What follows belongs to an exercise in optimizing a design on an open flow for small area and a short achievable clock period; a production flow would make more cautious choices. In this exercise RTL edits were held to simulation tests only and were not proved equivalent to the original. Not every run is shown, and edits may drop behaviour that the tests do not exercise. Power and IR drop assume default switching activity.

[design/flow/design.v]
module alu(
    input [15:0] a, b,
    input [2:0] ALUCtrl,
    output zero,
    output reg [15:0] out
);
    always @(*) begin
        case (ALUCtrl)
            3'b000: out = a & b;
            3'b001: out = a | b;
            3'b010: out = a + b;
            3'b011: out = a ^ b;
            3'b100: out = ~(a | b);
            3'b110: out = a - b;
            3'b111: out = ($signed(a) < $signed(b)) ? 16'b1 : 16'b0;
            default: out = 0;
        endcase
    end
    assign zero = (out == 16'b0);
endmodule
module ctrl_unit(
    input [3:0] opcode,
    input [2:0] funct,
    output reg [2:0] ALUCtrl,
    output reg reg_dst, branch, mem_to_reg, mem_write, alu_src, reg_write
);
    always @(*) begin
        case (opcode)
            4'b0000: begin
                reg_dst = 1;
                branch = 0;
                mem_to_reg = 0;
                mem_write = 0;
                alu_src = 0;
                reg_write = 1;
                ALUCtrl = funct;
            end
            4'b0001: begin
                reg_dst = 0;
                branch = 0;
                mem_to_reg = 0;
                mem_write = 0;
                alu_src = 1;
                reg_write = 1;
                ALUCtrl = 3'b010;
            end
            4'b0010: begin
                reg_dst = 0;
                branch = 0;
                mem_to_reg = 0;
                mem_write = 0;
                alu_src = 1;
                reg_write = 1;
                ALUCtrl = 3'b110;
            end
            4'b1000: begin
                reg_dst = 0;
                branch = 0;
                mem_to_reg = 1;
                mem_write = 0;
                alu_src = 1;
                reg_write = 1;
                ALUCtrl = 3'b010;
            end
            4'b1010: begin
                reg_dst = 1'b0;
                branch = 0;
                mem_to_reg = 1'b0;
                mem_write = 1;
                alu_src = 1;
                reg_write = 0;
                ALUCtrl = 3'b010;
            end
            4'b1100: begin
                reg_dst = 1'b0;
                branch = 1;
                mem_to_reg = 1'b0;
                mem_write = 0;
                alu_src = 0;
                reg_write = 0;
                ALUCtrl = 3'b110;
            end
            default: begin
                reg_dst = 0;
                branch = 0;
                mem_to_reg = 0;
                mem_write = 0;
                alu_src = 0;
                reg_write = 0;
                ALUCtrl = 3'b010;  
            end
        endcase
    end
endmodule
module sign_extend(
    input [5:0] in,
    output [15:0] out
);
    assign out = {{10{in[5]}}, in};
endmodule
module rf(
    input clk, reg_write,
    input [2:0] rs, rt, rd,
    input [15:0] write_data,
    output reg [15:0] read_rs, read_rt
);
    reg [15:0] v0;
    reg [15:0] a0;
    reg [15:0] a1;
    reg [15:0] t0;
    reg [15:0] t1;
    reg [15:0] s0;
    reg [15:0] s1;
    always @(posedge clk) begin
        if (reg_write) begin
            case (rd)
                3'b000: ;  
                3'b001: v0 <= write_data;
                3'b010: a0 <= write_data;
                3'b011: a1 <= write_data;
                3'b100: t0 <= write_data;
                3'b101: t1 <= write_data;
                3'b110: s0 <= write_data;
                3'b111: s1 <= write_data;
            endcase
        end
    end
    always @(*) begin
        case (rs)
            3'b001: read_rs = v0;
            3'b010: read_rs = a0;
            3'b011: read_rs = a1;
            3'b100: read_rs = t0;
            3'b101: read_rs = t1;
            3'b110: read_rs = s0;
            3'b111: read_rs = s1;
            default: read_rs = 16'h0000;
        endcase
        case (rt)
            3'b001: read_rt = v0;
            3'b010: read_rt = a0;
            3'b011: read_rt = a1;
            3'b100: read_rt = t0;
            3'b101: read_rt = t1;
            3'b110: read_rt = s0;
            3'b111: read_rt = s1;
            default: read_rt = 16'h0000;
        endcase
    end
endmodule
module dm(
    input clk, we,  
    input [15:0] addr,
    input [15:0] d_in,
    output [15:0] d_out
);
    reg [7:0] mem [5:63];
    wire [7:0] rbyte [0:63];
    assign rbyte[0] = 8'h12;
    assign rbyte[1] = 8'h02;
    assign rbyte[2] = 8'h22;
    assign rbyte[3] = 8'h20;
    assign rbyte[4] = 8'h01;
    genvar g;
    generate
        for (g = 5; g < 64; g = g + 1) begin : rd_bytes
            assign rbyte[g] = mem[g];
        end
    endgenerate
    wire [15:0] addr_p1 = addr + 16'd1;
    always @(posedge clk) begin
        if (we) begin
            if (addr > 16'h4 && addr < 16'h003F) begin
                mem[addr[5:0]] <= d_in[7:0];
                mem[addr_p1[5:0]] <= d_in[15:8];
            end
        end
    end
    assign d_out = (addr < 16'h003F) ? {rbyte[addr_p1[5:0]], rbyte[addr[5:0]]} : 16'h0;
endmodule
module pc (
    input clk, reset,
    input [15:0] pc_in,
    output reg [15:0] pc_out
);
    always @(posedge clk or posedge reset) begin
        if (reset)
            pc_out <= 16'b0;
        else
            pc_out <= pc_in;
    end
endmodule
module pc_adder (
    input [15:0] pc_out,
    output [15:0] pc_in
);
    assign pc_in = ((pc_out + 16'd2) % 16'd64);  
endmodule
module if_id(
    input clk,
    input [15:0] i_out_f,
    output reg [15:0] i_out_d
);
    always @(posedge clk)
        i_out_d <= i_out_f;
endmodule
module id_ex(
    input clk,
    input [2:0] ALUCtrl_d,
    input reg_dst_d, mem_to_reg_d, mem_write_d, alu_src_d, reg_write_d,
    input [15:0] rdata1_d, rdata2_d, sign_ext_imm_d,
    input [2:0] rt_d, rd_d,
    output reg [2:0] ALUCtrl_x,
    output reg reg_dst_x, mem_to_reg_x, mem_write_x, alu_src_x, reg_write_x,
    output reg [15:0] rdata1_x, rdata2_x, sign_ext_imm_x,
    output reg [2:0] rt_x, rd_x
);
    always @(posedge clk) begin
        ALUCtrl_x <= ALUCtrl_d;
        reg_dst_x <= reg_dst_d;
        mem_to_reg_x <= mem_to_reg_d;
        mem_write_x <= mem_write_d;
        alu_src_x <= alu_src_d;
        reg_write_x <= reg_write_d;
        rdata1_x <= rdata1_d;
        rdata2_x <= rdata2_d;
        sign_ext_imm_x <= sign_ext_imm_d;
        rt_x <= rt_d;
        rd_x <= rd_d;
    end
endmodule
module ex_mem(
    input clk,
    input mem_to_reg_x, mem_write_x, reg_write_x,
    input [15:0] alu_result_x, rdata2_x,
    input [2:0] rd_x,
    output reg mem_to_reg_m, mem_write_m, reg_write_m,
    output reg [15:0] alu_result_m, rdata2_m,
    output reg [2:0] rd_m
);
    always @(posedge clk) begin
        mem_to_reg_m <= mem_to_reg_x;
        mem_write_m <= mem_write_x;
        reg_write_m <= reg_write_x;
        alu_result_m <= alu_result_x;
        rdata2_m <= rdata2_x;
        rd_m <= rd_x;
    end
endmodule
module mem_wb(
    input clk,
    input mem_to_reg_m, reg_write_m,
    input [15:0] alu_result_m, mem_data_m,
    input [2:0] rd_m,
    output reg mem_to_reg_w, reg_write_w,
    output reg [15:0] alu_result_w, mem_data_w,
    output reg [2:0] rd_w
);
    always @(posedge clk) begin
        mem_to_reg_w <= mem_to_reg_m;
        reg_write_w <= reg_write_m;
        alu_result_w <= alu_result_m;
        mem_data_w <= mem_data_m;
        rd_w <= rd_m;
    end
endmodule
module processorPipe(
    input clk,
    input rst,
    input [15:0] instr_in,
    output [15:0] pc_out,
    output [15:0] alu_res,
    output memWrite,
    output regWrite,
    output [15:0] rf_WD,
    output [15:0] alu_b,
    output [15:0] read_rs,
    output [15:0] data_out,
    output [15:0] data_in
);
    wire [15:0] pc_in;
    wire [15:0] i_out_d;
    pc inst8 (.clk(clk), .reset(rst), .pc_in(pc_in), .pc_out(pc_out));
    pc_adder inst9 (.pc_out(pc_out), .pc_in(pc_in));
    if_id inst1 (.clk(clk), .i_out_f(instr_in), .i_out_d(i_out_d));
    wire [2:0] ALUCtrl_d;
    wire reg_dst_d, branch_d, mem_to_reg_d, mem_write_d, alu_src_d, reg_write_d;
    wire [15:0] rdata1_d, rdata2_d, sign_ext_imm_d;
    wire [2:0] rd_w;
    ctrl_unit inst4 (
        .opcode(i_out_d[15:12]), .funct(i_out_d[2:0]),
        .ALUCtrl(ALUCtrl_d),
        .reg_dst(reg_dst_d), .branch(branch_d), .mem_to_reg(mem_to_reg_d),
        .mem_write(mem_write_d), .alu_src(alu_src_d), .reg_write(reg_write_d)
    );
    rf inst10 (
        .clk(clk), .reg_write(regWrite),
        .rs(i_out_d[11:9]), .rt(i_out_d[8:6]), .rd(rd_w),
        .write_data(rf_WD),
        .read_rs(rdata1_d), .read_rt(rdata2_d)
    );
    sign_extend inst11 (.in(i_out_d[5:0]), .out(sign_ext_imm_d));
    wire [2:0] ALUCtrl_x;
    wire reg_dst_x, mem_to_reg_x, mem_write_x, alu_src_x, reg_write_x;
    wire [15:0] rdata2_x, sign_ext_imm_x;
    wire [2:0] rt_x, rd_x;
    wire [15:0] alu_out_x;
    wire alu_zero_x;
    id_ex inst2 (
        .clk(clk),
        .ALUCtrl_d(ALUCtrl_d),
        .reg_dst_d(reg_dst_d), .mem_to_reg_d(mem_to_reg_d), .mem_write_d(mem_write_d),
        .alu_src_d(alu_src_d), .reg_write_d(reg_write_d),
        .rdata1_d(rdata1_d), .rdata2_d(rdata2_d), .sign_ext_imm_d(sign_ext_imm_d),
        .rt_d(i_out_d[8:6]), .rd_d(i_out_d[5:3]),
        .ALUCtrl_x(ALUCtrl_x),
        .reg_dst_x(reg_dst_x), .mem_to_reg_x(mem_to_reg_x), .mem_write_x(mem_write_x),
        .alu_src_x(alu_src_x), .reg_write_x(reg_write_x),
        .rdata1_x(read_rs), .rdata2_x(rdata2_x), .sign_ext_imm_x(sign_ext_imm_x),
        .rt_x(rt_x), .rd_x(rd_x)
    );
    wire [2:0] wreg_x = reg_dst_x ? rd_x : rt_x;         
    assign alu_b = alu_src_x ? sign_ext_imm_x : rdata2_x;   
    alu inst (.a(read_rs), .b(alu_b), .ALUCtrl(ALUCtrl_x), .zero(alu_zero_x), .out(alu_out_x));
    wire mem_to_reg_m, reg_write_m;
    wire [2:0] rd_m;
    wire [15:0] mem_data_m;
    ex_mem inst6 (
        .clk(clk),
        .mem_to_reg_x(mem_to_reg_x), .mem_write_x(mem_write_x), .reg_write_x(reg_write_x),
        .alu_result_x(alu_out_x), .rdata2_x(rdata2_x), .rd_x(wreg_x),
        .mem_to_reg_m(mem_to_reg_m), .mem_write_m(memWrite), .reg_write_m(reg_write_m),
        .alu_result_m(alu_res), .rdata2_m(data_in), .rd_m(rd_m)
    );
    dm inst5 (.clk(clk), .we(memWrite), .addr(alu_res), .d_in(data_in), .d_out(mem_data_m));
    wire mem_to_reg_w;
    wire [15:0] alu_result_w;
    mem_wb inst7 (
        .clk(clk),
        .mem_to_reg_m(mem_to_reg_m), .reg_write_m(reg_write_m),
        .alu_result_m(alu_res), .mem_data_m(mem_data_m), .rd_m(rd_m),
        .mem_to_reg_w(mem_to_reg_w), .reg_write_w(regWrite),
        .alu_result_w(alu_result_w), .mem_data_w(data_out), .rd_w(rd_w)
    );
    assign rf_WD = mem_to_reg_w ? data_out : alu_result_w;   
endmodule
[design/flow/run.sh]
#!/bin/bash
# synth_recipe.tcl (not shown) runs the flow's synth.tcl, then flattens the netlist and writes it again
# the make line also repeats each setting of config.mk as NAME=value (left out here)
make -C /OpenROAD-flow-scripts/flow DESIGN_CONFIG=/design/flow/config.mk WORK_HOME=/design/flow/orfs CLKGATE_MAP_FILE= SYNTH_SCRIPT=/design/flow/synth_recipe.tcl finish
[design/flow/constraint.sdc]
create_clock -name core_clock -period 5.5 [get_ports {clk}]
set_input_delay 1.1000 -clock core_clock [delete_from_list [all_inputs] [get_ports {clk}]]
set_output_delay 1.1000 -clock core_clock [all_outputs]
set_load 0.01 [all_outputs]
[design/flow/config.mk]
export PLATFORM = sky130hd
export DESIGN_NAME = processorPipe
export DESIGN_NICKNAME = processorPipe
export VERILOG_FILES = /design/flow/design.v
export SDC_FILE = /design/flow/constraint.sdc
export NUM_CORES = 4
export LEC_CHECK = 0
export CAP_MARGIN = 20
export CORE_MARGIN = 2
export CORE_UTILIZATION = 25
export PLACE_DENSITY = 0.35
export SLEW_MARGIN = 20
Figure 1. Routed clock nets over the placement (run 1).
Scale: 1 px per µm.
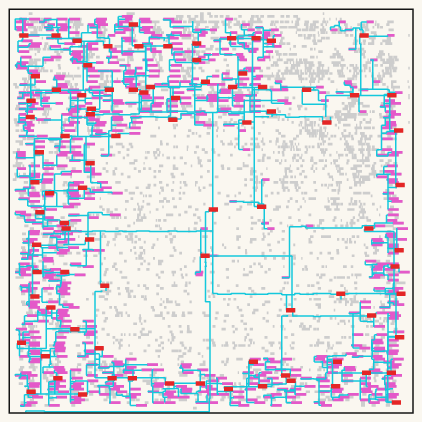
Cyan is clock wires, length 11,400 µm. Magenta is flip-flops, count 729. Red is clock drivers, count 88.
Position of the flops: all over the die. There are 89 routed clock nets.

Figure 2. Port wiring (run 1).
Scale: 1 px per µm.
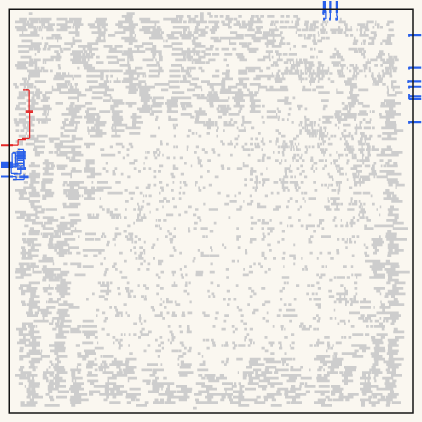
Red is `regWrite`, direction output, end cells 1, wire 86.4 µm. Blue is `pc_out`, direction output, end cells 16, wire 245 µm.

Figure 3. Sequential cells colored by instance or generate block (run 1).
Scale: 1.5 px per µm. Other sequential cells in the stronger gray, the rest of the logic in the fainter gray.
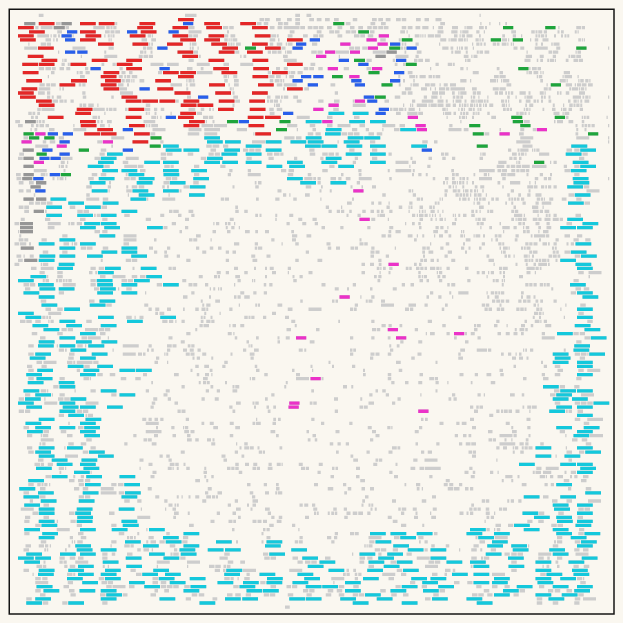
Green is `inst6`, sequential cells 38, where a horizontal strip, top. Cyan is `inst5`, sequential cells 472, where all over the die. Blue is `inst2`, sequential cells 49. Red is `inst10`, sequential cells 112. Magenta is `inst7`, sequential cells 37.
Another 21 sequential cells are not colored.

==> run 1: worst register-to-register path: stages (launching register included) <==
cell and delay [ps]:
dfxtp_1 670, ha_1 630, buf_4 330, nor3_1 160, o21a_1 430, buf_12 260
a22oi_1 680, o211ai_1 250, a2111oi_0 910, and4_1 460, a31oi_1 130
==> run 1: final timing paths <==
kind,start,to,cells past startpoint
worst max-delay path,inst6.alu_result_m[0],inst7.mem_data_w[15],10
worst min-delay path,inst2.mem_write_x,inst6.mem_write_m,0
worst max register to register,inst6.alu_result_m[0],inst7.mem_data_w[15],10
worst min register to register,inst2.mem_write_x,inst6.mem_write_m,0
max in group asynchronous,rst,inst8.pc_out[2],2
min in group asynchronous,rst,inst8.pc_out[5],2
==> run 1: cells by family (layout without fill, tap and decap cells) <==
kind of cell	count (synthesis)	in the layout	share of synthesized area (%)
flops	729	729	51.6
buf+inv	345	664	3.71
compound gates	888	888	16.6
xor+xnor	11	11	0.281
mux	598	598	17.2
other cells	1	35	0.00946
simple gates	669	669	8.62
fa+ha+maj	62	62	1.99
==> run 1: cells in the final DEF (no fill, tap or decap), drive strengths merged, types with 11 or more instances in the layout <==
cell	n
a21oi	110
a32oi	31
nor2	158
mux4	12
nand2	157
a22o	81
o22ai	23
clkdlybuf4s50	120
mux2	528
nor4	26
dfxtp	140
o21a	17
nand2b	21
a31oi	30
buf	315
a221oi	83
o21bai	20
a21o	11
and2	14
inv	71
o211ai	14
clkbuf	118
a22oi	201
and3	14
nand3	91
conb	11
nor2b	18
o21ai	126
clkinv	30
mux2i	58
a211oi	11
nand4	48
edfxtp	584
ha	59
diode	24
a222oi	39
a221o	17
nor3	66
==> run 1: power by group <==
group	leakage (nW)	internal, mW	total [mW]	switching (mW)
sequential	6.51	6.24	6.68	0.438
clock	1.40	3.34	5.97	2.62
combinational	8.55	1.93	6.55	4.62
==> run 1: cell type report <==
| cell class | count | area (µm²) |
|---|---|---|
| fill | 16100 | 110000 |
| timing repair buffer | 436 | 3680 |
| tap | 2072 | 2590 |
| clock inverter | 43 | 534 |
| clock buffer | 117 | 2400 |
| multi-input combinational | 2239 | 18000 |
| sequential | 729 | 20500 |
| inverter | 68 | 255 |
| antenna | 24 | 60.1 |
==> summary.txt, run 1 <==
Outcome
  – Outcome: finished clean

Hold path
  – Type of the worst min-delay path: reg2reg

CTS
  – CTS buffer count: 88
  – Post-CTS setup buffer count: 0
  – Clock tree buffer depth: 3
  – CTS tree: yes
  – Clk Latency, worst-skew pair: 790 ps
  – Root Buffer: clkbuf_16

Global route
  – First-pass GRT wire length: 406 mm
  – Initial antenna violation count: 74

Cells and area
  – Final instance area: 48,000 µm²
  – Area Growth Syn to Fin: 21.2%
  – Final net count: 3,641
  – Flip-flop count of the largest register after layout: 472
  – Fin util: 30.4%

Placement
  – Final Wtd Congestion: 1.11
  – Detailed placement HPWL: 257 mm
  – Port buffer count: 120

Drt
  – Metal3 WL: 33.2 mm
  – Overall routed net length: 327 mm
  – Met2 Wirelength: 131 mm
  – Vias per cell: 6.36
  – Detail Route Antenna Nets: 0
  – Via count: 36.4k

Floorplanning
  – Die X: 402 µm
  – Die area: 162,000 µm²
  – Rows: 146
  – Io pins: 132
  – Die height: 402 µm
  – Core ar.: 158,000 µm²

STA
  – Setup TNS: 0 ps
  – Max-slew violations: 0
  – Final setup margin: 490 ps
  – Clk_skew: 98.1 ps

Logic synthesis
  – Primary FF master, synth: edfxtp_1
  – Cell area after synthesis: 39,600 µm²
  – Yosys warnings: 9
  – Most frequent cell after synthesis: edfxtp_1
  – Commonest cells post-synth: edfxtp_1, mux2_2, a22oi_1
  – Mapped Cells: 3,303

Setup path
  – CP endpoint kind: register
  – Required @ worst endpoint: 6080 ps
  – Slowest stage delay, CP: 910 ps
  – Critical Path Fanout Max: 15
  – Critical path buffers and inverters: 2

Power and ir drop
  – Total power: 19.2 mW
Figure 4. Placement view (run 1).
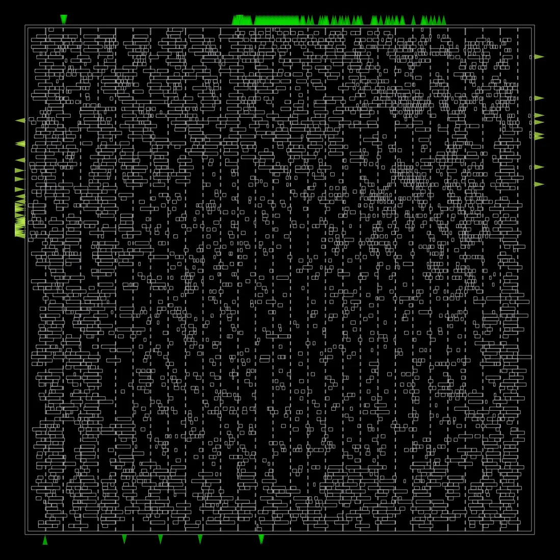

## Run 2: files that changed since run 1, shown whole
==> design/flow/design.v <==
module processorPipe(
    input clk,
    input rst,
    input [15:0] instr_in,
    output [15:0] pc_out,
    output [15:0] alu_res,
    output memWrite,
    output regWrite,
    output [15:0] rf_WD,
    output [15:0] alu_b,
    output [15:0] read_rs,
    output [15:0] data_out,
    output [15:0] data_in
);
    reg [4:0] pc_q;    
    always @(posedge clk or posedge rst) begin
        if (rst)
            pc_q <= 5'd0;
        else
            pc_q <= pc_q + 5'd1;
    end
    assign pc_out = {10'd0, pc_q, 1'b0};
    reg [15:0] ir;
    always @(posedge clk)
        ir <= instr_in;
    wire [3:0] op = ir[15:12];
    wire [2:0] rs = ir[11:9];
    wire [2:0] rt = ir[8:6];
    wire [2:0] rd = ir[5:3];
    wire [2:0] fn = ir[2:0];
    reg [2:0] alu_ctrl_d;
    reg       reg_dst_d, mem_to_reg_d, mem_write_d, alu_src_d, reg_write_d;
    always @(*) begin
        reg_dst_d = 1'b0;
        mem_to_reg_d = 1'b0;
        mem_write_d = 1'b0;
        alu_src_d = 1'b0;
        reg_write_d = 1'b0;
        alu_ctrl_d = 3'b010;
        case (op)
            4'b0000: begin reg_dst_d = 1'b1; reg_write_d = 1'b1; alu_ctrl_d = fn; end
            4'b0001: begin alu_src_d = 1'b1; reg_write_d = 1'b1; end
            4'b0010: begin alu_src_d = 1'b1; reg_write_d = 1'b1; alu_ctrl_d = 3'b110; end
            4'b1000: begin alu_src_d = 1'b1; reg_write_d = 1'b1; mem_to_reg_d = 1'b1; end
            4'b1010: begin alu_src_d = 1'b1; mem_write_d = 1'b1; end
            4'b1100: begin alu_ctrl_d = 3'b110; end
            default: ;
        endcase
    end
    reg [16*8-1:0] rf;    
    reg [15:0] rs_val, rt_val;
    integer i;
    always @(*) begin
        rs_val = 16'd0;
        rt_val = 16'd0;
        for (i = 1; i < 8; i = i + 1) begin
            rs_val = rs_val | (rf[16*i +: 16] & {16{rs == i[2:0]}});
            rt_val = rt_val | (rf[16*i +: 16] & {16{rt == i[2:0]}});
        end
    end
    wire [15:0] imm_ext = {{10{ir[5]}}, ir[5:0]};
    reg [15:0] ex_a, ex_b, ex_s;
    reg [2:0]  ex_ctrl;
    reg        ex_sub, ex_mem_write, ex_reg_write, ex_mem_to_reg;
    reg [2:0]  ex_wreg;
    always @(posedge clk) begin
        ex_a <= rs_val;
        ex_b <= alu_src_d ? imm_ext : rt_val;
        ex_s <= rt_val;
        ex_ctrl <= alu_ctrl_d;
        ex_sub <= alu_ctrl_d[2] & alu_ctrl_d[1];
        ex_mem_write <= mem_write_d;
        ex_reg_write <= reg_write_d;
        ex_mem_to_reg <= mem_to_reg_d;
        ex_wreg <= reg_dst_d ? rd : rt;
    end
    assign read_rs = ex_a;
    assign alu_b = ex_b;
    wire [15:0] bx = ex_b ^ {16{ex_sub}};
    wire [15:0] sum = ex_a + bx + {15'd0, ex_sub};
    wire slt = (ex_a[15] ^ ex_b[15]) ? ex_a[15] : sum[15];
    reg [15:0] alu_out;
    always @(*) begin
        case (ex_ctrl)
            3'b000: alu_out = ex_a & ex_b;
            3'b001: alu_out = ex_a | ex_b;
            3'b010: alu_out = sum;
            3'b011: alu_out = ex_a ^ ex_b;
            3'b100: alu_out = ~(ex_a | ex_b);
            3'b110: alu_out = sum;
            3'b111: alu_out = {15'd0, slt};
            default: alu_out = 16'd0;
        endcase
    end
    reg [15:0] m_res, m_s;
    reg        m_mem_write, m_reg_write, m_mem_to_reg;
    reg [2:0]  m_wreg;
    always @(posedge clk) begin
        m_res <= alu_out;
        m_s <= ex_s;
        m_mem_write <= ex_mem_write;
        m_reg_write <= ex_reg_write;
        m_mem_to_reg <= ex_mem_to_reg;
        m_wreg <= ex_wreg;
    end
    assign alu_res = m_res;
    assign memWrite = m_mem_write;
    assign data_in = m_s;
    reg [8*32-1:0] mem_e;    
    reg [8*32-1:0] mem_o;    
    wire [5:0] a = m_res[5:0];
    wire hi_zero = (m_res[15:6] == 10'd0);
    wire rd_ok = hi_zero & (a != 6'd63);
    wire wr_ok = m_mem_write & hi_zero & (a >= 6'd5) & (a <= 6'd62);
    reg [31:0] sel_o, sel_e;
    integer j;
    always @(*) begin
        for (j = 0; j < 32; j = j + 1) begin
            sel_o[j] = (a[5:1] == j[4:0]);
            sel_e[j] = (a == 2 * j) | (a == 2 * j - 1);
        end
    end
    reg [7:0] rd_e, rd_o;
    always @(*) begin
        rd_e = (8'h12 & {8{sel_e[0]}}) | (8'h22 & {8{sel_e[1]}}) | (8'h01 & {8{sel_e[2]}});
        rd_o = (8'h02 & {8{sel_o[0]}}) | (8'h20 & {8{sel_o[1]}});
        for (j = 3; j < 32; j = j + 1)
            rd_e = rd_e | (mem_e[8*j +: 8] & {8{sel_e[j]}});
        for (j = 2; j < 32; j = j + 1)
            rd_o = rd_o | (mem_o[8*j +: 8] & {8{sel_o[j]}});
    end
    wire [7:0] rd_lo = a[0] ? rd_o : rd_e;
    wire [7:0] rd_hi = a[0] ? rd_e : rd_o;
    wire [15:0] mem_rd = {rd_hi, rd_lo} & {16{rd_ok}};
    wire [7:0] wd_e = a[0] ? m_s[15:8] : m_s[7:0];
    wire [7:0] wd_o = a[0] ? m_s[7:0] : m_s[15:8];
    always @(posedge clk) begin
        for (j = 3; j < 32; j = j + 1)
            if (wr_ok & sel_e[j])
                mem_e[8*j +: 8] <= wd_e;
        for (j = 2; j < 32; j = j + 1)
            if (wr_ok & sel_o[j])
                mem_o[8*j +: 8] <= wd_o;
    end
    reg [15:0] w_data, w_wd;
    reg        w_reg_write;
    reg [2:0]  w_wreg;
    always @(posedge clk) begin
        w_data <= mem_rd;
        w_wd <= m_mem_to_reg ? mem_rd : m_res;
        w_reg_write <= m_reg_write;
        w_wreg <= m_wreg;
    end
    assign data_out = w_data;
    assign rf_WD = w_wd;
    assign regWrite = w_reg_write;
    always @(posedge clk) begin
        for (i = 1; i < 8; i = i + 1)
            if (w_reg_write & (w_wreg == i[2:0]))
                rf[16*i +: 16] <= w_wd;
    end
endmodule
==> design/flow/config.mk <==
export PLATFORM = sky130hd
export DESIGN_NAME = processorPipe
export DESIGN_NICKNAME = processorPipe
export VERILOG_FILES = /design/flow/design.v
export SDC_FILE = /design/flow/constraint.sdc
export NUM_CORES = 4
export LEC_CHECK = 0
export CAP_MARGIN = 20
export CORE_MARGIN = 2
export CORE_UTILIZATION = 50
export PLACE_DENSITY = 0.6
export SLEW_MARGIN = 20
Figure 5. Placement view (run 2).
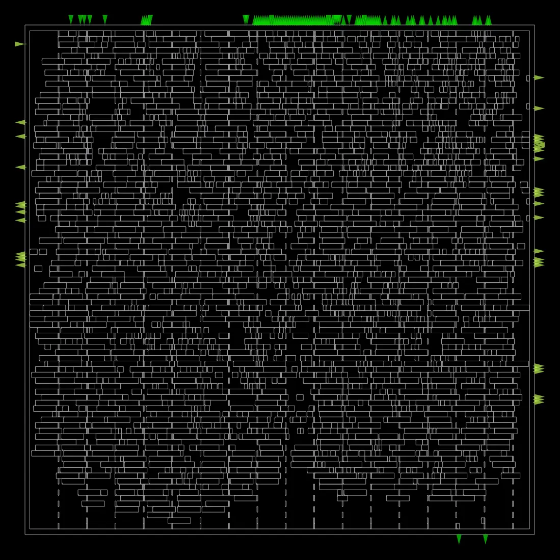
Core ar.: 58,800 µm²
fin util: 58.9%
fill cell count: 4,577
Rows: 89

Figure 6. Where the registers sit (run 2).
Scale: 2 px per µm. Other sequential cells in the stronger gray, the rest of the logic in the fainter gray.
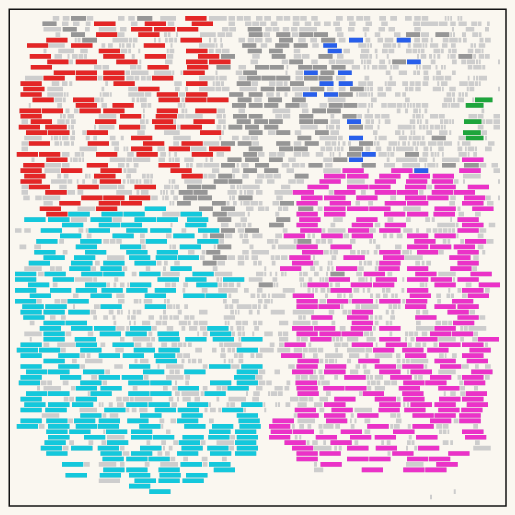
Green is `pc_q`, sequential cells 5, where upper right. Red is `rf`, sequential cells 112, where upper left. Blue is `ex_a`, sequential cells 16. Cyan is `mem_e`, sequential cells 232. Magenta is `mem_o`, sequential cells 240.
Power Sequential: 6.92 mW
Reg area: 20,600 µm²

==> summary.txt, run 2 <==
Placement
  – Port buffer count: 120 (unchanged)
  – Final Wtd Congestion: 0.991 (-10%)
  – Detailed placement HPWL: 64.0 mm (-75%)

Setup path
  – Required @ worst endpoint: 6010 ps (-70 ps)
  – Worst Path Arrival: 4850 ps
  – Critical Path Fanout Max: 33 (+18)
  – WS Path Type: reg2reg
  – Slowest stage delay, CP: 1070 ps (+160 ps)
  – CP endpoint kind: register
  – Worst setup path startpoint: m_res[5]
  – Slowest CP cell: a2111oi_1
  – Critical Path Source Type: register
  – Cell breakdown of the critical path: and3b_1 > and3_1 > a2111oi_1 > nand3_1 > or4_1 > nand2b_1 > o211a_1 > mux2_2
  – RR Startpoint: m_res[5]

Global route
  – Initial antenna violation count: 4 (-95%)
  – Largest net degree at the start of global routing: 47
  – First-pass GRT wire length: 135 mm (-67%)
  – GRT Total Usage: 31.1%

Logic synthesis
  – Top post-synthesis cells by area: edfxtp_1, dfxtp_1, a22oi_1, mux2_2, ha_1
  – Mapped Cells: 2,031 (-39%)
  – Yosys reg bits: 737
  – Sequential area share after synthesis: 69.5%
  – Primary FF master, synth: edfxtp_1
  – Commonest cells post-synth: edfxtp_1, dfxtp_1, a22oi_1
  – Yosys warnings: 1 (-8)
  – Cell taking the most area after synthesis: edfxtp_1
  – Cell area after synthesis: 29,700 µm² (-25%)
  – Number of enable flip-flop cells after synthesis: 584
  – Most frequent cell after synthesis: edfxtp_1

CTS
  – Post-CTS setup buffer count: 0 (unchanged)
  – CTS tree: yes
  – Hold Buf Count CTS: 0
  – CTS buffer count: 77 (-13%)
  – Root Buffer: clkbuf_16
  – Post-cts sizing count: 0
  – H-tree lvl count: 3
  – CTS Sinks: 737
  – Clk Latency, worst-skew pair: 640 ps (-150 ps)
  – Clock tree buffer depth: 3 (unchanged)
  – Clk slew on worst S/H paths: 60 ps

Cells and area
  – Flip-flop count of the largest register after layout: 240 (-49%)
  – Share of cells above drive strength 1: 16.0%
  – Finished Layout Cells: 3,023
  – Final instance area: 34,600 µm² (-28%)
  – Final net count: 2,259 (-38%)
  – Most common cell after layout, fill and taps aside: edfxtp_1
  – Area Growth Syn to Fin: 16.7%
  – Most frequent cells in the layout: edfxtp_1, dfxtp_1, clkdlybuf4s50_1, a22oi_1, nand2_1
  – Leading registers by flop count: mem_o: 240 flops, mem_e: 232 flops, rf: 112 flops

Drt
  – Via count: 19.4k (-47%)
  – DRC viols: 0
  – Vias per cell: 6.43 (+1.1%)
  – Iteration count of the initial detailed-routing pass: 6
  – Overall routed net length: 95.1 mm (-71%)
  – Initial drt markers: 2,459
  – Detail Route Antenna Nets: 0 (unchanged)

Hold path
  – Hold_sp: ex_s[3]
  – Type of the worst min-delay path: reg2reg

Floorplanning
  – Io pins: 132 (unchanged)
  – Die height: 248 µm (-38%)
  – Die area: 61,300 µm² (-62%)
  – Die X: 248 µm (-38%)

STA
  – Post-layout min period: 4340 ps
  – Max transition margin: 17.0%
  – Fin. Hold Viols: 0
  – RSZ-0062 raised after global routing: no
  – Max-slew violations: 0 (unchanged)
  – Final setup vio count: 0
  – Setup TNS: 0 ps (unchanged)
  – Tcrit/Tclk final: 79.0%
  – Final setup margin: 1160 ps (+666 ps)
  – Clk_skew: 28.4 ps (-69.7 ps)

Outcome
  – Outcome: finished clean

Power and ir drop
  – Total power: 15.5 mW (-19%)
  – Leak Pwr: 12.1 nW
  – Cell Pwr Density: 448 nW/µm²

Job
  – Max capacitance violation total: 0
Figure 7. Cell density map (run 2).
Scale: 1.5 px per µm. 25 x 25 tiles, from black (low) to pale yellow (high), 0 to 100% covered.
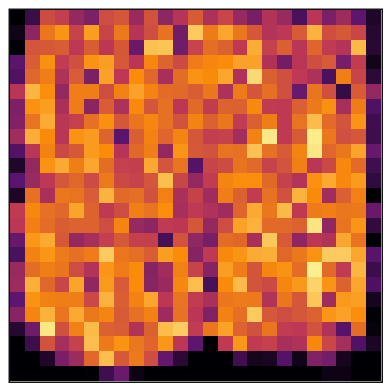
The mean over all tiles is 55%. 5.4% of the tiles are nearly empty. The fullest tile reaches 97%. 18% of the tiles are over 75% full.
Initial Util: 50.5%

Figure 8. Port wiring (run 2).
Scale: 1.5 px per µm.
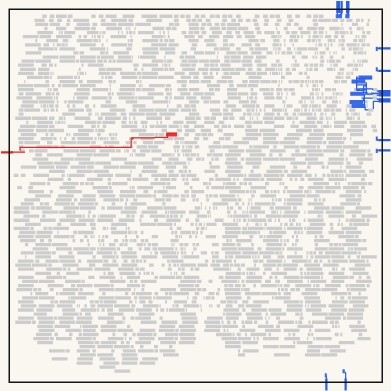
Red is `regWrite`, direction output, end cells 1, wire 127 µm. Blue is `pc_out`, direction output, end cells 16, wire 150 µm.

run 2: cell types whose count changed in the layout (fill, tap and decap cells not counted), sizes merged, moves of 23 or more:
cell and change:
a21oi -58, a221oi -59, a222oi -34, a22o -55, a22oi -81, a31oi -24, and3 +23, buf -233
diode -23, mux2 -456, mux2i -28, nand2 -70, nor2 -75, o21ai -81
run 2: critical path: cells and delay by family (launching register included):
family | cells | cell delay [ps]
AOI/OAI and AO/OA | 2 | 1300
DFF | 1 | 830
muxes | 1 | 290
and+or+nand+nor | 5 | 1770
run 2: layer usage:
metal	vias to the layer above	track usage (%)	routed length, µm
met5	-	0	27
li1	8283	-	-
met4	4	10.4	3450
met2	1208	46.1	42100
met3	184	6.55	10100
met1	9761	45.9	39400
run 2: logic make-up after synthesis:
family | after synthesis | share of synthesized area [%]
adders and majority gates | 49 | 2.08
DFF | 737 | 69.5
muxes | 124 | 5.43
xor gates and xnor gates | 32 | 0.945
other | 1 | 0.0126
and+or+nand+nor | 502 | 9.10
AOI/OAI and AO/OA | 395 | 10.0
buffers and inverters | 191 | 2.91
run 2: worst paths after layout:
check / end / cells past startpoint
min reg2reg: m_s[3] / 0
min in group asynchronous: pc_q[3] / 2
min: m_s[3] / 0
max in group asynchronous: pc_q[4] / 2
max reg2reg: w_wd[10] / 8
max: w_wd[10] / 8
run 2: layout make-up:
class / count / area [µm²]
fillers: 4577 / 24200
flip-flops and latches: 737 / 20600
multi-input cells: 1113 / 8480
clock buffers: 109 / 2240
repair buffers: 203 / 1840
well taps: 773 / 967
clock inverters: 26 / 231
inverters: 61 / 229
diodes: 1 / 2.50
run 2: power by group:
group | internal (mW) | switching [mW] | leakage, nW
logic | 1.10 | 2.37 | 4.27
registers | 6.50 | 0.426 | 6.59
clock network | 2.97 | 2.13 | 1.22
total | 10.6 | 4.92 | 12.1
Figure 9. Routed clock nets over the placement (run 2).
Scale: 1.5 px per µm.
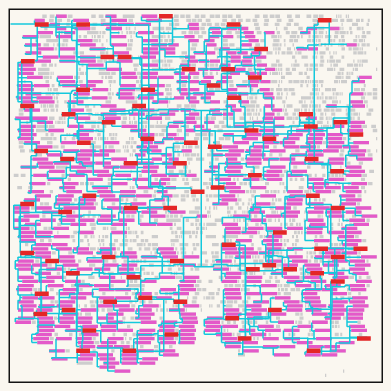

--- run 3 (changed files replaced; the others as in run 2) ---
==> design/flow/design.v <==
module processorPipe(
    input clk,
    input rst,
    input [15:0] instr_in,
    output [15:0] pc_out,
    output [15:0] alu_res,
    output memWrite,
    output regWrite,
    output [15:0] rf_WD,
    output [15:0] alu_b,
    output [15:0] read_rs,
    output [15:0] data_out,
    output [15:0] data_in
);
    integer i, k;
    reg [4:0] pc_q;    
    always @(posedge clk or posedge rst) begin
        if (rst)
            pc_q <= 5'd0;
        else
            pc_q <= pc_q + 5'd1;
    end
    assign pc_out = {10'd0, pc_q, 1'b0};
    wire [3:0] op_f = instr_in[15:12];
    wire alu_src_f = (op_f == 4'b0001) | (op_f == 4'b0010) | (op_f == 4'b1000) | (op_f == 4'b1010);
    wire sub_f = (op_f == 4'b0010) | (op_f == 4'b1100) |
                 ((op_f == 4'b0000) & (instr_in[2:1] == 2'b11));
    reg [15:0] ir;
    reg [7:1]  rs_oh, rt_oh;    
    reg        alu_src_d, sub_d;
    always @(posedge clk) begin
        ir <= instr_in;
        for (i = 1; i < 8; i = i + 1) begin
            rs_oh[i] <= (instr_in[11:9] == i[2:0]);
            rt_oh[i] <= (instr_in[8:6] == i[2:0]);
        end
        alu_src_d <= alu_src_f;
        sub_d <= sub_f;
    end
    wire [3:0] op = ir[15:12];
    wire [2:0] rt = ir[8:6];
    wire [2:0] rd = ir[5:3];
    wire [2:0] fn = ir[2:0];
    reg [2:0] alu_ctrl_d;
    reg       reg_dst_d, mem_to_reg_d, mem_write_d, reg_write_d;
    always @(*) begin
        reg_dst_d = 1'b0;
        mem_to_reg_d = 1'b0;
        mem_write_d = 1'b0;
        reg_write_d = 1'b0;
        alu_ctrl_d = 3'b010;
        case (op)
            4'b0000: begin reg_dst_d = 1'b1; reg_write_d = 1'b1; alu_ctrl_d = fn; end
            4'b0001: begin reg_write_d = 1'b1; end
            4'b0010: begin reg_write_d = 1'b1; alu_ctrl_d = 3'b110; end
            4'b1000: begin reg_write_d = 1'b1; mem_to_reg_d = 1'b1; end
            4'b1010: begin mem_write_d = 1'b1; end
            4'b1100: begin alu_ctrl_d = 3'b110; end
            default: ;
        endcase
    end
    reg [16*8-1:0] rf;    
    reg [15:0] rs_val, rt_val;
    always @(*) begin
        rs_val = 16'd0;
        rt_val = 16'd0;
        for (i = 1; i < 8; i = i + 1) begin
            rs_val = rs_val | (rf[16*i +: 16] & {16{rs_oh[i]}});
            rt_val = rt_val | (rf[16*i +: 16] & {16{rt_oh[i]}});
        end
    end
    wire [15:0] imm_ext = {{10{ir[5]}}, ir[5:0]};
    wire [15:0] b_d = alu_src_d ? imm_ext : rt_val;
    wire [15:0] bx_d = b_d ^ {16{sub_d}};    
    reg [15:0] ex_a, ex_b, ex_s, ex_p, ex_g;
    reg [2:0]  ex_ctrl;
    reg        ex_sub, ex_mem_write, ex_reg_write, ex_mem_to_reg;
    reg [2:0]  ex_wreg;
    always @(posedge clk) begin
        ex_a <= rs_val;
        ex_b <= b_d;
        ex_s <= rt_val;
        ex_p <= rs_val ^ bx_d;
        ex_g <= rs_val & bx_d;
        ex_ctrl <= alu_ctrl_d;
        ex_sub <= sub_d;
        ex_mem_write <= mem_write_d;
        ex_reg_write <= reg_write_d;
        ex_mem_to_reg <= mem_to_reg_d;
        ex_wreg <= reg_dst_d ? rd : rt;
    end
    assign read_rs = ex_a;
    assign alu_b = ex_b;
    reg [15:0] gg, pp, ng, np;
    reg [16:0] cy;
    always @(*) begin
        gg = ex_g;
        pp = ex_p;
        gg[0] = ex_g[0] | (ex_p[0] & ex_sub);
        for (k = 1; k < 16; k = 2 * k) begin
            ng = gg;
            np = pp;
            for (i = k; i < 16; i = i + 1) begin
                ng[i] = gg[i] | (pp[i] & gg[i - k]);
                np[i] = pp[i] & pp[i - k];
            end
            gg = ng;
            pp = np;
        end
        cy = {gg, ex_sub};
    end
    wire [15:0] sum = ex_p ^ cy[15:0];
    wire slt = ex_p[15] ? sum[15] : ex_a[15];
    wire [15:0] lor = ex_g | ex_p;
    reg [15:0] alu_out;
    always @(*) begin
        case (ex_ctrl)
            3'b000: alu_out = ex_g;
            3'b001: alu_out = lor;
            3'b010: alu_out = sum;
            3'b011: alu_out = ex_p;
            3'b100: alu_out = ~lor;
            3'b110: alu_out = sum;
            3'b111: alu_out = {15'd0, slt};
            default: alu_out = 16'd0;
        endcase
    end
    reg [31:0] sel_o_x, sel_e_x;
    always @(*) begin
        for (k = 0; k < 32; k = k + 1)
            sel_o_x[k] = (alu_out[5:1] == k[4:0]);
        sel_e_x = alu_out[0] ? {sel_o_x[30:0], 1'b0} : sel_o_x;
    end
    reg [15:0] m_res, m_s;
    reg        m_mem_write, m_reg_write, m_mem_to_reg;
    reg [2:0]  m_wreg;
    reg [31:0] sel_o, sel_e;
    reg        m_a0n;    
    always @(posedge clk) begin
        m_res <= alu_out;
        sel_o <= sel_o_x;
        sel_e <= sel_e_x;
        m_a0n <= ~alu_out[0];
        m_s <= ex_s;
        m_mem_write <= ex_mem_write;
        m_reg_write <= ex_reg_write;
        m_mem_to_reg <= ex_mem_to_reg;
        m_wreg <= ex_wreg;
    end
    assign alu_res = m_res;
    assign memWrite = m_mem_write;
    assign data_in = m_s;
    reg [8*32-1:0] mem_e;    
    reg [8*32-1:0] mem_o;    
    wire [5:0] a = m_res[5:0];
    wire a0 = ~m_a0n;
    wire hi_zero = (m_res[15:6] == 10'd0);
    wire rd_ok = hi_zero & (a != 6'd63);
    wire wr_ok = m_mem_write & hi_zero & (a >= 6'd5) & (a <= 6'd62);
    reg [7:0] rd_e, rd_o;
    integer j;
    always @(*) begin
        rd_e = (8'h12 & {8{sel_e[0]}}) | (8'h22 & {8{sel_e[1]}}) | (8'h01 & {8{sel_e[2]}});
        rd_o = (8'h02 & {8{sel_o[0]}}) | (8'h20 & {8{sel_o[1]}});
        for (j = 3; j < 32; j = j + 1)
            rd_e = rd_e | (mem_e[8*j +: 8] & {8{sel_e[j]}});
        for (j = 2; j < 32; j = j + 1)
            rd_o = rd_o | (mem_o[8*j +: 8] & {8{sel_o[j]}});
    end
    wire [7:0] rd_lo = a0 ? rd_o : rd_e;
    wire [7:0] rd_hi = a0 ? rd_e : rd_o;
    wire [15:0] mem_rd = {rd_hi, rd_lo} & {16{rd_ok}};
    wire [7:0] wd_e = a0 ? m_s[15:8] : m_s[7:0];
    wire [7:0] wd_o = a0 ? m_s[7:0] : m_s[15:8];
    always @(posedge clk) begin
        for (j = 3; j < 32; j = j + 1)
            if (wr_ok & sel_e[j])
                mem_e[8*j +: 8] <= wd_e;
        for (j = 2; j < 32; j = j + 1)
            if (wr_ok & sel_o[j])
                mem_o[8*j +: 8] <= wd_o;
    end
    reg [15:0] w_data, w_wd;
    reg        w_reg_write;
    reg [2:0]  w_wreg;
    always @(posedge clk) begin
        w_data <= mem_rd;
        w_wd <= m_mem_to_reg ? mem_rd : m_res;
        w_reg_write <= m_reg_write;
        w_wreg <= m_wreg;
    end
    assign data_out = w_data;
    assign rf_WD = w_wd;
    assign regWrite = w_reg_write;
    always @(posedge clk) begin
        for (i = 1; i < 8; i = i + 1)
            if (w_reg_write & (w_wreg == i[2:0]))
                rf[16*i +: 16] <= w_wd;
    end
endmodule
==> design/flow/config.mk <==
export PLATFORM = sky130hd
export DESIGN_NAME = processorPipe
export DESIGN_NICKNAME = processorPipe
export VERILOG_FILES = /design/flow/design.v
export SDC_FILE = /design/flow/constraint.sdc
export NUM_CORES = 4
export LEC_CHECK = 0
export CAP_MARGIN = 20
export CORE_MARGIN = 2
export CORE_UTILIZATION = 50
export CTS_CLUSTER_DIAMETER = 60
export CTS_CLUSTER_SIZE = 30
export PLACE_DENSITY = 0.6
export SETUP_SLACK_MARGIN = 3.2
export SLEW_MARGIN = 20
Figure 10. Routed clock nets over the placement (run 3).
Scale: 1.5 px per µm.
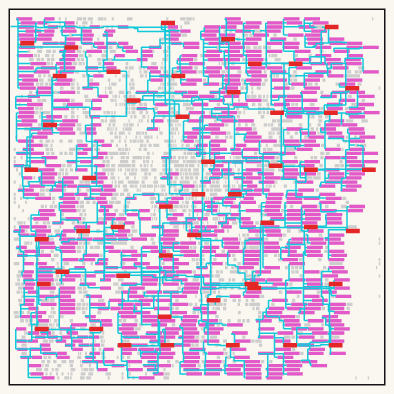
Magenta is flip-flops, count 847. Cyan is clock wires, length 8,250 µm. Red is clock drivers, count 49.
There are 50 routed clock nets.
clk_skew: 40.2 ps
Power Clock: 4.36 mW
Clk Latency, worst-skew pair: 660 ps
clock power share: 27.6%

Figure 11. Port wiring (run 3).
Scale: 1.5 px per µm.
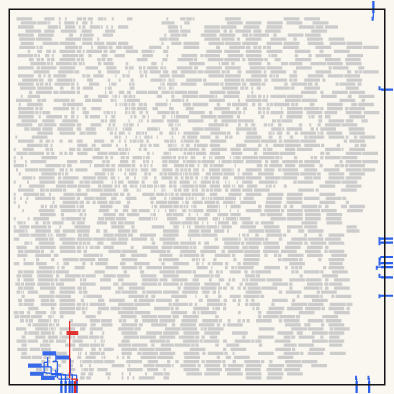
Red is `regWrite`, direction output, end cells 1, wire 51.5 µm. Blue is `pc_out`, direction output, end cells 16, wire 163 µm.

Figure 12. Cell density map (run 3).
Scale: 1.5 px per µm. 25 x 25 tiles, from black (low) to pale yellow (high), 0 to 100% covered.
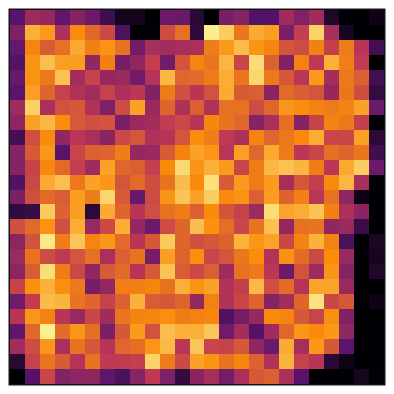
5.3% of the tiles are nearly empty. The fullest tile reaches 97%. The mean over all tiles is 55%.

Figure 13. Where the registers sit (run 3).
Scale: 2 px per µm. Other sequential cells in the stronger gray, the rest of the logic in the fainter gray.
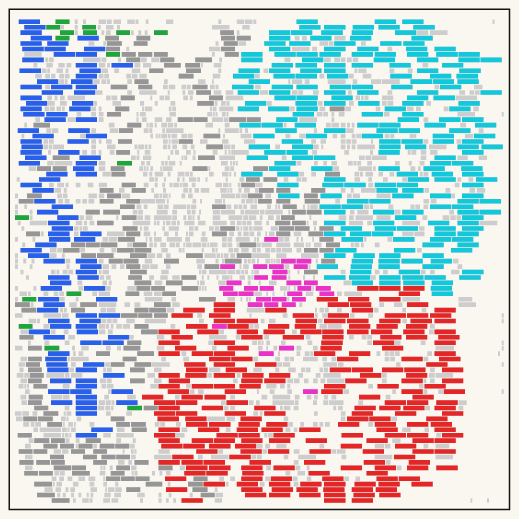
Green is `ex_a`, sequential cells 16. Magenta is `sel_o`, sequential cells 32, where center. Blue is `rf`, sequential cells 112, where a column on the left. Cyan is `mem_e`, sequential cells 232. Red is `mem_o`, sequential cells 240.
Another 215 sequential cells are not colored.

==> summary.txt, run 3 <==
STA
  – RSZ-0062 raised after global routing: yes
  – F_max: 425 MHz
  – Setup TNS: 0 ps (unchanged)
  – Max transition margin: 25.3% (+8.3 points)
  – Tcrit/Tclk final: 42.7% (-36 points)
  – Fin. Hold Viols: 0 (unchanged)
  – Max-slew violations: 0 (unchanged)
  – Post-layout min period: 2350 ps (-1990 ps)

Drt
  – Via count: 19.2k (-1.3%)
  – Initial drt markers: 2,772 (+13%)
  – Vias per cell: 6.55 (+1.8%)
  – Overall routed net length: 95.8 mm (+0.69%)
  – Detail Route Antenna Nets: 0 (unchanged)
  – DRC viols: 0 (unchanged)

Logic synthesis
  – XOR/XNOR share of the synthesized area: 0.640% (-0.30 points)
  – Commonest cells post-synth: edfxtp_1, a22oi_1, dfxtp_1
  – Primary FF master, synth: edfxtp_1
  – Top post-synthesis cells by area: edfxtp_1, dfxtp_1, a22oi_1, nor2_1, and2_1
  – Synth Area in Simple Gates: 7.13% (-2.0 points)
  – Most frequent cell after synthesis: edfxtp_1
  – Main combinational cell family by area after synthesis: compound AO/OA/AOI/OAI gates
  – Yosys reg bits: 847 (+15%)
  – Mux cell area share after synthesis: 1.57% (-3.9 points)
  – Cell taking the most area after synthesis: edfxtp_1
  – Number of enable flip-flop cells after synthesis: 584 (unchanged)
  – Cell area after synthesis: 30,100 µm² (+1.4%)
  – Synth Area in Compound Gates: 12.0% (+2.0 points)
  – Adder-cell share of the synthesized area: 0.823% (-1.3 points)
  – Sequential area share after synthesis: 75.9% (+6.3 points)
  – Mapped Cells: 1,961 (-3.4%)

Floorplanning
  – Rows: 89 (unchanged)
  – Initial Util: 50.8% (+0.33 points)
  – Core ar.: 59,200 µm² (+0.76%)
  – Die area: 62,200 µm² (+1.4%)
  – Die height: 249 µm (+0.69%)
  – Die X: 249 µm (+0.69%)
  – Io pins: 132 (unchanged)

Cells and area
  – Flip-flop count of the largest register after layout: 240 (unchanged)
  – Final net count: 2,153 (-4.7%)
  – Share of cells above drive strength 1: 27.8% (+12 points)
  – Area Growth Syn to Fin: 16.5%
  – Final instance area: 35,100 µm² (+1.3%)
  – Most common cell after layout, fill and taps aside: edfxtp_1
  – Leading registers by flop count: mem_o: 240 flops, mem_e: 232 flops, rf: 112 flops
  – Most frequent cells in the layout: edfxtp_1, a22oi_1, dfxtp_1, buf_4, nor2_1

Placement
  – Detailed placement HPWL: 62.5 mm (-2.3%)
  – Port buffer count: 120 (unchanged)
  – Final Wtd Congestion: 0.997 (+0.62%)

Global route
  – GRT Total Usage: 30.5% (-0.67 points)
  – Largest net degree at the start of global routing: 35 (-26%)
  – Initial antenna violation count: 0 (-4)
  – First-pass GRT wire length: 136 mm (+0.77%)

Setup path
  – CP endpoint kind: register
  – Worst Path Arrival: 2860 ps (-1990 ps)
  – Critical path buffers and inverters: 1 (+1)
  – Required @ worst endpoint: 6010 ps (about the same)
  – Slowest stage delay, CP: 470 ps (-600 ps)
  – Worst setup path startpoint: sel_o[20]
  – Critical Path Fanout Max: 9 (-73%)
  – Critical Path Source Type: register
  – Cell breakdown of the critical path: a22oi_1 > nand4_1 > nor4_4 > buf_4 > nand2_1 > and3_1 > mux2_2
  – WS Path Type: reg2reg
  – Top delay family on crit path: simple AND/OR/NAND/NOR gates
  – RR Startpoint: sel_o[20]
  – Slowest CP cell: dfxtp_1

Power and ir drop
  – Cell Pwr Density: 450 nW/µm² (+0.53%)
  – Total power: 15.8 mW (+1.8%)
  – Leak Pwr: 12.1 nW (about the same)

CTS
  – Hold Buf Count CTS: 0 (unchanged)
  – H-tree lvl count: 2 (-1)
  – Clk slew on worst S/H paths: 110 ps (+50 ps)
  – CTS buffer count: 49 (-36%)
  – CTS Sinks: 847 (+15%)
  – Clock tree buffer depth: 3 (unchanged)
  – CTS tree: yes

Outcome
  – Outcome: finished clean

Hold path
  – Hold_sp: ex_s[9]

Job
  – Max capacitance violation total: 0 (unchanged)
-- run 3: metrics by stage --
stage	setup WS (ps)	instances	util, %
2_1_floorplan	3180	1971	-
3_3_place_gp	2490	2745	53.8
3_5_place_dp	2470	2745	53.8
4_1_cts	3170	2923	58.8
5_1_grt	3010	2929	59.2
6_report	3150	2930	59.2
-- run 3: worst register-to-register path, cell delays in order, from the launching register on --
cell	delay [ps]
dfxtp_1	470
a22oi_1	230
nand4_1	260
nor4_4	410
buf_4	210
nand2_1	50
and3_1	250
mux2_2	330
-- run 3: per-layer routing --
| metal | global-route usage, % | vias up | share of wire, % |
|---|---|---|---|
| met1 | 42.0 | 9638 | 38 |
| met2 | 48.9 | 1303 | 47 |
| li1 | - | 8038 | - |
| met4 | 9.60 | 0 | 3.8 |
| met3 | 6.12 | 208 | 11 |
| met5 | 0 | - | 0 |
-- run 3: worst paths after layout --
path	slack, ps	endpoint	cells after the start
worst min-delay path	330	m_s[9]	0
worst max-delay path	3150	w_wd[3]	7
max in group asynchronous	4650	pc_q[3]	2
worst min register to register	330	m_s[9]	0
min in group asynchronous	670	pc_q[1]	2
worst max register to register	3150	w_wd[3]	7
-- run 3: cells by family (layout without fill, tap and decap cells) --
kind of cell | count (synthesis) | after routing
DFF | 847 | 847
and+or+nand+nor | 412 | 417
xor gates and xnor gates | 22 | 22
other | 1 | 12
muxes | 41 | 41
buffers and inverters | 146 | 326
adders and majority gates | 20 | 20
AOI/OAI and AO/OA | 472 | 472
-- run 3: layout make-up --
type | instances | area (µm²)
timing repair buffer | 221 | 1700
tap | 773 | 967
multi-input combinational | 983 | 7460
inverter | 14 | 63.8
antenna | 1 | 2.50
clock buffer | 51 | 1240
fill | 4506 | 24200
clock inverter | 40 | 583
sequential | 847 | 23000
-- run 3: repair_timing --
action,in CTS,in global routing
cloned,4,1
resized for setup,647,87
buffers inserted,83,5
endpoints found under the setup margin,687,289
pin swaps,25,27
-- run 3: power breakdown --
part	leakage (nW)	internal [mW]	switching, mW
Clock	0.886	1.98	2.38
Sequential	7.53	7.53	0.558
Combinational	3.66	1.18	2.14
Figure 14. Placement view (run 3).
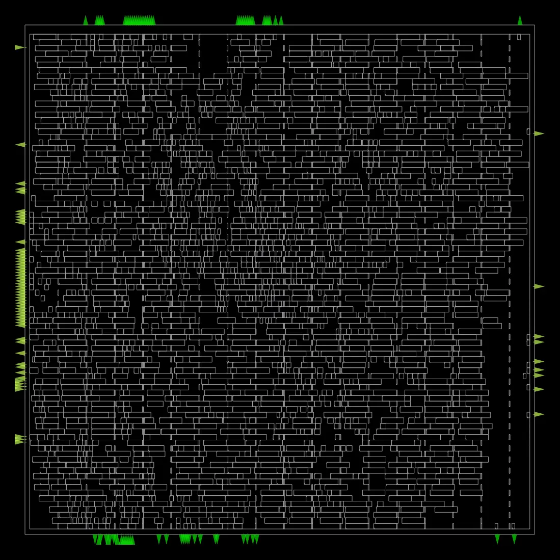

==> run 4: changes to the inputs <==
--- a/design/flow/config.mk
+++ b/design/flow/config.mk
@@ -5,6 +5,7 @@
 export SDC_FILE = /design/flow/constraint.sdc
 export NUM_CORES = 4
 export LEC_CHECK = 0
+export ABC_AREA = 1
 export CAP_MARGIN = 20
 export CORE_MARGIN = 2
 export CORE_UTILIZATION = 50
Figure 15. Placement view (run 4).
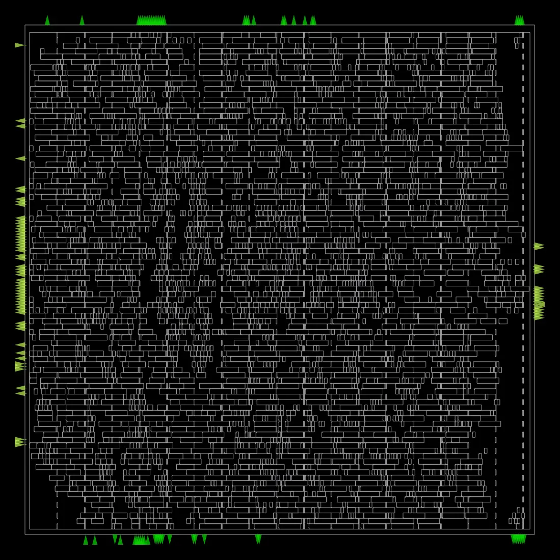
Tap Cells: 846
Core ar.: 63,100 µm²
Rows: 92
fin util: 58.1%
seq_cells: 847

Figure 16. Where the registers sit (run 4).
Scale: 2 px per µm. Other sequential cells in the stronger gray, the rest of the logic in the fainter gray.
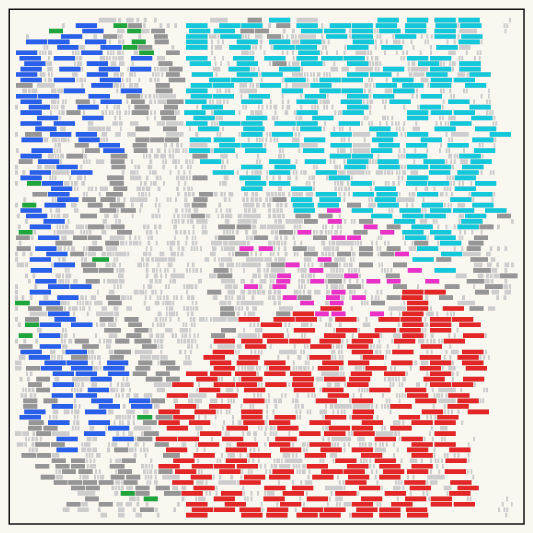
Magenta is `sel_o`, sequential cells 32. Red is `mem_o`, sequential cells 240. Green is `ex_a`, sequential cells 16. Blue is `rf`, sequential cells 112, where a column on the left. Cyan is `mem_e`, sequential cells 232.
Power Sequential: 7.98 mW
Seq area share: 62.7%
Reg area: 23,000 µm²

==> summary.txt, run 4 <==
Outcome
  – Outcome: finished clean

Placement
  – Pre-CTS setup slack: 2600 ps (+133 ps)
  – Detailed placement HPWL: 67.6 mm (+8.1%)
  – Port buffer count: 120 (unchanged)
  – Final Wtd Congestion: 0.997 (about the same)

Cells and area
  – Leading registers by flop count: mem_o: 240 flops, mem_e: 232 flops, rf: 112 flops
  – Most frequent cells in the layout: nand2_1, edfxtp_1, dfxtp_1, inv_1, nor2_1
  – Most common cell after layout, fill and taps aside: nand2_1
  – Final net count: 3,080 (+43%)
  – Share of cells above drive strength 1: 15.6% (-12 points)
  – Flip-flop count of the largest register after layout: 240 (unchanged)
  – Area Growth Syn to Fin: 14.8%

Drt
  – Detail Route Antenna Nets: 0 (unchanged)
  – Routed wire length per instance: 24.8 µm
  – DRC viols: 0 (unchanged)
  – Overall routed net length: 97.6 mm (+1.9%)
  – Iteration count of the initial detailed-routing pass: 6
  – Via count: 22.1k (+15%)
  – Initial drt markers: 2,502 (-9.7%)
  – Vias per cell: 5.62 (-14%)

Logic synthesis
  – Async SR Flop Fraction: 0.590%
  – Avg Cell Area, Syn: 10.9 µm²
  – Number of library cell types mapped by synthesis: 46
  – Cell area after synthesis: 31,900 µm² (+6.1%)
  – Commonest cells post-synth: nand2_1, edfxtp_1, dfxtp_1
  – Primary FF master, synth: edfxtp_1
  – Number of enable flip-flop cells after synthesis: 584 (unchanged)
  – Cell taking the most area after synthesis: edfxtp_1
  – Yosys reg bits: 847 (unchanged)
  – Top post-synthesis cells by area: edfxtp_1, dfxtp_1, nand2_1, nor2_1, inv_1
  – Most frequent cell after synthesis: nand2_1
  – Post-synth top area share: 54.9%
  – Mapped Cells: 2,923 (+49%)
  – Sequential area share after synthesis: 71.5% (-4.3 points)
  – Yosys warnings: 1

Setup path
  – WS Path Type: reg2reg
  – Critical Path Source Type: register
  – Critical Path Fanout Max: 9 (unchanged)
  – R2R depth: 8 (+1)
  – Worst Path Arrival: 2780 ps (-80 ps)
  – Slowest stage delay, CP: 420 ps (-50 ps)
  – Slowest CP cell: dfxtp_2
  – Required @ worst endpoint: 5920 ps (-90 ps)
  – Cell breakdown of the critical path: nand2_1 > nand2_1 > nor2_1 > nand4_1 > nor2_1 > nand3_1 > nand4_1 > o21ai_0
  – RR Startpoint: sel_e[24]
  – Worst setup path startpoint: sel_e[24]
  – FF-to-FF setup slack: 3140 ps (about the same)
  – R2r endpoint: w_wd[3]
  – CP Capture Point: w_wd[3]
  – CP endpoint kind: register

STA
  – Final setup vio count: 0
  – RSZ-0062 raised after global routing: yes
  – Post-layout min period: 2360 ps (+5.16 ps)
  – F_max: 424 MHz (-0.22%)
  – Final setup margin: 3140 ps (-5.16 ps)
  – Clk_skew: 36.8 ps (-3.38 ps)
  – Max-slew violations: 0 (unchanged)
  – Worst Tran Pin Value: 1110 ps
  – Setup TNS: 0 ps (unchanged)
  – Tcrit/Tclk final: 42.8% (+0.094 points)
  – Max transition margin: 25.7% (+0.37 points)
  – Fin. Hold Viols: 0 (unchanged)

CTS
  – Clock tree buffer depth: 3 (unchanged)
  – CTS buffer count: 49 (unchanged)
  – Root Buffer: clkbuf_16
  – CTS tree: yes
  – H-tree lvl count: 2 (unchanged)
  – Clk Latency, worst-skew pair: 650 ps (about the same)
  – CTS Sinks: 847 (unchanged)
  – Clk slew on worst S/H paths: 100 ps (about the same)
  – Hold Buf Count CTS: 0 (unchanged)

Global route
  – Remaining Overflow, GRT: 0
  – Vias in the first global route: 20.8k
  – First-pass GRT wire length: 140 mm (+3.4%)
  – Initial antenna violation count: 1 (+1)
  – Largest net degree at the start of global routing: 34 (-2.9%)
  – GRT Total Usage: 29.1% (-1.4 points)

Hold path
  – Worst Hold Path EP: m_s[1]
  – Hold path cells: 0 (unchanged)
  – Hold_sp: ex_s[1]
  – Type of the worst min-delay path: reg2reg

Floorplanning
  – Io pins: 132 (unchanged)
  – Die height: 257 µm (+2.9%)
  – Die X: 257 µm (+2.9%)
  – Die area: 65,900 µm² (+6.0%)
  – Initial Util: 50.6% (-0.20 points)

Power and ir drop
  – Cell Pwr Density: 418 nW/µm² (-7.2%)
  – Leak Pwr: 13.9 nW (+15%)
  – VDD IR max: 0.000331 V

Job
  – Max capacitance violation total: 0 (unchanged)
Figure 17. Port wiring (run 4).
Scale: 1.5 px per µm.
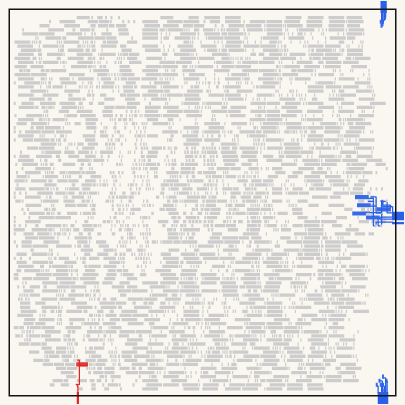
Blue is `pc_out`, direction output, end cells 16, wire 241 µm. Red is `regWrite`, direction output, end cells 1, wire 31.1 µm.

Figure 18. Routed clock nets over the placement (run 4).
Scale: 1.5 px per µm.
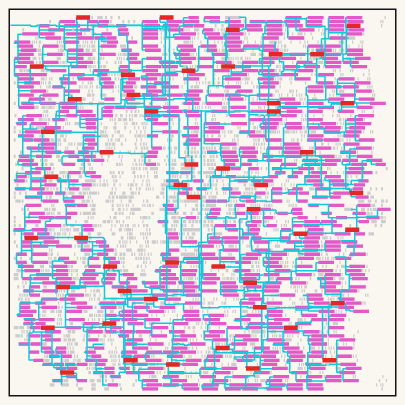
Cyan is clock wires, length 8,660 µm. Red is clock drivers, count 49. Magenta is flip-flops, count 847.
There are 50 routed clock nets. Position of the flops: all over the die.

-- run 4: changes by cell type in the layout (fill, tap and decap cells not counted), moves of 38 or more --
cell and change:
inv_1 +169, nand2_1 +1012, nand4_1 +49, nor2_1 +51, a22oi_1 -240, nand3_1 +41, nor2_4 +59, a222oi_1 -38
and2_2 -47, dfxtp_1 +40
-- run 4: through the flow --
stage	cells	power (mW)	cell area, µm²	hold WS, ps	utilization, %
finish	3932	15.3	36700	317	58.1
detailed placement	3789	11.0	33900	312	53.8
global placement	3789	11.0	33900	310	53.8
floorplan	2933	9.35	32000	310	-
global route	3930	15.8	36700	331	58.1
CTS	3916	15.2	36300	319	57.5
-- run 4: layer usage --
layer / global-route usage, % / part of all wire [%] / vias up
li1: - / - / 10000
met1: 41.0 / 42 / 10900
met2: 47.6 / 48 / 1070
met3: 4.32 / 8.1 / 144
met4: 7.45 / 2.5 / 0
met5: 0 / 0 / -
-- run 4: power by group --
group | total [mW] | switching [mW] | internal, mW
Clock | 4.25 | 2.37 | 1.88
Combinational | 3.08 | 2.27 | 0.811
Sequential | 7.98 | 0.474 | 7.51
Total | 15.3 | 5.11 | 10.2
-- run 4: repair_timing --
action                                  in CTS  in global routing
cloned                                       1                  5
gates resized for setup                    632                 76
pin swaps                                    4                 15
endpoints found under the setup margin     620                492
buffers inserted                            34                  8
-- run 4: final cells by class --
cell class	count	area, µm²
inverter	186	701
sequential	847	23000
timing repair buffer	195	1510
multi-input combinational	1764	8630
clock inverter	38	468
clock buffer	54	1310
antenna	2	5.00
fill	5371	26400
tap	846	1060
-- run 4: cells by family (layout without fill, tap and decap cells) --
logic type | count (synthesis) | count (layout) | share of synthesized area, %
buffers and inverters | 323 | 473 | 4.08
muxes | 2 | 2 | 0.0706
xor gates and xnor gates | 9 | 9 | 0.247
DFF | 847 | 847 | 71.5
other | 1 | 13 | 0.0117
and+or+nand+nor | 1565 | 1566 | 20.2
AOI/OAI and AO/OA | 157 | 157 | 3.16
adders and majority gates | 19 | 19 | 0.745
-- run 4: worst max-delay path: cells and delay by family (launching register included) --
kind               cells  cell delay, ps
DFF                    1             420
AOI/OAI and AO/OA      1             260
and+or+nand+nor        7            1440
Figure 19. Cell density map (run 4).
Scale: 1.5 px per µm. 26 x 26 tiles, from black (low) to pale yellow (high), 0 to 100% covered.
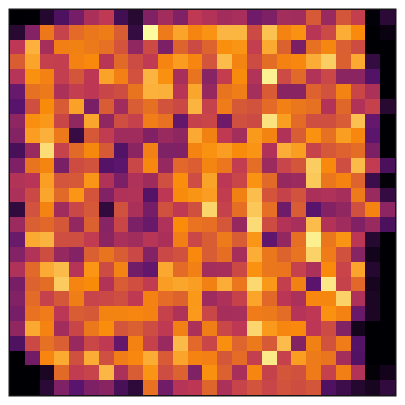

==> run 5: changes to the inputs <==
--- a/design/flow/design.v
+++ b/design/flow/design.v
@@ -91,12 +91,13 @@
     end
     assign read_rs = ex_a;
     assign alu_b = ex_b;
+    wire [15:0] ex_t = ex_g | ex_p;
     reg [15:0] gg, pp, ng, np;
     reg [16:0] cy;
     always @(*) begin
         gg = ex_g;
-        pp = ex_p;
-        gg[0] = ex_g[0] | (ex_p[0] & ex_sub);
+        pp = ex_t;
+        gg[0] = ex_g[0] | (ex_t[0] & ex_sub);
         for (k = 1; k < 16; k = 2 * k) begin
             ng = gg;
             np = pp;
@@ -111,7 +112,7 @@
     end
     wire [15:0] sum = ex_p ^ cy[15:0];
     wire slt = ex_p[15] ? sum[15] : ex_a[15];
-    wire [15:0] lor = ex_g | ex_p;
+    wire [15:0] lor = ex_t;
     reg [15:0] alu_out;
     always @(*) begin
         case (ex_ctrl)
--- a/design/flow/config.mk
+++ b/design/flow/config.mk
@@ -5,7 +5,6 @@
 export SDC_FILE = /design/flow/constraint.sdc
 export NUM_CORES = 4
 export LEC_CHECK = 0
-export ABC_AREA = 1
 export CAP_MARGIN = 20
 export CORE_MARGIN = 2
 export CORE_UTILIZATION = 50
Figure 20. Cell density map (run 5).
Scale: 1.5 px per µm. 25 x 25 tiles, from black (low) to pale yellow (high), 0 to 100% covered.
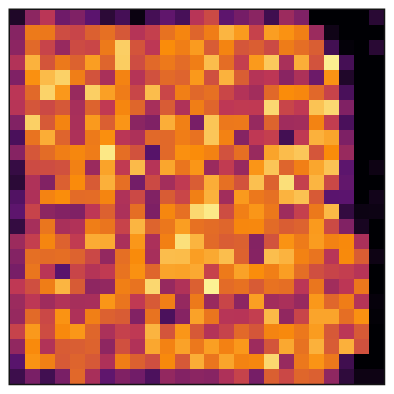
19% of the tiles are over 75% full. The fullest tile reaches 97%. 5.9% of the tiles are nearly empty. The mean over all tiles is 55%. The emptiest ninth of the die: upper right.

Figure 21. Where the registers sit (run 5).
Scale: 2 px per µm. Other sequential cells in the stronger gray, the rest of the logic in the fainter gray.
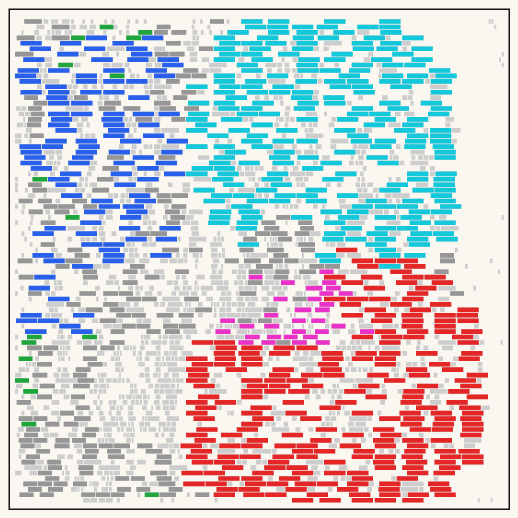
Magenta is `sel_o`, sequential cells 32. Red is `mem_o`, sequential cells 240. Blue is `rf`, sequential cells 112. Green is `ex_a`, sequential cells 16. Cyan is `mem_e`, sequential cells 232.
Another 215 sequential cells are not colored.

==> summary.txt, run 5 <==
Setup path
  – R2r endpoint: w_wd[8]
  – CP endpoint kind: register
  – R2R depth: 6 (-2)
  – Required @ worst endpoint: 6020 ps (+100 ps)
  – FF-to-FF setup slack: 3130 ps (about the same)
  – Worst Path Arrival: 2880 ps (+100 ps)
  – Critical Path Source Type: register

Logic synthesis
  – Primary FF master, synth: edfxtp_1
  – Cell area after synthesis: 30,100 µm² (-5.8%)
  – Commonest cells post-synth: edfxtp_1, dfxtp_1, a22oi_1
  – Number of library cell types mapped by synthesis: 77 (+67%)
  – Avg Cell Area, Syn: 15.7 µm² (+44%)
  – Most frequent cell after synthesis: edfxtp_1

Power and ir drop
  – Sw frac: 31.8% (-1.5 points)
  – Reg power frac: 52.2% (about the same)
  – Comb power frac: 19.5% (-0.6 points)
  – Comb group: 3.02 mW (-2%)
  – Clock power share: 28.3% (+0.5 points)
  – Power Sequential: 8.07 mW (+1%)
  – Internal: 10.5 mW (+3.3%)
  – Total power: 15.5 mW (+1.0%)
  – Top Consumer: registers

STA
  – RSZ-0062 raised after global routing: yes
  – Final setup vio count: 0 (unchanged)
  – Setup TNS: 0 ps (unchanged)
  – Worst Tran Pin Value: 1020 ps (-92.2 ps)
  – Tcrit/Tclk final: 43.1% (+0.21 points)
  – Clk_skew: 44.6 ps (+7.80 ps)

Cells and area
  – Area Growth Syn to Fin: 16.6%
  – Share of cells above drive strength 1: 30.1% (+15 points)
  – Leading registers by flop count: mem_o: 240 flops, mem_e: 232 flops, rf: 112 flops
  – Most frequent cells in the layout: edfxtp_1, a22oi_1, dfxtp_1, buf_4, dfxtp_2
  – Flip-flop count of the largest register after layout: 240 (unchanged)
  – Multi-input gate area: 7360 µm² (-15%)
  – Fill cell count: 4,595 (-14%)

CTS
  – Clock tree buffer depth: 3 (unchanged)
  – H-tree lvl count: 2 (unchanged)
  – CTS Sinks: 847 (unchanged)
  – Clk slew on worst S/H paths: 110 ps (about the same)
  – CTS tree: yes

Global route
  – Vias in the first global route: 18.0k (-14%)
  – Initial antenna violation count: 2 (+1)
  – Largest net degree at the start of global routing: 40 (+18%)
  – First-pass GRT wire length: 136 mm (-2.8%)
  – Remaining Overflow, GRT: 0 (unchanged)

Outcome
  – Outcome: finished clean

Hold path
  – Worst Hold Path EP: m_s[0]
  – Type of the worst min-delay path: reg2reg

Drt
  – Routed wire length per instance: 33.7 µm (+36%)
  – DRC viols: 0 (unchanged)

Floorplanning
  – Core ar.: 59,200 µm² (-6.1%)
Figure 22. Routed clock nets over the placement (run 5).
Scale: 1.5 px per µm.
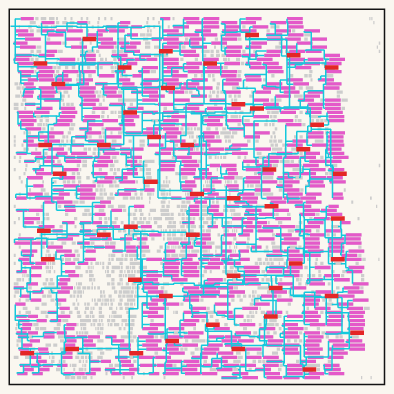
Cyan is clock wires, length 8,370 µm. Magenta is flip-flops, count 847. Red is clock drivers, count 48.
Position of the flops: all over the die. There are 49 routed clock nets.

Figure 23. Port wiring (run 5).
Scale: 1.5 px per µm.
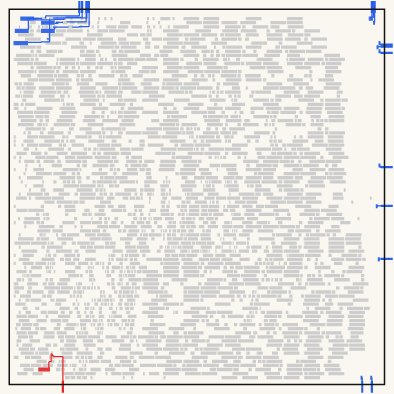
Red is `regWrite`, direction output, end cells 1, wire 37.4 µm. Blue is `pc_out`, direction output, end cells 16, wire 250 µm.

## run 5: cell types whose count changed after synthesis, sizes merged, moves of 41 or more
cell,before,now
nand4,95,37
and2,2,62
a22oi,1,256
mux2,2,49
nand2,1064,28
nor2,233,97
inv,185,13
nand3,116,75
## run 5: per-layer routing
| metal | vias to the layer above | wire length [µm] | track usage (%) |
|---|---|---|---|
| met1 | 9566 | 37400 | 42.3 |
| met2 | 1233 | 44700 | 48.1 |
| met4 | 0 | 4890 | 12.9 |
| met5 | - | 0 | 0 |
| met3 | 229 | 10300 | 6.85 |
| li1 | 7899 | - | - |
## run 5: how the worst max path moves through the flow
stage	start	end	slack, ps	cells past startpoint
finish	sel_e[7]	w_wd[8]	3130	6
global route	ex_sub	sel_e[25]	3090	11
CTS	sel_e[7]	w_wd[8]	3140	6
detailed placement	ex_ctrl[0]	sel_e[11]	2240	7
global placement	ex_ctrl[0]	sel_e[1]	2340	7
floorplan	m_res[6]	mem_e[100]	3230	7
## run 5: logic make-up after synthesis
logic type	after synthesis	synth area share, %
mux	52	1.94
flops	847	75.9
buf+inv	144	2.04
simple gates	373	6.75
compound gates	457	11.9
fa+ha+maj	18	0.741
other cells	1	0.0125
xor+xnor	24	0.699
## run 5: cell type report
cell class / count / area share [%]
inverters: 14 / 0.186
flip-flops and latches: 847 / 65.9
repair inverters: 1 / 0.0214
well taps: 773 / 2.76
repair buffers: 224 / 4.90
clock inverters: 40 / 1.72
clock buffers: 50 / 3.51
multi-input cells: 942 / 21.0
## run 5: critical path: stages (launching register included)
cell	delay (ps)
dfxtp_4	420
a22o_4	270
a221oi_2	190
nand3_1	150
or4_4	590
o211a_4	280
mux2_2	310
## run 5: repair_timing
action | in CTS | in global routing
resized for setup | 630 | 152
setup endpoints to repair | 699 | 577
hold buffers | 0 | 0
pin swaps | 29 | 31
buffers inserted | 63 | 33
gates cloned | 8 | 0
## run 5: per-stage QoR
stage | setup slack (ps) | hold slack (ps) | util, % | cell area, µm²
6_report | 3130 | 312 | 59.1 | 35000
5_1_grt | 3090 | 319 | 59.1 | 35000
4_1_cts | 3140 | 319 | 58.4 | 34600
3_5_place_dp | 2240 | 312 | 53.7 | 31800
3_3_place_gp | 2340 | 310 | 53.6 | 31800
2_1_floorplan | 3230 | 310 | - | 30100
Figure 24. Placement view (run 5).
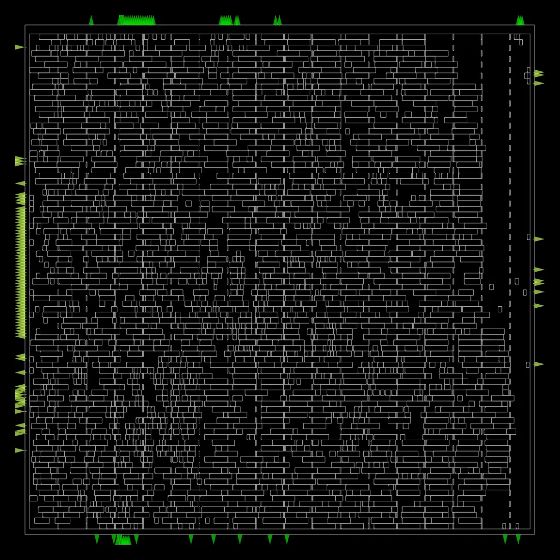

==> run 6: changes to the inputs <==
--- a/design/flow/design.v
+++ b/design/flow/design.v
@@ -91,13 +91,12 @@
     end
     assign read_rs = ex_a;
     assign alu_b = ex_b;
-    wire [15:0] ex_t = ex_g | ex_p;
     reg [15:0] gg, pp, ng, np;
     reg [16:0] cy;
     always @(*) begin
         gg = ex_g;
-        pp = ex_t;
-        gg[0] = ex_g[0] | (ex_t[0] & ex_sub);
+        pp = ex_p;
+        gg[0] = ex_g[0] | (ex_p[0] & ex_sub);
         for (k = 1; k < 16; k = 2 * k) begin
             ng = gg;
             np = pp;
@@ -112,7 +111,7 @@
     end
     wire [15:0] sum = ex_p ^ cy[15:0];
     wire slt = ex_p[15] ? sum[15] : ex_a[15];
-    wire [15:0] lor = ex_t;
+    wire [15:0] lor = ex_g | ex_p;
     reg [15:0] alu_out;
     always @(*) begin
         case (ex_ctrl)
==> design/flow/flow/run.sh (new file) <==
#!/bin/bash
# Layout flow: the standard ORFS flow (standard.sh, standard synthesis
# unchanged), with clock tree synthesis told not to insert dummy loads.
set -euo pipefail
export CTS_ARGS="-sink_clustering_enable -repair_clock_nets -dont_use_dummy_load -sink_clustering_size 30 -sink_clustering_max_diameter 60"
bash standard.sh > standard_flow.log 2>&1
==> design/flow/standard.sh (new file) <==
#!/bin/bash
# synth_recipe.tcl (not shown) runs the flow's synth.tcl, then flattens the netlist and writes it again
# the make line also repeats each setting of config.mk as NAME=value (left out here)
make -C /OpenROAD-flow-scripts/flow DESIGN_CONFIG=/design/flow/config.mk WORK_HOME=/design/flow/orfs CLKGATE_MAP_FILE= SYNTH_SCRIPT=/design/flow/synth_recipe.tcl "${@:-finish}"
removed: design/flow/run.sh
Figure 25. Placement view (run 6).
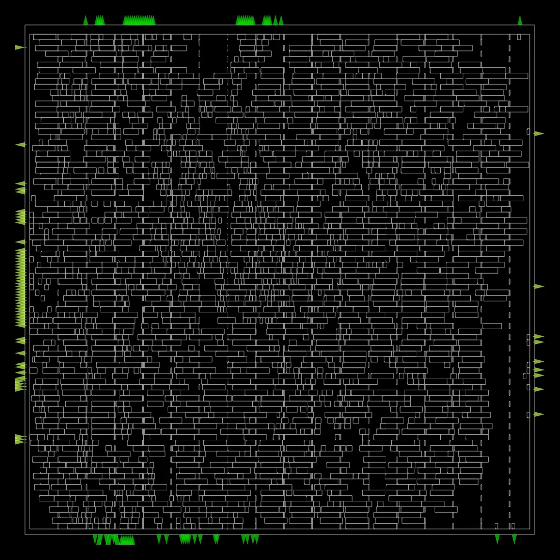
Tap Cells: 773
fin util: 58.3%
Seq area share: 66.7%

Figure 26. Routed clock nets over the placement (run 6).
Scale: 1.5 px per µm.
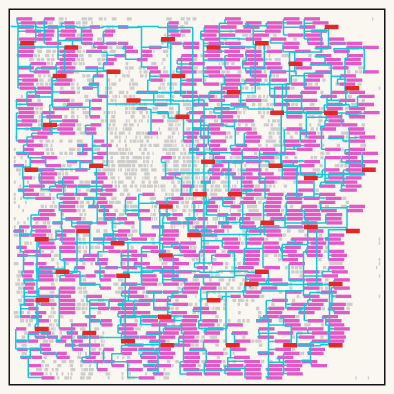
Magenta is flip-flops, count 847. Cyan is clock wires, length 8,160 µm. Red is clock drivers, count 49.
There are 50 routed clock nets.
clk_skew: 73.7 ps
Clk Latency, worst-skew pair: 650 ps
Power Clock: 3.49 mW
clock power share: 23.4%

==> summary.txt, run 6 <==
Power and ir drop
  – Sw frac: 30.8% (-1.0 points)
  – Total power: 14.9 mW (-3.6%)
  – Cell Pwr Density: 432 nW/µm²
  – Comb power frac: 22.2% (+2.7 points)
  – Internal: 10.3 mW (-2.2%)
  – Reg power frac: 54.4% (+2.2 points)

STA
  – Worst hold margin: 308 ps (-3.73 ps)
  – Fin. Hold Viols: 0
  – RSZ-0062 raised after global routing: yes
  – F_max: 414 MHz
  – Final setup margin: 3080 ps (-47.8 ps)
  – Setup TNS: 0 ps (unchanged)
  – Max-slew violations: 0
  – Worst Tran Pin Value: 1110 ps (+90.3 ps)
  – Final setup vio count: 0 (unchanged)
  – Tcrit/Tclk final: 43.9% (+0.87 points)

Cells and area
  – Area Growth Syn to Fin: 14.8%
  – Multi-input gate area: 7450 µm² (+1.2%)
  – Leading registers by flop count: mem_o: 240 flops, mem_e: 232 flops, rf: 112 flops
  – Fill cell count: 4,586 (-0.20%)
  – Final instance area: 34,500 µm² (-1.4%)
  – Flip-flop count of the largest register after layout: 240 (unchanged)
  – Most frequent cells in the layout: edfxtp_1, a22oi_1, dfxtp_1, nor2_1, buf_4
  – Reg area: 23,000 µm²
  – Share of cells above drive strength 1: 25.0% (-5.1 points)

CTS
  – Hold Buf Count CTS: 0 (unchanged)
  – H-tree lvl count: 2 (unchanged)
  – Clk slew on worst S/H paths: 90 ps (-20 ps)
  – Clock tree buffer depth: 3 (unchanged)
  – Root Buffer: clkbuf_16
  – CTS Sinks: 847 (unchanged)
  – CTS buffer count: 49
  – CTS tree: yes

Logic synthesis
  – Sequential area share after synthesis: 75.9%
  – Commonest cells post-synth: edfxtp_1, a22oi_1, dfxtp_1
  – Number of library cell types mapped by synthesis: 71 (-7.8%)
  – Cell area after synthesis: 30,100 µm² (+0.11%)
  – Yosys warnings: 1
  – Most frequent cell after synthesis: edfxtp_1
  – Avg Cell Area, Syn: 15.3 µm² (-2.2%)
  – Mapped Cells: 1,961
  – Post-synth top area share: 58.3%
  – Primary FF master, synth: edfxtp_1

Drt
  – Routed wire length per instance: 33.2 µm (-1.3%)
  – Detail Route Antenna Nets: 0
  – DRC viols: 0 (unchanged)
  – Vias per cell: 6.59
  – Initial drt markers: 2,639

Placement
  – Port buffer count: 120
  – Final Wtd Congestion: 0.997
  – Pre-CTS setup slack: 2470 ps (+235 ps)
  – Placed cell areas: 31,900 µm² (+0.32%)

Setup path
  – Top delay family on crit path: simple AND/OR/NAND/NOR gates
  – Slowest stage delay, CP: 410 ps (-180 ps)
  – FF-to-FF setup slack: 3080 ps (-50 ps)
  – Critical path buffers and inverters: 2 (+2)
  – CP endpoint kind: register
  – Most frequent CP cell: ha_4
  – Cell breakdown of the critical path: ha_4 > or2_4 > ha_4 > o211ai_1 > a2111oi_2 > or3_4 > nor2_4 > buf_4 > buf_6 > nand2_8 > nor3_1
  – Slowest CP cell: or3_4
  – R2r endpoint: sel_e[6]
  – Critical Path Source Type: register
  – Required @ worst endpoint: 6070 ps (+50 ps)
  – Worst Path Arrival: 2980 ps (+100 ps)
  – R2R depth: 11 (+5)

Global route
  – First-pass GRT wire length: 135 mm (-0.77%)
  – Largest net degree at the start of global routing: 35 (-13%)
  – Initial antenna violation count: 3 (+1)
  – Remaining Overflow, GRT: 0 (unchanged)
  – Vias in the first global route: 18.3k (+2.0%)
  – GRT Total Usage: 30.4%

Floorplanning
  – Io pins: 132

Outcome
  – Outcome: finished clean

Job
  – Max capacitance violation total: 0

Hold path
  – Type of the worst min-delay path: reg2reg
  – Worst Hold Path EP: m_s[12]
Figure 27. Where the registers sit (run 6).
Scale: 2 px per µm. Other sequential cells in the stronger gray, the rest of the logic in the fainter gray.
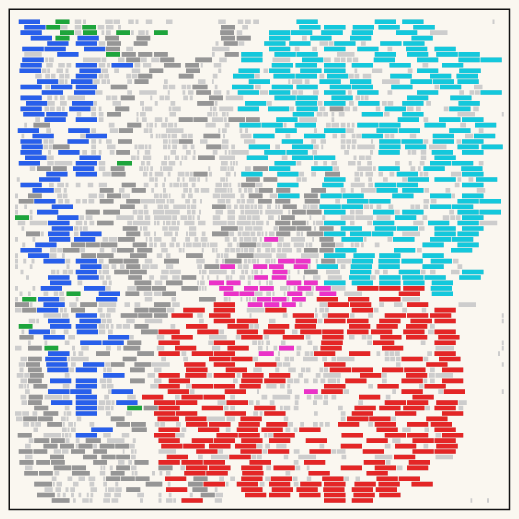
Cyan is `mem_e`, sequential cells 232. Magenta is `sel_o`, sequential cells 32, where center. Red is `mem_o`, sequential cells 240. Green is `ex_a`, sequential cells 16. Blue is `rf`, sequential cells 112, where a column on the left.

Figure 28. Cell density map (run 6).
Scale: 1.5 px per µm. 25 x 25 tiles, from black (low) to pale yellow (high), 0 to 100% covered.
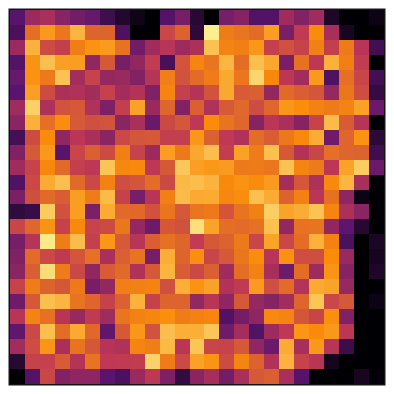
The mean over all tiles is 54%. 19% of the tiles are over 75% full. The emptiest ninth of the die: lower right. 5.4% of the tiles are nearly empty. The fullest tile reaches 96%.
Initial Util: 50.8%
Core ar.: 59,200 µm²

-- run 6: changes by cell type after synthesis, sizes merged, moves of 7 or more --
| cell | previous run | this run |
|---|---|---|
| a21oi | 22 | 43 |
| mux2 | 49 | 37 |
| nand2 | 28 | 45 |
| nand3 | 75 | 68 |
| nand4 | 37 | 46 |
| nor2 | 97 | 108 |
| o211a | 13 | 5 |
| o211ai | 3 | 11 |
-- run 6: layout make-up --
class                   instances  area share, %
well taps                     773           2.80
flip-flops and latches        847           66.7
repair buffers                220           5.14
multi-input cells             982           21.6
clock buffers                  49           3.55
inverters                      14          0.210
diodes                          2         0.0145
-- run 6: power groups by stage --
stage | registers [mW] | logic, mW | clock network [mW]
after global placement | 8.22 | 2.65 | 0
after CTS | 8.07 | 3.10 | 3.52
after global routing | 8.14 | 3.47 | 3.75
after floorplan | 7.87 | 1.43 | 0
after detailed placement | 8.22 | 2.64 | 0
final | 8.11 | 3.30 | 3.49
-- run 6: metal layers --
layer  track usage, %  share of wire [%]
met5                0              0.028
met4             8.57                3.3
met3             6.55                 11
met2             49.1                 47
met1             41.7                 38
-- run 6: worst max-delay path by stage --
stage | start | endpoint | slack [ps] | cells after the start
after floorplan | ex_p[0] | sel_o[2] | 3180 | 10
after global placement | ex_ctrl[1] | sel_e[23] | 2490 | 6
after detailed placement | ex_ctrl[1] | sel_e[23] | 2470 | 6
after CTS | ex_sub | sel_e[18] | 3130 | 12
after global routing | ex_p[0] | sel_e[21] | 2990 | 11
final | ex_p[0] | sel_e[6] | 3080 | 11
-- run 6: cell families (layout without fill, tap and decap cells) --
group | after synthesis | after routing | synth area share, %
AO/OA/AOI/OAI | 472 | 472 | 12.0
XOR/XNOR | 22 | 22 | 0.640
adder cells (fa/ha/maj) | 20 | 20 | 0.823
buffers and inverters | 146 | 283 | 2.01
flip-flops | 847 | 847 | 75.9
multiplexers | 41 | 41 | 1.57
other | 1 | 13 | 0.0125
AND/OR/NAND/NOR | 412 | 416 | 7.13
-- run 6: per-stage QoR --
stage,util [%],cells
final,58.3,2887
after global routing,58.3,2885
after CTS,57.8,2878
after detailed placement,53.8,2745
after global placement,53.8,2745
after floorplan,-,1971
-- run 6: what timing repair did --
item,CTS,global route
cloned,4,0
setup endpoints to repair,689,489
resized for setup,577,113
buffers inserted,80,7
pin swaps,23,31
Figure 29. Port wiring (run 6).
Scale: 1.5 px per µm.
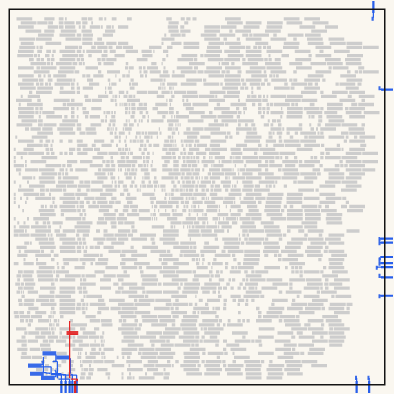

==> run 7: changes to the inputs <==
--- a/design/flow/design.v
+++ b/design/flow/design.v
@@ -91,12 +91,13 @@
     end
     assign read_rs = ex_a;
     assign alu_b = ex_b;
+    wire [15:0] ex_t = ex_g | ex_p;
     reg [15:0] gg, pp, ng, np;
     reg [16:0] cy;
     always @(*) begin
         gg = ex_g;
-        pp = ex_p;
-        gg[0] = ex_g[0] | (ex_p[0] & ex_sub);
+        pp = ex_t;
+        gg[0] = ex_g[0] | (ex_t[0] & ex_sub);
         for (k = 1; k < 16; k = 2 * k) begin
             ng = gg;
             np = pp;
@@ -111,7 +112,7 @@
     end
     wire [15:0] sum = ex_p ^ cy[15:0];
     wire slt = ex_p[15] ? sum[15] : ex_a[15];
-    wire [15:0] lor = ex_g | ex_p;
+    wire [15:0] lor = ex_t;
     reg [15:0] alu_out;
     always @(*) begin
         case (ex_ctrl)
@@ -125,6 +126,21 @@
             default: alu_out = 16'd0;
         endcase
     end
+    reg hz_arith, hz_x;
+    always @(*) begin
+        hz_arith = (ex_p[6] == cy[6]);
+        for (i = 7; i < 16; i = i + 1)
+            hz_arith = hz_arith & (ex_p[i] == ex_t[i - 1]);
+        case (ex_ctrl)
+            3'b000: hz_x = ~|ex_g[15:6];
+            3'b001: hz_x = ~|ex_t[15:6];
+            3'b011: hz_x = ~|ex_p[15:6];
+            3'b100: hz_x = &ex_t[15:6];
+            3'b010, 3'b110: hz_x = hz_arith;
+            default: hz_x = 1'b1;
+        endcase
+    end
+    wire wr_ok_x = ex_mem_write & hz_arith & (sum[5:0] >= 6'd5) & (sum[5:0] <= 6'd62);
     reg [31:0] sel_o_x, sel_e_x;
     always @(*) begin
         for (k = 0; k < 32; k = k + 1)
@@ -136,7 +152,11 @@
     reg [2:0]  m_wreg;
     reg [31:0] sel_o, sel_e;
     reg        m_a0n;    
-    always @(posedge clk) begin
+    reg        m_hz;     
+    reg        m_wr_ok;  
+    always @(posedge clk) begin
+        m_hz <= hz_x;
+        m_wr_ok <= wr_ok_x;
         m_res <= alu_out;
         sel_o <= sel_o_x;
         sel_e <= sel_e_x;
@@ -154,9 +174,8 @@
     reg [8*32-1:0] mem_o;    
     wire [5:0] a = m_res[5:0];
     wire a0 = ~m_a0n;
-    wire hi_zero = (m_res[15:6] == 10'd0);
-    wire rd_ok = hi_zero & (a != 6'd63);
-    wire wr_ok = m_mem_write & hi_zero & (a >= 6'd5) & (a <= 6'd62);
+    wire rd_ok = m_hz & (a != 6'd63);
+    wire wr_ok = m_wr_ok;
     reg [7:0] rd_e, rd_o;
     integer j;
     always @(*) begin
@@ -167,9 +186,15 @@
         for (j = 2; j < 32; j = j + 1)
             rd_o = rd_o | (mem_o[8*j +: 8] & {8{sel_o[j]}});
     end
-    wire [7:0] rd_lo = a0 ? rd_o : rd_e;
-    wire [7:0] rd_hi = a0 ? rd_e : rd_o;
-    wire [15:0] mem_rd = {rd_hi, rd_lo} & {16{rd_ok}};
+    wire s_o_lo = rd_ok & a0;      
+    wire s_e_lo = rd_ok & ~a0;     
+    wire [15:0] mem_rd = {({8{s_e_lo}} & rd_o) | ({8{s_o_lo}} & rd_e),
+                          ({8{s_o_lo}} & rd_o) | ({8{s_e_lo}} & rd_e)};
+    wire w_o_lo = m_mem_to_reg & s_o_lo;
+    wire w_e_lo = m_mem_to_reg & s_e_lo;
+    wire [15:0] wd_m = {16{~m_mem_to_reg}} & m_res;
+    wire [15:0] wd_x = {({8{w_e_lo}} & rd_o) | ({8{w_o_lo}} & rd_e) | wd_m[15:8],
+                        ({8{w_o_lo}} & rd_o) | ({8{w_e_lo}} & rd_e) | wd_m[7:0]};
     wire [7:0] wd_e = a0 ? m_s[15:8] : m_s[7:0];
     wire [7:0] wd_o = a0 ? m_s[7:0] : m_s[15:8];
     always @(posedge clk) begin
@@ -185,7 +210,7 @@
     reg [2:0]  w_wreg;
     always @(posedge clk) begin
         w_data <= mem_rd;
-        w_wd <= m_mem_to_reg ? mem_rd : m_res;
+        w_wd <= wd_x;
         w_reg_write <= m_reg_write;
         w_wreg <= m_wreg;
     end
Figure 30. Port wiring (run 7).
Scale: 1.5 px per µm.
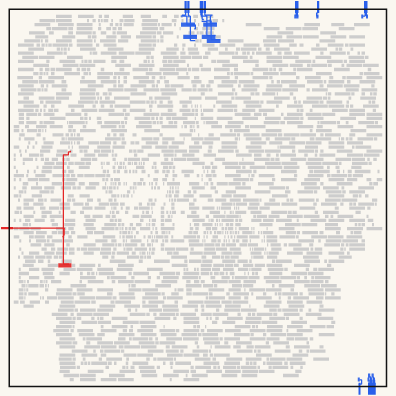
Blue is `pc_out`, direction output, end cells 16, wire 182 µm. Red is `regWrite`, direction output, end cells 1, wire 125 µm.

Figure 31. Where the registers sit (run 7).
Scale: 2 px per µm. Other sequential cells in the stronger gray, the rest of the logic in the fainter gray.
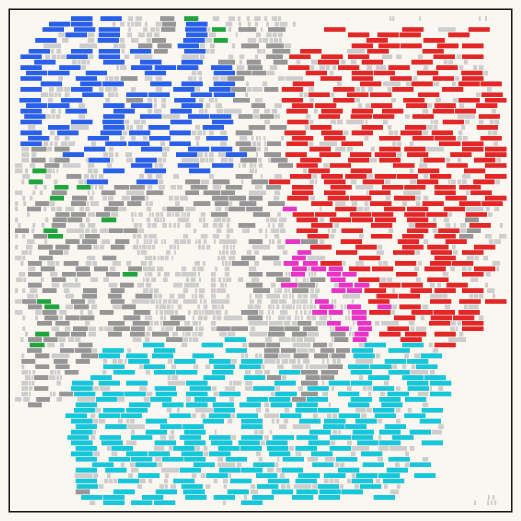
Blue is `rf`, sequential cells 112, where upper left. Red is `mem_o`, sequential cells 240. Green is `ex_a`, sequential cells 16. Cyan is `mem_e`, sequential cells 232. Magenta is `sel_o`, sequential cells 32.
Reg area: 23,200 µm²
Power Sequential: 8.22 mW
Seq area share: 67.6%
fin util: 56.9%

Figure 32. Placement view (run 7).
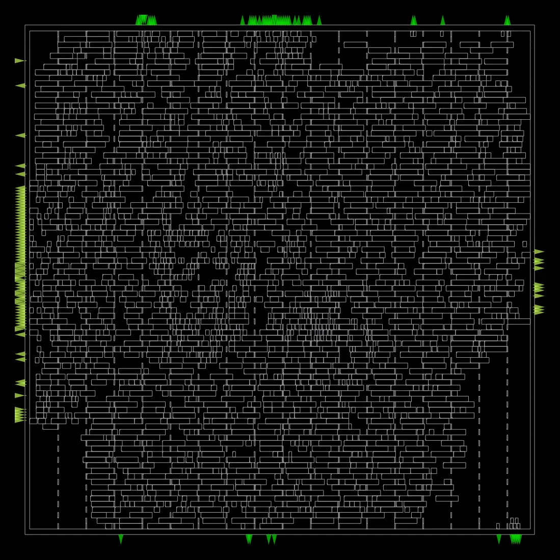
seq_cells: 849
Tap Cells: 782
Rows: 90

Figure 33. Routed clock nets over the placement (run 7).
Scale: 1.5 px per µm.
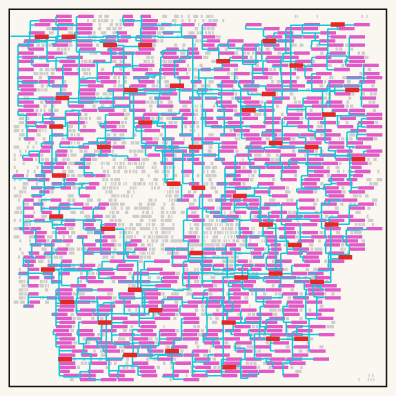
Cyan is clock wires, length 8,450 µm. Magenta is flip-flops, count 849. Red is clock drivers, count 48.
There are 49 routed clock nets.

==> summary.txt, run 7 <==
Outcome
  – Outcome: finished clean

Setup path
  – FF-to-FF setup slack: 3170 ps (+80 ps)
  – CP endpoint kind: register
  – R2R depth: 5 (-6)
  – Worst Path Arrival: 2850 ps (-130 ps)
  – Required @ worst endpoint: 6010 ps (-60 ps)

STA
  – Final setup margin: 3170 ps (+81.0 ps)
  – Setup TNS: 0 ps (unchanged)
  – Worst Tran Pin Value: 1130 ps (+23.9 ps)
  – Clk_skew: 68.2 ps (-5.47 ps)
  – Final setup vio count: 0 (unchanged)
  – Tcrit/Tclk final: 42.5% (-1.5 points)
  – Max-slew violations: 0 (unchanged)

Cells and area
  – Flip-flop count of the largest register after layout: 240 (unchanged)
  – Area Growth Syn to Fin: 12.8%
  – Antenna diodes: 0 (-2)
  – Share of cells above drive strength 1: 22.8% (-2.2 points)
  – Most frequent cells in the layout: edfxtp_1, a22oi_1, dfxtp_1, nor2_1, buf_4

CTS
  – Clk slew on worst S/H paths: 110 ps (+20 ps)
  – Clock tree buffer depth: 3 (unchanged)
  – Root Buffer: clkbuf_16
  – H-tree lvl count: 2 (unchanged)
  – Hold Buf Count CTS: 0 (unchanged)
  – CTS Sinks: 849 (+0.24%)
  – Clk Latency, worst-skew pair: 640 ps (about the same)

Logic synthesis
  – Mapped Cells: 1,974 (+0.66%)
  – Number of library cell types mapped by synthesis: 76 (+7.0%)
  – Most frequent cell after synthesis: edfxtp_1
  – Avg Cell Area, Syn: 15.4 µm² (+0.27%)
  – Commonest cells post-synth: edfxtp_1, dfxtp_1, a22oi_1
  – Post-synth top area share: 57.7% (-0.54 points)
  – Primary FF master, synth: edfxtp_1

Power and ir drop
  – Cell Pwr Density: 428 nW/µm² (-0.88%)

Global route
  – Vias in the first global route: 17.9k (-2.1%)
  – Initial antenna violation count: 4 (+1)
  – Remaining Overflow, GRT: 0 (unchanged)
  – First-pass GRT wire length: 129 mm (-4.6%)

Placement
  – Final Wtd Congestion: 0.912 (-8.5%)
  – Pre-CTS setup slack: 1930 ps (-539 ps)

Job
  – Max capacitance violation total: 0 (unchanged)

Floorplanning
  – Core ar.: 60,200 µm² (+1.7%)
  – Io pins: 132 (unchanged)
  – Initial Util: 50.4% (-0.38 points)

Drt
  – Initial drt markers: 2,793 (+5.8%)
  – DRC viols: 0 (unchanged)
  – Detail Route Antenna Nets: 0 (unchanged)

Hold path
  – Type of the worst min-delay path: reg2reg
==> run 7: cell count changes after synthesis, sizes merged, moves of 10 or more <==
cell	before	now
a22oi	258	222
a21oi	43	30
nand2	45	55
nor3	16	29
nor2	108	97
a22o	19	41
a221oi	22	41
==> run 7: through the flow <==
step                hold WS (ps)  instance area, µm²  util [%]  instances
CTS                          252               33800      56.2       2863
detailed placement           312               32100      53.2       2755
global route                 252               34300      56.9       2885
global placement             311               32100      53.2       2755
finish                       256               34300      56.9       2885
floorplan                    310               30400         -       1984
==> run 7: cells by family (layout without fill, tap and decap cells) <==
kind of cell	after synthesis	count (layout)	share of synthesized area (%)
other	1	11	0.0123
multiplexers	41	41	1.52
adder cells (fa/ha/maj)	18	18	0.733
flip-flops	849	849	75.3
buffers and inverters	155	274	2.18
XOR/XNOR	30	30	0.927
AND/OR/NAND/NOR	413	413	7.16
AO/OA/AOI/OAI	467	467	12.2
==> run 7: final timing paths <==
| check | endpoint |
|---|---|
| min in group asynchronous | pc_q[1] |
| worst min-delay path | m_s[15] |
| worst max-delay path | ex_p[0] |
| worst max register to register | ex_p[0] |
| worst min register to register | m_s[15] |
| max in group asynchronous | pc_q[4] |
==> run 7: layer usage <==
layer	vias up	global-route usage (%)	wire, µm
li1	7951	-	-
met1	9546	41.3	38200
met2	1101	44.6	41600
met3	158	5.90	8940
met4	0	8.28	2930
met5	-	0	0
==> run 7: cell type report <==
| type | count | area, µm² |
|---|---|---|
| fill | 4735 | 26000 |
| sequential | 849 | 23200 |
| multi-input combinational | 980 | 7240 |
| timing repair buffer | 213 | 1640 |
| clock buffer | 48 | 1200 |
| tap | 782 | 978 |
| inverter | 13 | 52.6 |
==> run 7: worst max-delay path, cell delays in order (launching register included) <==
cell and delay (ps):
dfxtp_1 900, a22oi_1 150, nand3_1 340, mux2_2 250, xor2_1 280, ha_1 290
==> run 7: what timing repair did <==
action | CTS | global route
setup endpoints to repair | 207 | 105
gates cloned | 0 | 1
buffers inserted | 60 | 21
endpoints found under the hold margin | 0 | 0
pin swaps | 18 | 32
resized for setup | 556 | 105
==> run 7: power by group <==
part | internal (mW) | switching, mW | total [mW]
clock network | 1.55 | 1.93 | 3.48
logic | 1.14 | 1.81 | 2.95
registers | 7.54 | 0.687 | 8.22
total | 10.2 | 4.43 | 14.7
Figure 34. Cell density map (run 7).
Scale: 1.5 px per µm. 25 x 25 tiles, from black (low) to pale yellow (high), 0 to 100% covered.
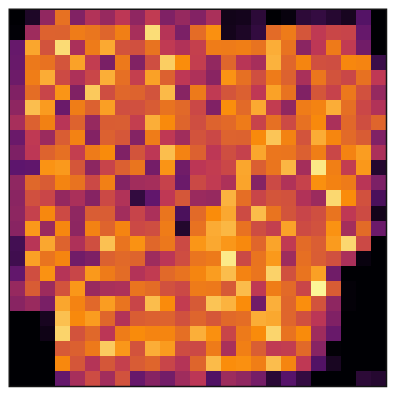

==> run 8: changes to the inputs <==
==> design/flow/run.sh (new file) <==
#!/bin/bash
# synth_recipe.tcl (not shown) runs the flow's synth.tcl, then flattens the netlist and writes it again
# the make line also repeats each setting of config.mk as NAME=value (left out here)
make -C /OpenROAD-flow-scripts/flow DESIGN_CONFIG=/design/flow/config.mk WORK_HOME=/design/flow/orfs CLKGATE_MAP_FILE= SYNTH_SCRIPT=/design/flow/synth_recipe.tcl finish
removed: design/flow/flow/run.sh
removed: design/flow/standard.sh
Figure 35. Cell density map (run 8).
Scale: 1.5 px per µm. 25 x 25 tiles, from black (low) to pale yellow (high), 0 to 100% covered.
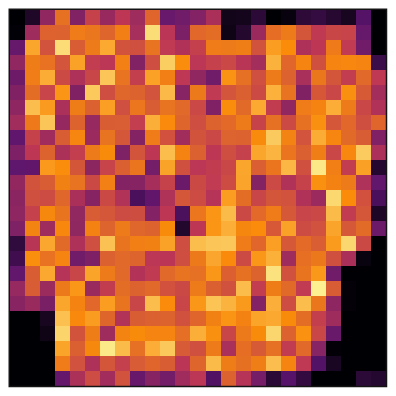
16% of the tiles are over 75% full. The fullest tile reaches 97%. The mean over all tiles is 54%. 7.4% of the tiles are nearly empty. The emptiest ninth of the die: lower right.

Figure 36. Routed clock nets over the placement (run 8).
Scale: 1.5 px per µm.
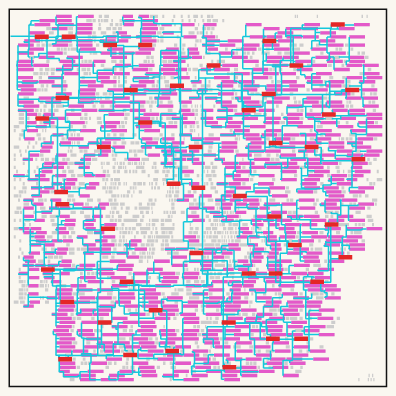
Cyan is clock wires, length 8,460 µm. Red is clock drivers, count 48. Magenta is flip-flops, count 849.
There are 49 routed clock nets.

==> summary.txt, run 8 <==
Placement
  – Dpl cells: 2,755 (unchanged)
  – Detailed placement HPWL: 60.1 mm
  – Pre-CTS setup slack: 1930 ps (unchanged)
  – Placed cell areas: 32,100 µm² (unchanged)
  – Final Wtd Congestion: 0.912 (unchanged)

Global route
  – GRT Total Usage: 28.9%
  – Most Crowded Layer GR: met2
  – GRT met3 Usage: 5.95% (+0.052 points)
  – Met1 Use GR: 41.8% (+0.46 points)
  – First-pass GRT wire length: 129 mm (+0.27%)
  – Vias in the first global route: 18.0k (+0.13%)
  – Largest net degree at the start of global routing: 60
  – Met2 Use GR: 44.6% (-0.056 points)
  – Initial antenna violation count: 5 (+1)
  – Remaining Overflow, GRT: 0 (unchanged)

STA
  – Max-slew violations: 0 (unchanged)
  – Tcrit/Tclk final: 42.5% (+0.050 points)
  – Final setup vio count: 0 (unchanged)
  – Worst Tran Pin Value: 1110 ps (-25.6 ps)
  – Final setup margin: 3160 ps (-2.77 ps)
  – Clk_skew: 38.1 ps (-30.1 ps)
  – Setup TNS: 0 ps (unchanged)

Setup path
  – Worst Path Arrival: 2870 ps (+20 ps)
  – CP endpoint kind: register
  – R2R depth: 5 (unchanged)
  – FF-to-FF setup slack: 3160 ps (about the same)
  – Required @ worst endpoint: 6030 ps (+20 ps)
  – R2r endpoint: ex_p[0]

Hold path
  – Worst Hold Path EP: m_s[15]
  – Type of the worst min-delay path: reg2reg
  – Hold path cells: 0

Outcome
  – Outcome: finished clean

Logic synthesis
  – Most frequent cell after synthesis: edfxtp_1
  – Mapped Cells: 1,974 (unchanged)
  – Number of library cell types mapped by synthesis: 76 (unchanged)
  – Post-synth top area share: 57.7% (unchanged)
  – Primary FF master, synth: edfxtp_1
  – Cell taking the most area after synthesis: edfxtp_1
  – Avg Cell Area, Syn: 15.4 µm² (unchanged)
  – Commonest cells post-synth: edfxtp_1, dfxtp_1, a22oi_1
  – Async SR Flop Fraction: 0.589%

Power and ir drop
  – Cell Pwr Density: 443 nW/µm² (+3.7%)
  – VDD IR max: 0.000281 V

CTS
  – Clk slew on worst S/H paths: 110 ps (about the same)
  – CTS buffer count: 48
  – Clk Latency, worst-skew pair: 640 ps (about the same)
  – Root Buffer: clkbuf_16
  – CTS Sinks: 849 (unchanged)
  – H-tree lvl count: 2 (unchanged)
  – Hold Buf Count CTS: 0 (unchanged)
  – Clock tree buffer depth: 3 (unchanged)

Cells and area
  – Antenna diodes: 0 (unchanged)
  – Share of cells above drive strength 1: 25.4% (+2.6 points)
  – Area Growth Syn to Fin: 14.8%
  – Most frequent cells in the layout: edfxtp_1, a22oi_1, dfxtp_1, nor2_1, buf_4
  – Final instance area: 34,900 µm² (+1.7%)
  – Finished Layout Cells: 2,929 (+1.5%)
  – Fin util: 57.9% (+0.97 points)
  – Flip-flop count of the largest register after layout: 240 (unchanged)

Floorplanning
  – Core ar.: 60,200 µm² (unchanged)
  – Initial Util: 50.4% (unchanged)
  – Die area: 62,700 µm²
  – Rows: 90 (unchanged)
  – Die height: 250 µm

Drt
  – Overall routed net length: 91.9 mm
  – Initial drt markers: 2,605 (-6.7%)
  – Iteration count of the initial detailed-routing pass: 8
  – Detail Route Antenna Nets: 0 (unchanged)
  – DRC viols: 0 (unchanged)

Job
  – Max capacitance violation total: 0 (unchanged)
Figure 37. Port wiring (run 8).
Scale: 1.5 px per µm.
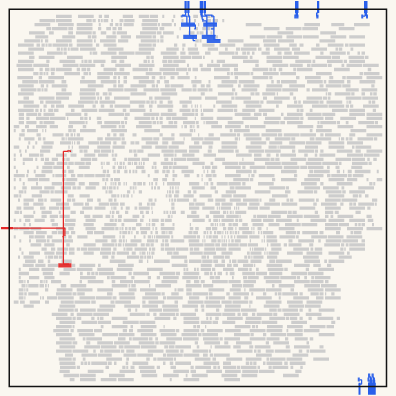
Blue is `pc_out`, direction output, end cells 16, wire 181 µm. Red is `regWrite`, direction output, end cells 1, wire 126 µm.
port buffer count: 120
io pins: 132

Figure 38. Where the registers sit (run 8).
Scale: 2 px per µm. Other sequential cells in the stronger gray, the rest of the logic in the fainter gray.
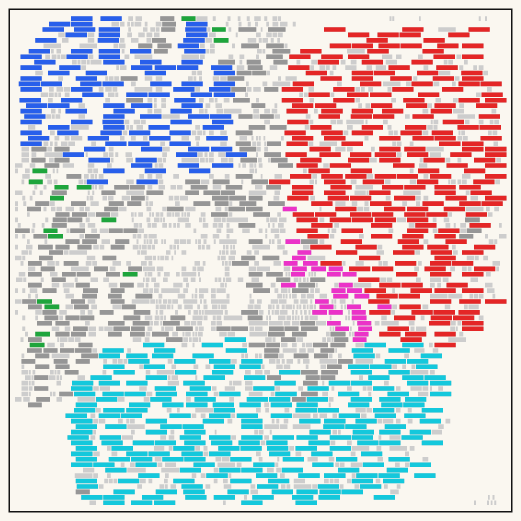
Green is `ex_a`, sequential cells 16. Blue is `rf`, sequential cells 112, where upper left. Cyan is `mem_e`, sequential cells 232. Magenta is `sel_o`, sequential cells 32. Red is `mem_o`, sequential cells 240.
Another 217 sequential cells are not colored.

[run 8: cell counts after synthesis]
Identical to the previous run, type by type.
[run 8: how the worst max path moves through the flow]
stage	from	to	slack, ps	cells after the start
floorplan	ex_g[0]	m_res[15]	3410	8
global placement	ex_ctrl[0]	sel_e[14]	2010	7
detailed placement	ex_ctrl[1]	sel_e[26]	1930	7
CTS	ex_ctrl[1]	sel_e[6]	3150	8
global route	ex_p[0]	sel_e[16]	3130	8
finish	rt_oh[6]	ex_p[0]	3160	5
[run 8: report_power, final]
part	internal (mW)	leakage, nW	total, mW	switching, mW
clock network	1.87	0.867	4.28	2.41
logic	1.16	3.60	2.96	1.80
registers	7.54	7.56	8.22	0.681
total	10.6	12.0	15.5	4.89
[run 8: metal layers]
metal,routed length [µm],part of all wire [%],vias to the layer above
li1,-,-,8019
met4,2750,3.0,0
met1,38100,41,9619
met5,0,0,-
met2,41800,45,1091
met3,9220,10,130
[run 8: final cells by class]
type,instances,area [µm²]
fill,4693,25400
sequential,849,23200
multi-input combinational,980,7250
timing repair buffer,216,1610
clock buffer,52,1270
tap,782,978
clock inverter,37,523
inverter,13,55.1
[run 8: logic make-up (layout without fill, tap and decap cells)]
logic type	Yosys count	after routing	share of synthesized area, %
buffers and inverters	155	318	2.18
other	1	11	0.0123
and+or+nand+nor	413	413	7.16
muxes	41	41	1.52
DFF	849	849	75.3
AOI/OAI and AO/OA	467	467	12.2
adders and majority gates	18	18	0.733
xor gates and xnor gates	30	30	0.927
[run 8: metrics by stage]
stage	hold slack (ps)	total power, mW
2_1_floorplan	310	9.27
3_3_place_gp	311	10.7
3_5_place_dp	312	10.7
4_1_cts	304	15.2
5_1_grt	302	15.9
6_report	304	15.5
[run 8: worst max-delay path, stage by stage, from the launching register on]
cell and delay (ps):
dfxtp_2 490, a222oi_1 390, nand3_1 370, mux2_2 410, xor2_1 270, ha_1 290
[run 8: timing repair]
item	4_1_cts	5_1_grt
buffers inserted	62	23
gates resized for setup	616	92
pin swaps	18	28
setup endpoints to repair	207	86
hold endpoints to repair	0	0
Figure 39. Placement view (run 8).
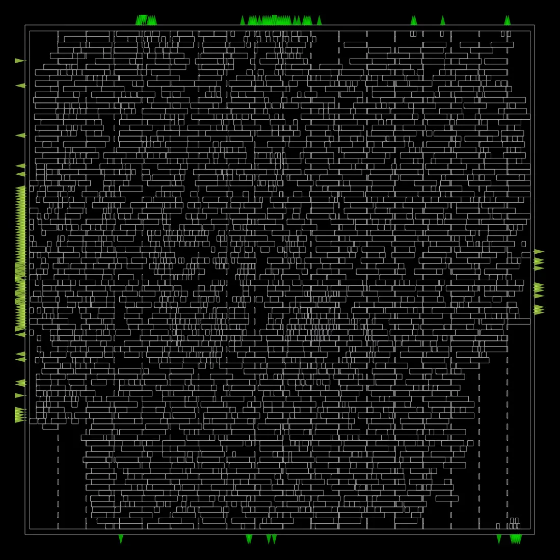

==> run 9: changes to the inputs <==
--- a/design/flow/design.v
+++ b/design/flow/design.v
@@ -141,16 +141,47 @@
         endcase
     end
     wire wr_ok_x = ex_mem_write & hz_arith & (sum[5:0] >= 6'd5) & (sum[5:0] <= 6'd62);
-    reg [31:0] sel_o_x, sel_e_x;
-    always @(*) begin
-        for (k = 0; k < 32; k = k + 1)
-            sel_o_x[k] = (alu_out[5:1] == k[4:0]);
-        sel_e_x = alu_out[0] ? {sel_o_x[30:0], 1'b0} : sel_o_x;
-    end
+    wire is_arith = (ex_ctrl == 3'b010) | (ex_ctrl == 3'b110);
+    reg [5:1] lres;    
+    always @(*) begin
+        case (ex_ctrl)
+            3'b000: lres = ex_g[5:1];
+            3'b001: lres = ex_t[5:1];
+            3'b011: lres = ex_p[5:1];
+            3'b100: lres = ~ex_t[5:1];
+            default: lres = 5'd0;
+        endcase
+    end
+    function match;
+        input integer bb;
+        input v, w;
+        match = ((ex_p[bb] ^ v) == (w ? ex_g[bb - 1] : ex_t[bb - 1]));
+    endfunction
+    reg [3:0] o_lo_x;
+    reg [7:0] o_hi_x;
+    reg [2:0] kk;
+    always @(*) begin
+        for (k = 0; k < 4; k = k + 1) begin
+            kk = k[2:0];
+            o_lo_x[k] = is_arith ? (((ex_p[1] ^ kk[0]) == cy[1]) & match(2, kk[1], kk[0]))
+                                 : (lres[2:1] == kk[1:0]);
+        end
+        for (k = 0; k < 8; k = k + 1) begin
+            kk = k[2:0];
+            o_hi_x[k] = is_arith ? (((ex_p[3] ^ kk[0]) == cy[3]) & match(4, kk[1], kk[0])
+                                    & match(5, kk[2], kk[1]))
+                                 : (lres[5:3] == kk);
+        end
+    end
+    wire cy_lo = alu_out[0];
+    wire cy_hi = alu_out[0] & alu_out[1] & alu_out[2];
+    wire [3:0] e_lo_x = cy_lo ? {o_lo_x[2:0], o_lo_x[3]} : o_lo_x;
+    wire [7:0] e_hi_x = cy_hi ? {o_hi_x[6:0], o_hi_x[7]} : o_hi_x;
     reg [15:0] m_res, m_s;
     reg        m_mem_write, m_reg_write, m_mem_to_reg;
     reg [2:0]  m_wreg;
-    reg [31:0] sel_o, sel_e;
+    reg [3:0]  o_lo, e_lo;
+    reg [7:0]  o_hi, e_hi;
     reg        m_a0n;    
     reg        m_hz;     
     reg        m_wr_ok;  
@@ -158,8 +189,10 @@
         m_hz <= hz_x;
         m_wr_ok <= wr_ok_x;
         m_res <= alu_out;
-        sel_o <= sel_o_x;
-        sel_e <= sel_e_x;
+        o_lo <= o_lo_x;
+        e_lo <= e_lo_x;
+        o_hi <= o_hi_x;
+        e_hi <= e_hi_x;
         m_a0n <= ~alu_out[0];
         m_s <= ex_s;
         m_mem_write <= ex_mem_write;
@@ -176,15 +209,23 @@
     wire a0 = ~m_a0n;
     wire rd_ok = m_hz & (a != 6'd63);
     wire wr_ok = m_wr_ok;
-    reg [7:0] rd_e, rd_o;
-    integer j;
-    always @(*) begin
-        rd_e = (8'h12 & {8{sel_e[0]}}) | (8'h22 & {8{sel_e[1]}}) | (8'h01 & {8{sel_e[2]}});
-        rd_o = (8'h02 & {8{sel_o[0]}}) | (8'h20 & {8{sel_o[1]}});
-        for (j = 3; j < 32; j = j + 1)
-            rd_e = rd_e | (mem_e[8*j +: 8] & {8{sel_e[j]}});
-        for (j = 2; j < 32; j = j + 1)
-            rd_o = rd_o | (mem_o[8*j +: 8] & {8{sel_o[j]}});
+    wire [8*32-1:0] bank_e = {mem_e[8*32-1:8*3], 8'h01, 8'h22, 8'h12};
+    wire [8*32-1:0] bank_o = {mem_o[8*32-1:8*2], 8'h20, 8'h02};
+    reg [7:0] rd_e, rd_o, grp_e, grp_o;
+    integer j, h;
+    always @(*) begin
+        rd_e = 8'd0;
+        rd_o = 8'd0;
+        for (h = 0; h < 8; h = h + 1) begin
+            grp_e = 8'd0;
+            grp_o = 8'd0;
+            for (j = 0; j < 4; j = j + 1) begin
+                grp_e = grp_e | (bank_e[8*(4*h+j) +: 8] & {8{e_lo[j]}});
+                grp_o = grp_o | (bank_o[8*(4*h+j) +: 8] & {8{o_lo[j]}});
+            end
+            rd_e = rd_e | (grp_e & {8{e_hi[h]}});
+            rd_o = rd_o | (grp_o & {8{o_hi[h]}});
+        end
     end
     wire s_o_lo = rd_ok & a0;      
     wire s_e_lo = rd_ok & ~a0;     
@@ -195,14 +236,16 @@
     wire [15:0] wd_m = {16{~m_mem_to_reg}} & m_res;
     wire [15:0] wd_x = {({8{w_e_lo}} & rd_o) | ({8{w_o_lo}} & rd_e) | wd_m[15:8],
                         ({8{w_o_lo}} & rd_o) | ({8{w_e_lo}} & rd_e) | wd_m[7:0]};
+    wire [7:0] wen_e = e_hi & {8{wr_ok}};
+    wire [7:0] wen_o = o_hi & {8{wr_ok}};
     wire [7:0] wd_e = a0 ? m_s[15:8] : m_s[7:0];
     wire [7:0] wd_o = a0 ? m_s[7:0] : m_s[15:8];
     always @(posedge clk) begin
         for (j = 3; j < 32; j = j + 1)
-            if (wr_ok & sel_e[j])
+            if (wen_e[j / 4] & e_lo[j % 4])
                 mem_e[8*j +: 8] <= wd_e;
         for (j = 2; j < 32; j = j + 1)
-            if (wr_ok & sel_o[j])
+            if (wen_o[j / 4] & o_lo[j % 4])
                 mem_o[8*j +: 8] <= wd_o;
     end
     reg [15:0] w_data, w_wd;
Figure 40. Placement view (run 9).
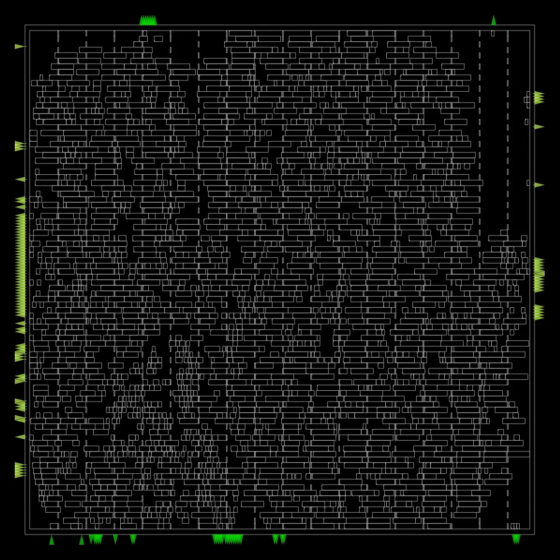
fill cell count: 4,774
seq_cells: 809

Figure 41. Port wiring (run 9).
Scale: 1.5 px per µm.
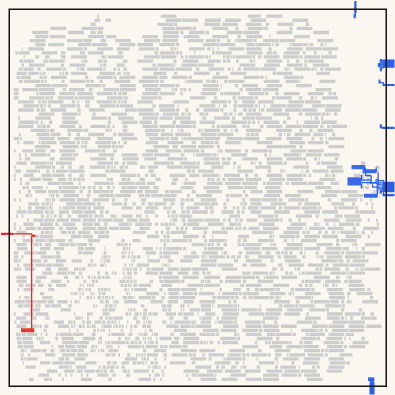
Red is `regWrite`, direction output, end cells 1, wire 81.4 µm. Blue is `pc_out`, direction output, end cells 16, wire 140 µm.

==> summary.txt, run 9 <==
Outcome
  – Outcome: finished clean

Hold path
  – Type of the worst min-delay path: reg2reg
  – Hold path cells: 0 (unchanged)
  – Worst Hold Path EP: m_s[1]

Setup path
  – Slowest stage delay, CP: 440 ps (-50 ps)
  – Top delay family on crit path: flip-flops
  – R2R depth: 7 (+2)
  – Worst Path Arrival: 1180 ps (-1690 ps)
  – FF-to-FF setup slack: 3250 ps (+90 ps)
  – Critical path depth in cells: 1 (-4)
  – Critical path buffers and inverters: 1 (+1)
  – Cell breakdown of the critical path: buf_6

Power and ir drop
  – VDD IR max: 0.000257 V (-8.5%)
  – Reg power frac: 50.6% (-2.6 points)
  – Net Sw Power: 5.46 mW (+12%)
  – Internal: 10.6 mW (about the same)
  – Cell Pwr Density: 468 nW/µm² (+5.5%)
  – Comb power frac: 23.8% (+4.7 points)

STA
  – Worst hold margin: 329 ps (+24.6 ps)
  – Setup TNS: 0 ps (unchanged)
  – Worst Tran Pin Value: 1030 ps (-79.3 ps)

Placement
  – Detailed placement HPWL: 53.9 mm (-10%)
  – Final Wtd Congestion: 0.884 (-3.1%)
  – Port buffer count: 120 (unchanged)
  – Placed cell areas: 32,000 µm² (about the same)

Job
  – Max capacitance violation total: 0 (unchanged)

Cells and area
  – Finished Layout Cells: 2,998 (+2.4%)
  – Share of cells above drive strength 1: 19.1% (-6.4 points)
  – Final instance area: 34,200 µm² (-1.8%)
  – Flip-flop count of the largest register after layout: 240 (unchanged)
  – Area Growth Syn to Fin: 12.9%

Global route
  – Met2 Use GR: 42.5% (-2.0 points)
  – Met1 Use GR: 36.6% (-5.2 points)
  – Vias in the first global route: 18.2k (+1.4%)
  – GRT met3 Usage: 4.67% (-1.3 points)
  – First-pass GRT wire length: 123 mm (-4.7%)
  – Initial antenna violation count: 1 (-4)
  – Most Crowded Layer GR: met2

Logic synthesis
  – Async SR Flop Fraction: 0.618% (+0.029 points)
  – Avg Cell Area, Syn: 14.5 µm² (-5.5%)
  – Cell taking the most area after synthesis: edfxtp_1
  – Primary FF master, synth: edfxtp_1
  – Most frequent cell after synthesis: edfxtp_1

Drt
  – Overall routed net length: 83.9 mm (-8.7%)
  – Iteration count of the initial detailed-routing pass: 7 (-1)
  – Initial drt markers: 2,054 (-21%)
  – DRC viols: 0 (unchanged)

Floorplanning
  – Core ar.: 60,100 µm² (-0.19%)
  – Die area: 62,600 µm² (-0.16%)
  – Rows: 90 (unchanged)
  – Io pins: 132 (unchanged)

CTS
  – Hold Buf Count CTS: 0 (unchanged)
  – Clk slew on worst S/H paths: 90 ps (-20 ps)
  – Root Buffer: clkbuf_16
Figure 42. Cell density map (run 9).
Scale: 1.5 px per µm. 25 x 25 tiles, from black (low) to pale yellow (high), 0 to 100% covered.
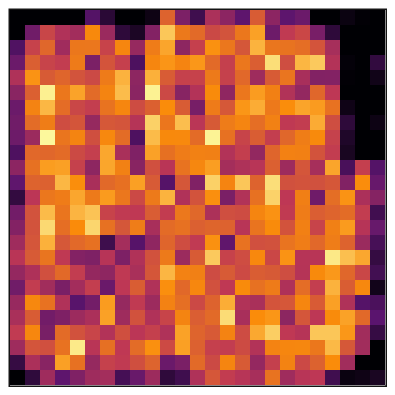
14% of the tiles are over 75% full. 5.8% of the tiles are nearly empty. The emptiest ninth of the die: upper right. The mean over all tiles is 53%. The fullest tile reaches 99%.

Figure 43. Routed clock nets over the placement (run 9).
Scale: 1.5 px per µm.
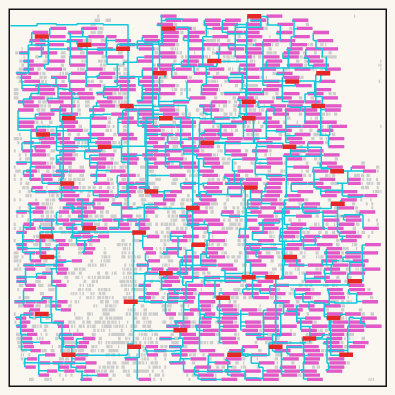
Cyan is clock wires, length 8,070 µm. Red is clock drivers, count 46. Magenta is flip-flops, count 809.
Position of the flops: all over the die.
Clk Latency, worst-skew pair: 640 ps
clock power share: 25.6%
Power Clock: 4.10 mW
clk_skew: 49.1 ps

[run 9: changes by cell type in the layout (fill, tap and decap cells not counted), moves of 35 or more]
cell | previous run | this run
and2_1 | 63 | 2
nand2_1 | 50 | 146
a22o_1 | 41 | 6
nor2_1 | 89 | 52
and3_1 | 4 | 62
a22oi_1 | 218 | 352
[run 9: power by group through the flow]
stage | logic [mW] | registers (mW) | clock network [mW]
detailed placement | 3.38 | 8.32 | 0
global placement | 3.36 | 8.31 | 0
CTS | 3.68 | 8.12 | 4.16
floorplan | 2.31 | 7.58 | 0
global route | 4.09 | 8.15 | 4.38
finish | 3.81 | 8.10 | 4.10
[run 9: how the worst max path moves through the flow]
| stage | endpoint | slack, ps |
|---|---|---|
| 6_report | rf_WD[8] | 3220 |
| 3_5_place_dp | e_hi[3] | 2570 |
| 2_1_floorplan | rf[64] | 3460 |
| 5_1_grt | m_wr_ok | 3160 |
| 4_1_cts | rf_WD[9] | 3050 |
| 3_3_place_gp | e_lo[1] | 2610 |
[run 9: layout make-up]
cell class | instances | area (µm²)
fill | 4774 | 25900
sequential | 809 | 22300
multi-input combinational | 1102 | 7640
timing repair buffer | 199 | 1460
clock buffer | 51 | 1240
tap | 782 | 978
clock inverter | 34 | 505
inverter | 20 | 75.1
antenna | 1 | 2.50
[run 9: per-stage QoR]
step | total power, mW | setup WS, ps
floorplan | 9.89 | 3460
global placement | 11.7 | 2610
detailed placement | 11.7 | 2570
CTS | 16.0 | 3050
global route | 16.6 | 3160
finish | 16.0 | 3220
[run 9: cells by family after synthesis]
family,after synthesis,synth area share [%]
flip-flops,809,72.8
AO/OA/AOI/OAI,571,14.3
AND/OR/NAND/NOR,426,7.22
buffers and inverters,185,2.52
XOR/XNOR,39,1.13
multiplexers,37,1.33
adder cells (fa/ha/maj),18,0.734
other,1,0.0124
[run 9: layer usage]
metal  up-vias  share of wire (%)
li1       8352                  -
met1      9428                 41
met2       887                 48
met3       153                8.2
met4         0                3.7
met5         -                  0
[run 9: timing repair]
item,in CTS,in global routing
buffers inserted,49,8
gates resized for setup,529,70
pin swaps,1,0
setup endpoints to repair,169,67
Figure 44. Where the registers sit (run 9).
Scale: 2 px per µm. Other sequential cells in the stronger gray, the rest of the logic in the fainter gray.
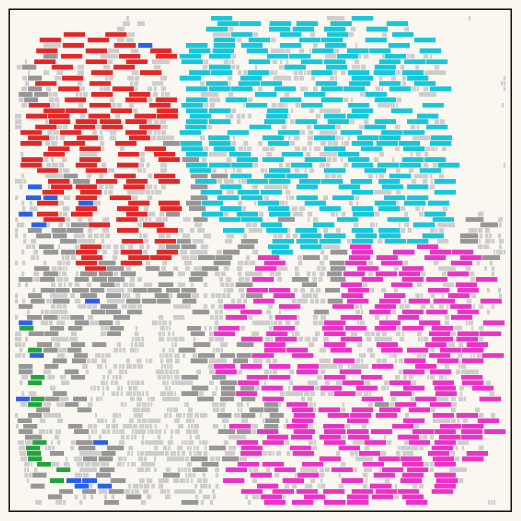

==> run 10: changes to the inputs <==
==> design/flow/flow/run.sh (new file) <==
#!/bin/bash
# Layout flow: the standard ORFS flow (standard.sh, standard synthesis
# unchanged), with clock tree synthesis told not to insert dummy loads.
set -euo pipefail
export CTS_ARGS="-sink_clustering_enable -repair_clock_nets -dont_use_dummy_load -sink_clustering_size 30 -sink_clustering_max_diameter 60"
bash standard.sh > standard_flow.log 2>&1
==> design/flow/standard.sh (new file) <==
#!/bin/bash
# synth_recipe.tcl (not shown) runs the flow's synth.tcl, then flattens the netlist and writes it again
# the make line also repeats each setting of config.mk as NAME=value (left out here)
make -C /OpenROAD-flow-scripts/flow DESIGN_CONFIG=/design/flow/config.mk WORK_HOME=/design/flow/orfs CLKGATE_MAP_FILE= SYNTH_SCRIPT=/design/flow/synth_recipe.tcl "${@:-finish}"
removed: design/flow/run.sh
Figure 45. Where the registers sit (run 10).
Scale: 2 px per µm. Other sequential cells in the stronger gray, the rest of the logic in the fainter gray.
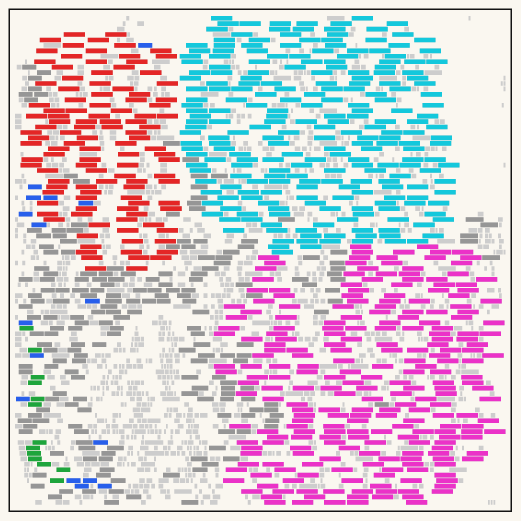
Blue is `ex_a`, sequential cells 16. Cyan is `mem_e`, sequential cells 232. Green is `ir`, sequential cells 13, where lower left. Magenta is `mem_o`, sequential cells 240. Red is `rf`, sequential cells 112.
Another 196 sequential cells are not colored.

Figure 46. Cell density map (run 10).
Scale: 1.5 px per µm. 25 x 25 tiles, from black (low) to pale yellow (high), 0 to 100% covered.
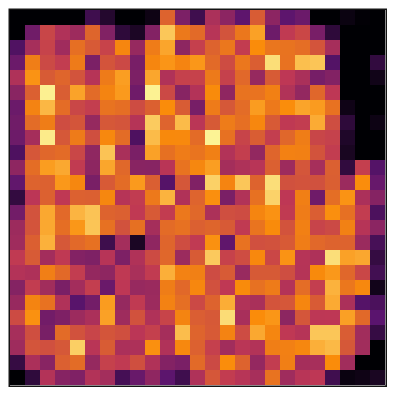
5.8% of the tiles are nearly empty. The emptiest ninth of the die: upper right. The mean over all tiles is 52%. 13% of the tiles are over 75% full. The fullest tile reaches 98%.

==> summary.txt, run 10 <==
Placement
  – Detailed placement HPWL: 53.9 mm (unchanged)

Drt
  – Initial drt markers: 2,071 (+0.83%)
  – DRC viols: 0 (unchanged)
  – Iteration count of the initial detailed-routing pass: 6 (-1)

Setup path
  – R2R depth: 7 (unchanged)
  – Critical path depth in cells: 1 (unchanged)
  – Top delay family on crit path: flip-flops
  – Critical path buffers and inverters: 1 (unchanged)
  – Slowest stage delay, CP: 430 ps (about the same)

Cells and area
  – Antenna diodes: 0 (-1)
  – Flip-flop count of the largest register after layout: 240 (unchanged)

Global route
  – First-pass GRT wire length: 123 mm (-0.53%)
  – Initial antenna violation count: 1 (unchanged)

Logic synthesis
  – Synth Area in Compound Gates: 14.3% (unchanged)
  – Mux cell area share after synthesis: 1.33% (unchanged)
  – Synth Area in Simple Gates: 7.22% (unchanged)
  – Async SR Flop Fraction: 0.618% (unchanged)
  – Main combinational cell family by area after synthesis: compound AO/OA/AOI/OAI gates

Hold path
  – Hold path cells: 0 (unchanged)
  – Type of the worst min-delay path: reg2reg

Outcome
  – Outcome: finished clean

CTS
  – Root Buffer: clkbuf_16

Floorplanning
  – Io pins: 132 (unchanged)
  – Rows: 90 (unchanged)

Power and ir drop
  – Cell Pwr Density: 452 nW/µm² (-3.4%)
Figure 47. Placement view (run 10).
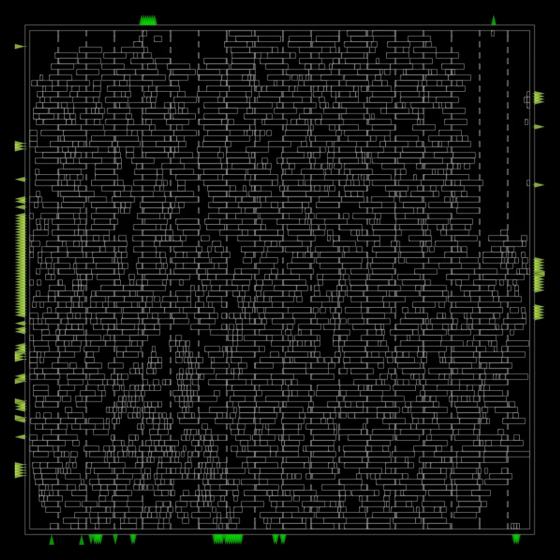
fill cell count: 4,827
Finished Layout Cells: 2,947
fin util: 55.9%

Figure 48. Routed clock nets over the placement (run 10).
Scale: 1.5 px per µm.
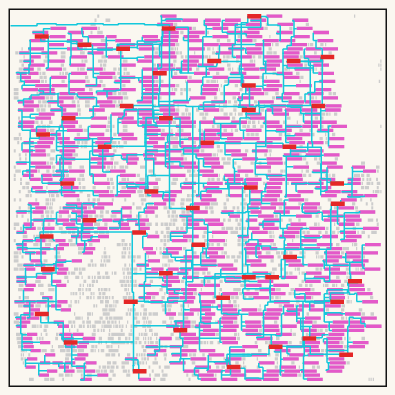
Magenta is flip-flops, count 809. Cyan is clock wires, length 8,110 µm. Red is clock drivers, count 46.
Position of the flops: all over the die.
Clk Latency, worst-skew pair: 630 ps
Power Clock: 3.31 mW
clock power share: 21.8%
clk_skew: 82.4 ps

==> run 10: cell counts after synthesis <==
Identical to the previous run, type by type.
==> run 10: routing by layer <==
metal / wire length [µm] / vias to the layer above / track usage, %
met1: 34400 / 9450 / 36.3
met4: 2890 / 0 / 9.27
met5: 0 / - / 0
met3: 6440 / 134 / 4.77
met2: 40200 / 824 / 42.4
li1: - / 8281 / -
==> run 10: where the power goes <==
part | leakage [nW] | switching [mW] | internal [mW]
combinational | 4.00 | 2.37 | 1.36
sequential | 7.22 | 0.857 | 7.28
clock | 0.567 | 1.83 | 1.49
==> run 10: final timing paths <==
kind                               from         to  slack, ps
worst max-delay path            w_wd[9]   rf_WD[9]       3200
worst min-delay path            ex_s[1]     m_s[1]        330
worst max register to register  o_lo[0]  w_data[0]       3260
worst min register to register  ex_s[1]     m_s[1]        330
max in group asynchronous           rst    pc_q[0]       4610
min in group asynchronous           rst    pc_q[4]        720
==> run 10: cells by family after synthesis <==
group	Yosys count
compound gates	571
xor+xnor	39
fa+ha+maj	18
buf+inv	185
flops	809
mux	37
other cells	1
simple gates	426
==> run 10: worst register-to-register path: cells and delay by family (launching register included) <==
| family | cells | cell delay (ps) |
|---|---|---|
| simple gates | 3 | 650 |
| compound gates | 3 | 790 |
| buf+inv | 1 | 310 |
| flops | 1 | 320 |
==> run 10: cell type report <==
cell class,count,area [µm²]
multi-input combinational,1102,7650
tap,782,978
timing repair buffer,188,1420
sequential,809,22300
clock buffer,46,1150
inverter,20,75.1
fill,4827,26500
==> run 10: metrics by stage <==
step                      util, %  hold slack [ps]
after floorplan                 -              310
after global placement       53.3              310
after detailed placement     53.3              312
after CTS                    55.7              326
after global routing         55.9              332
final                        55.9              326

==> static timing again, ports no longer ideal <==
In the flow no input, the clock included, has a driving cell. The finished layouts below were timed again as built, in two steps. Step 1, drivers: a clkbuf_16 drives clk and a buf_2 each remaining input, both assumed. Step 2, shift: input delay + t, output delay - t, t = (earliest + latest rising clock arrival at the registers) / 2. This alone moves slack from input paths to output paths. Slacks: no drivers / after step 1 / after step 2; pairs: no drivers / after step 1.
run | shift t [ns] | slack for setup (ns) | worst setup path after step 2 | clock arrival spread, ns
run 1 | 0.822 | 0.490 / 0.490 / 0.490 | register to register | 0.098 / 0.098
run 2 | 0.683 | 1.156 / 1.156 / 1.156 | register to register | 0.030 / 0.030
run 3 | 0.698 | 3.149 / 3.149 / 3.149 | register to register | 0.040 / 0.040
run 4 | 0.695 | 3.144 / 3.144 / 3.144 | register to register | 0.038 / 0.038
run 5 | 0.697 | 3.132 / 3.132 / 3.132 | register to register | 0.045 / 0.045
run 6 | 0.672 | 3.084 / 3.084 / 3.084 | register to register | 0.075 / 0.075
run 7 | 0.669 | 3.165 / 3.128 / 3.165 | register to register | 0.069 / 0.068
run 8 | 0.686 | 3.162 / 3.128 / 3.162 | register to register | 0.040 / 0.039
run 9 | 0.676 | 3.217 / 3.154 / 3.251 | register to register | 0.055 / 0.055
run 10 | 0.652 | 3.203 / 3.143 / 3.264 | register to register | 0.085 / 0.086
After both steps every run listed still meets setup and hold.
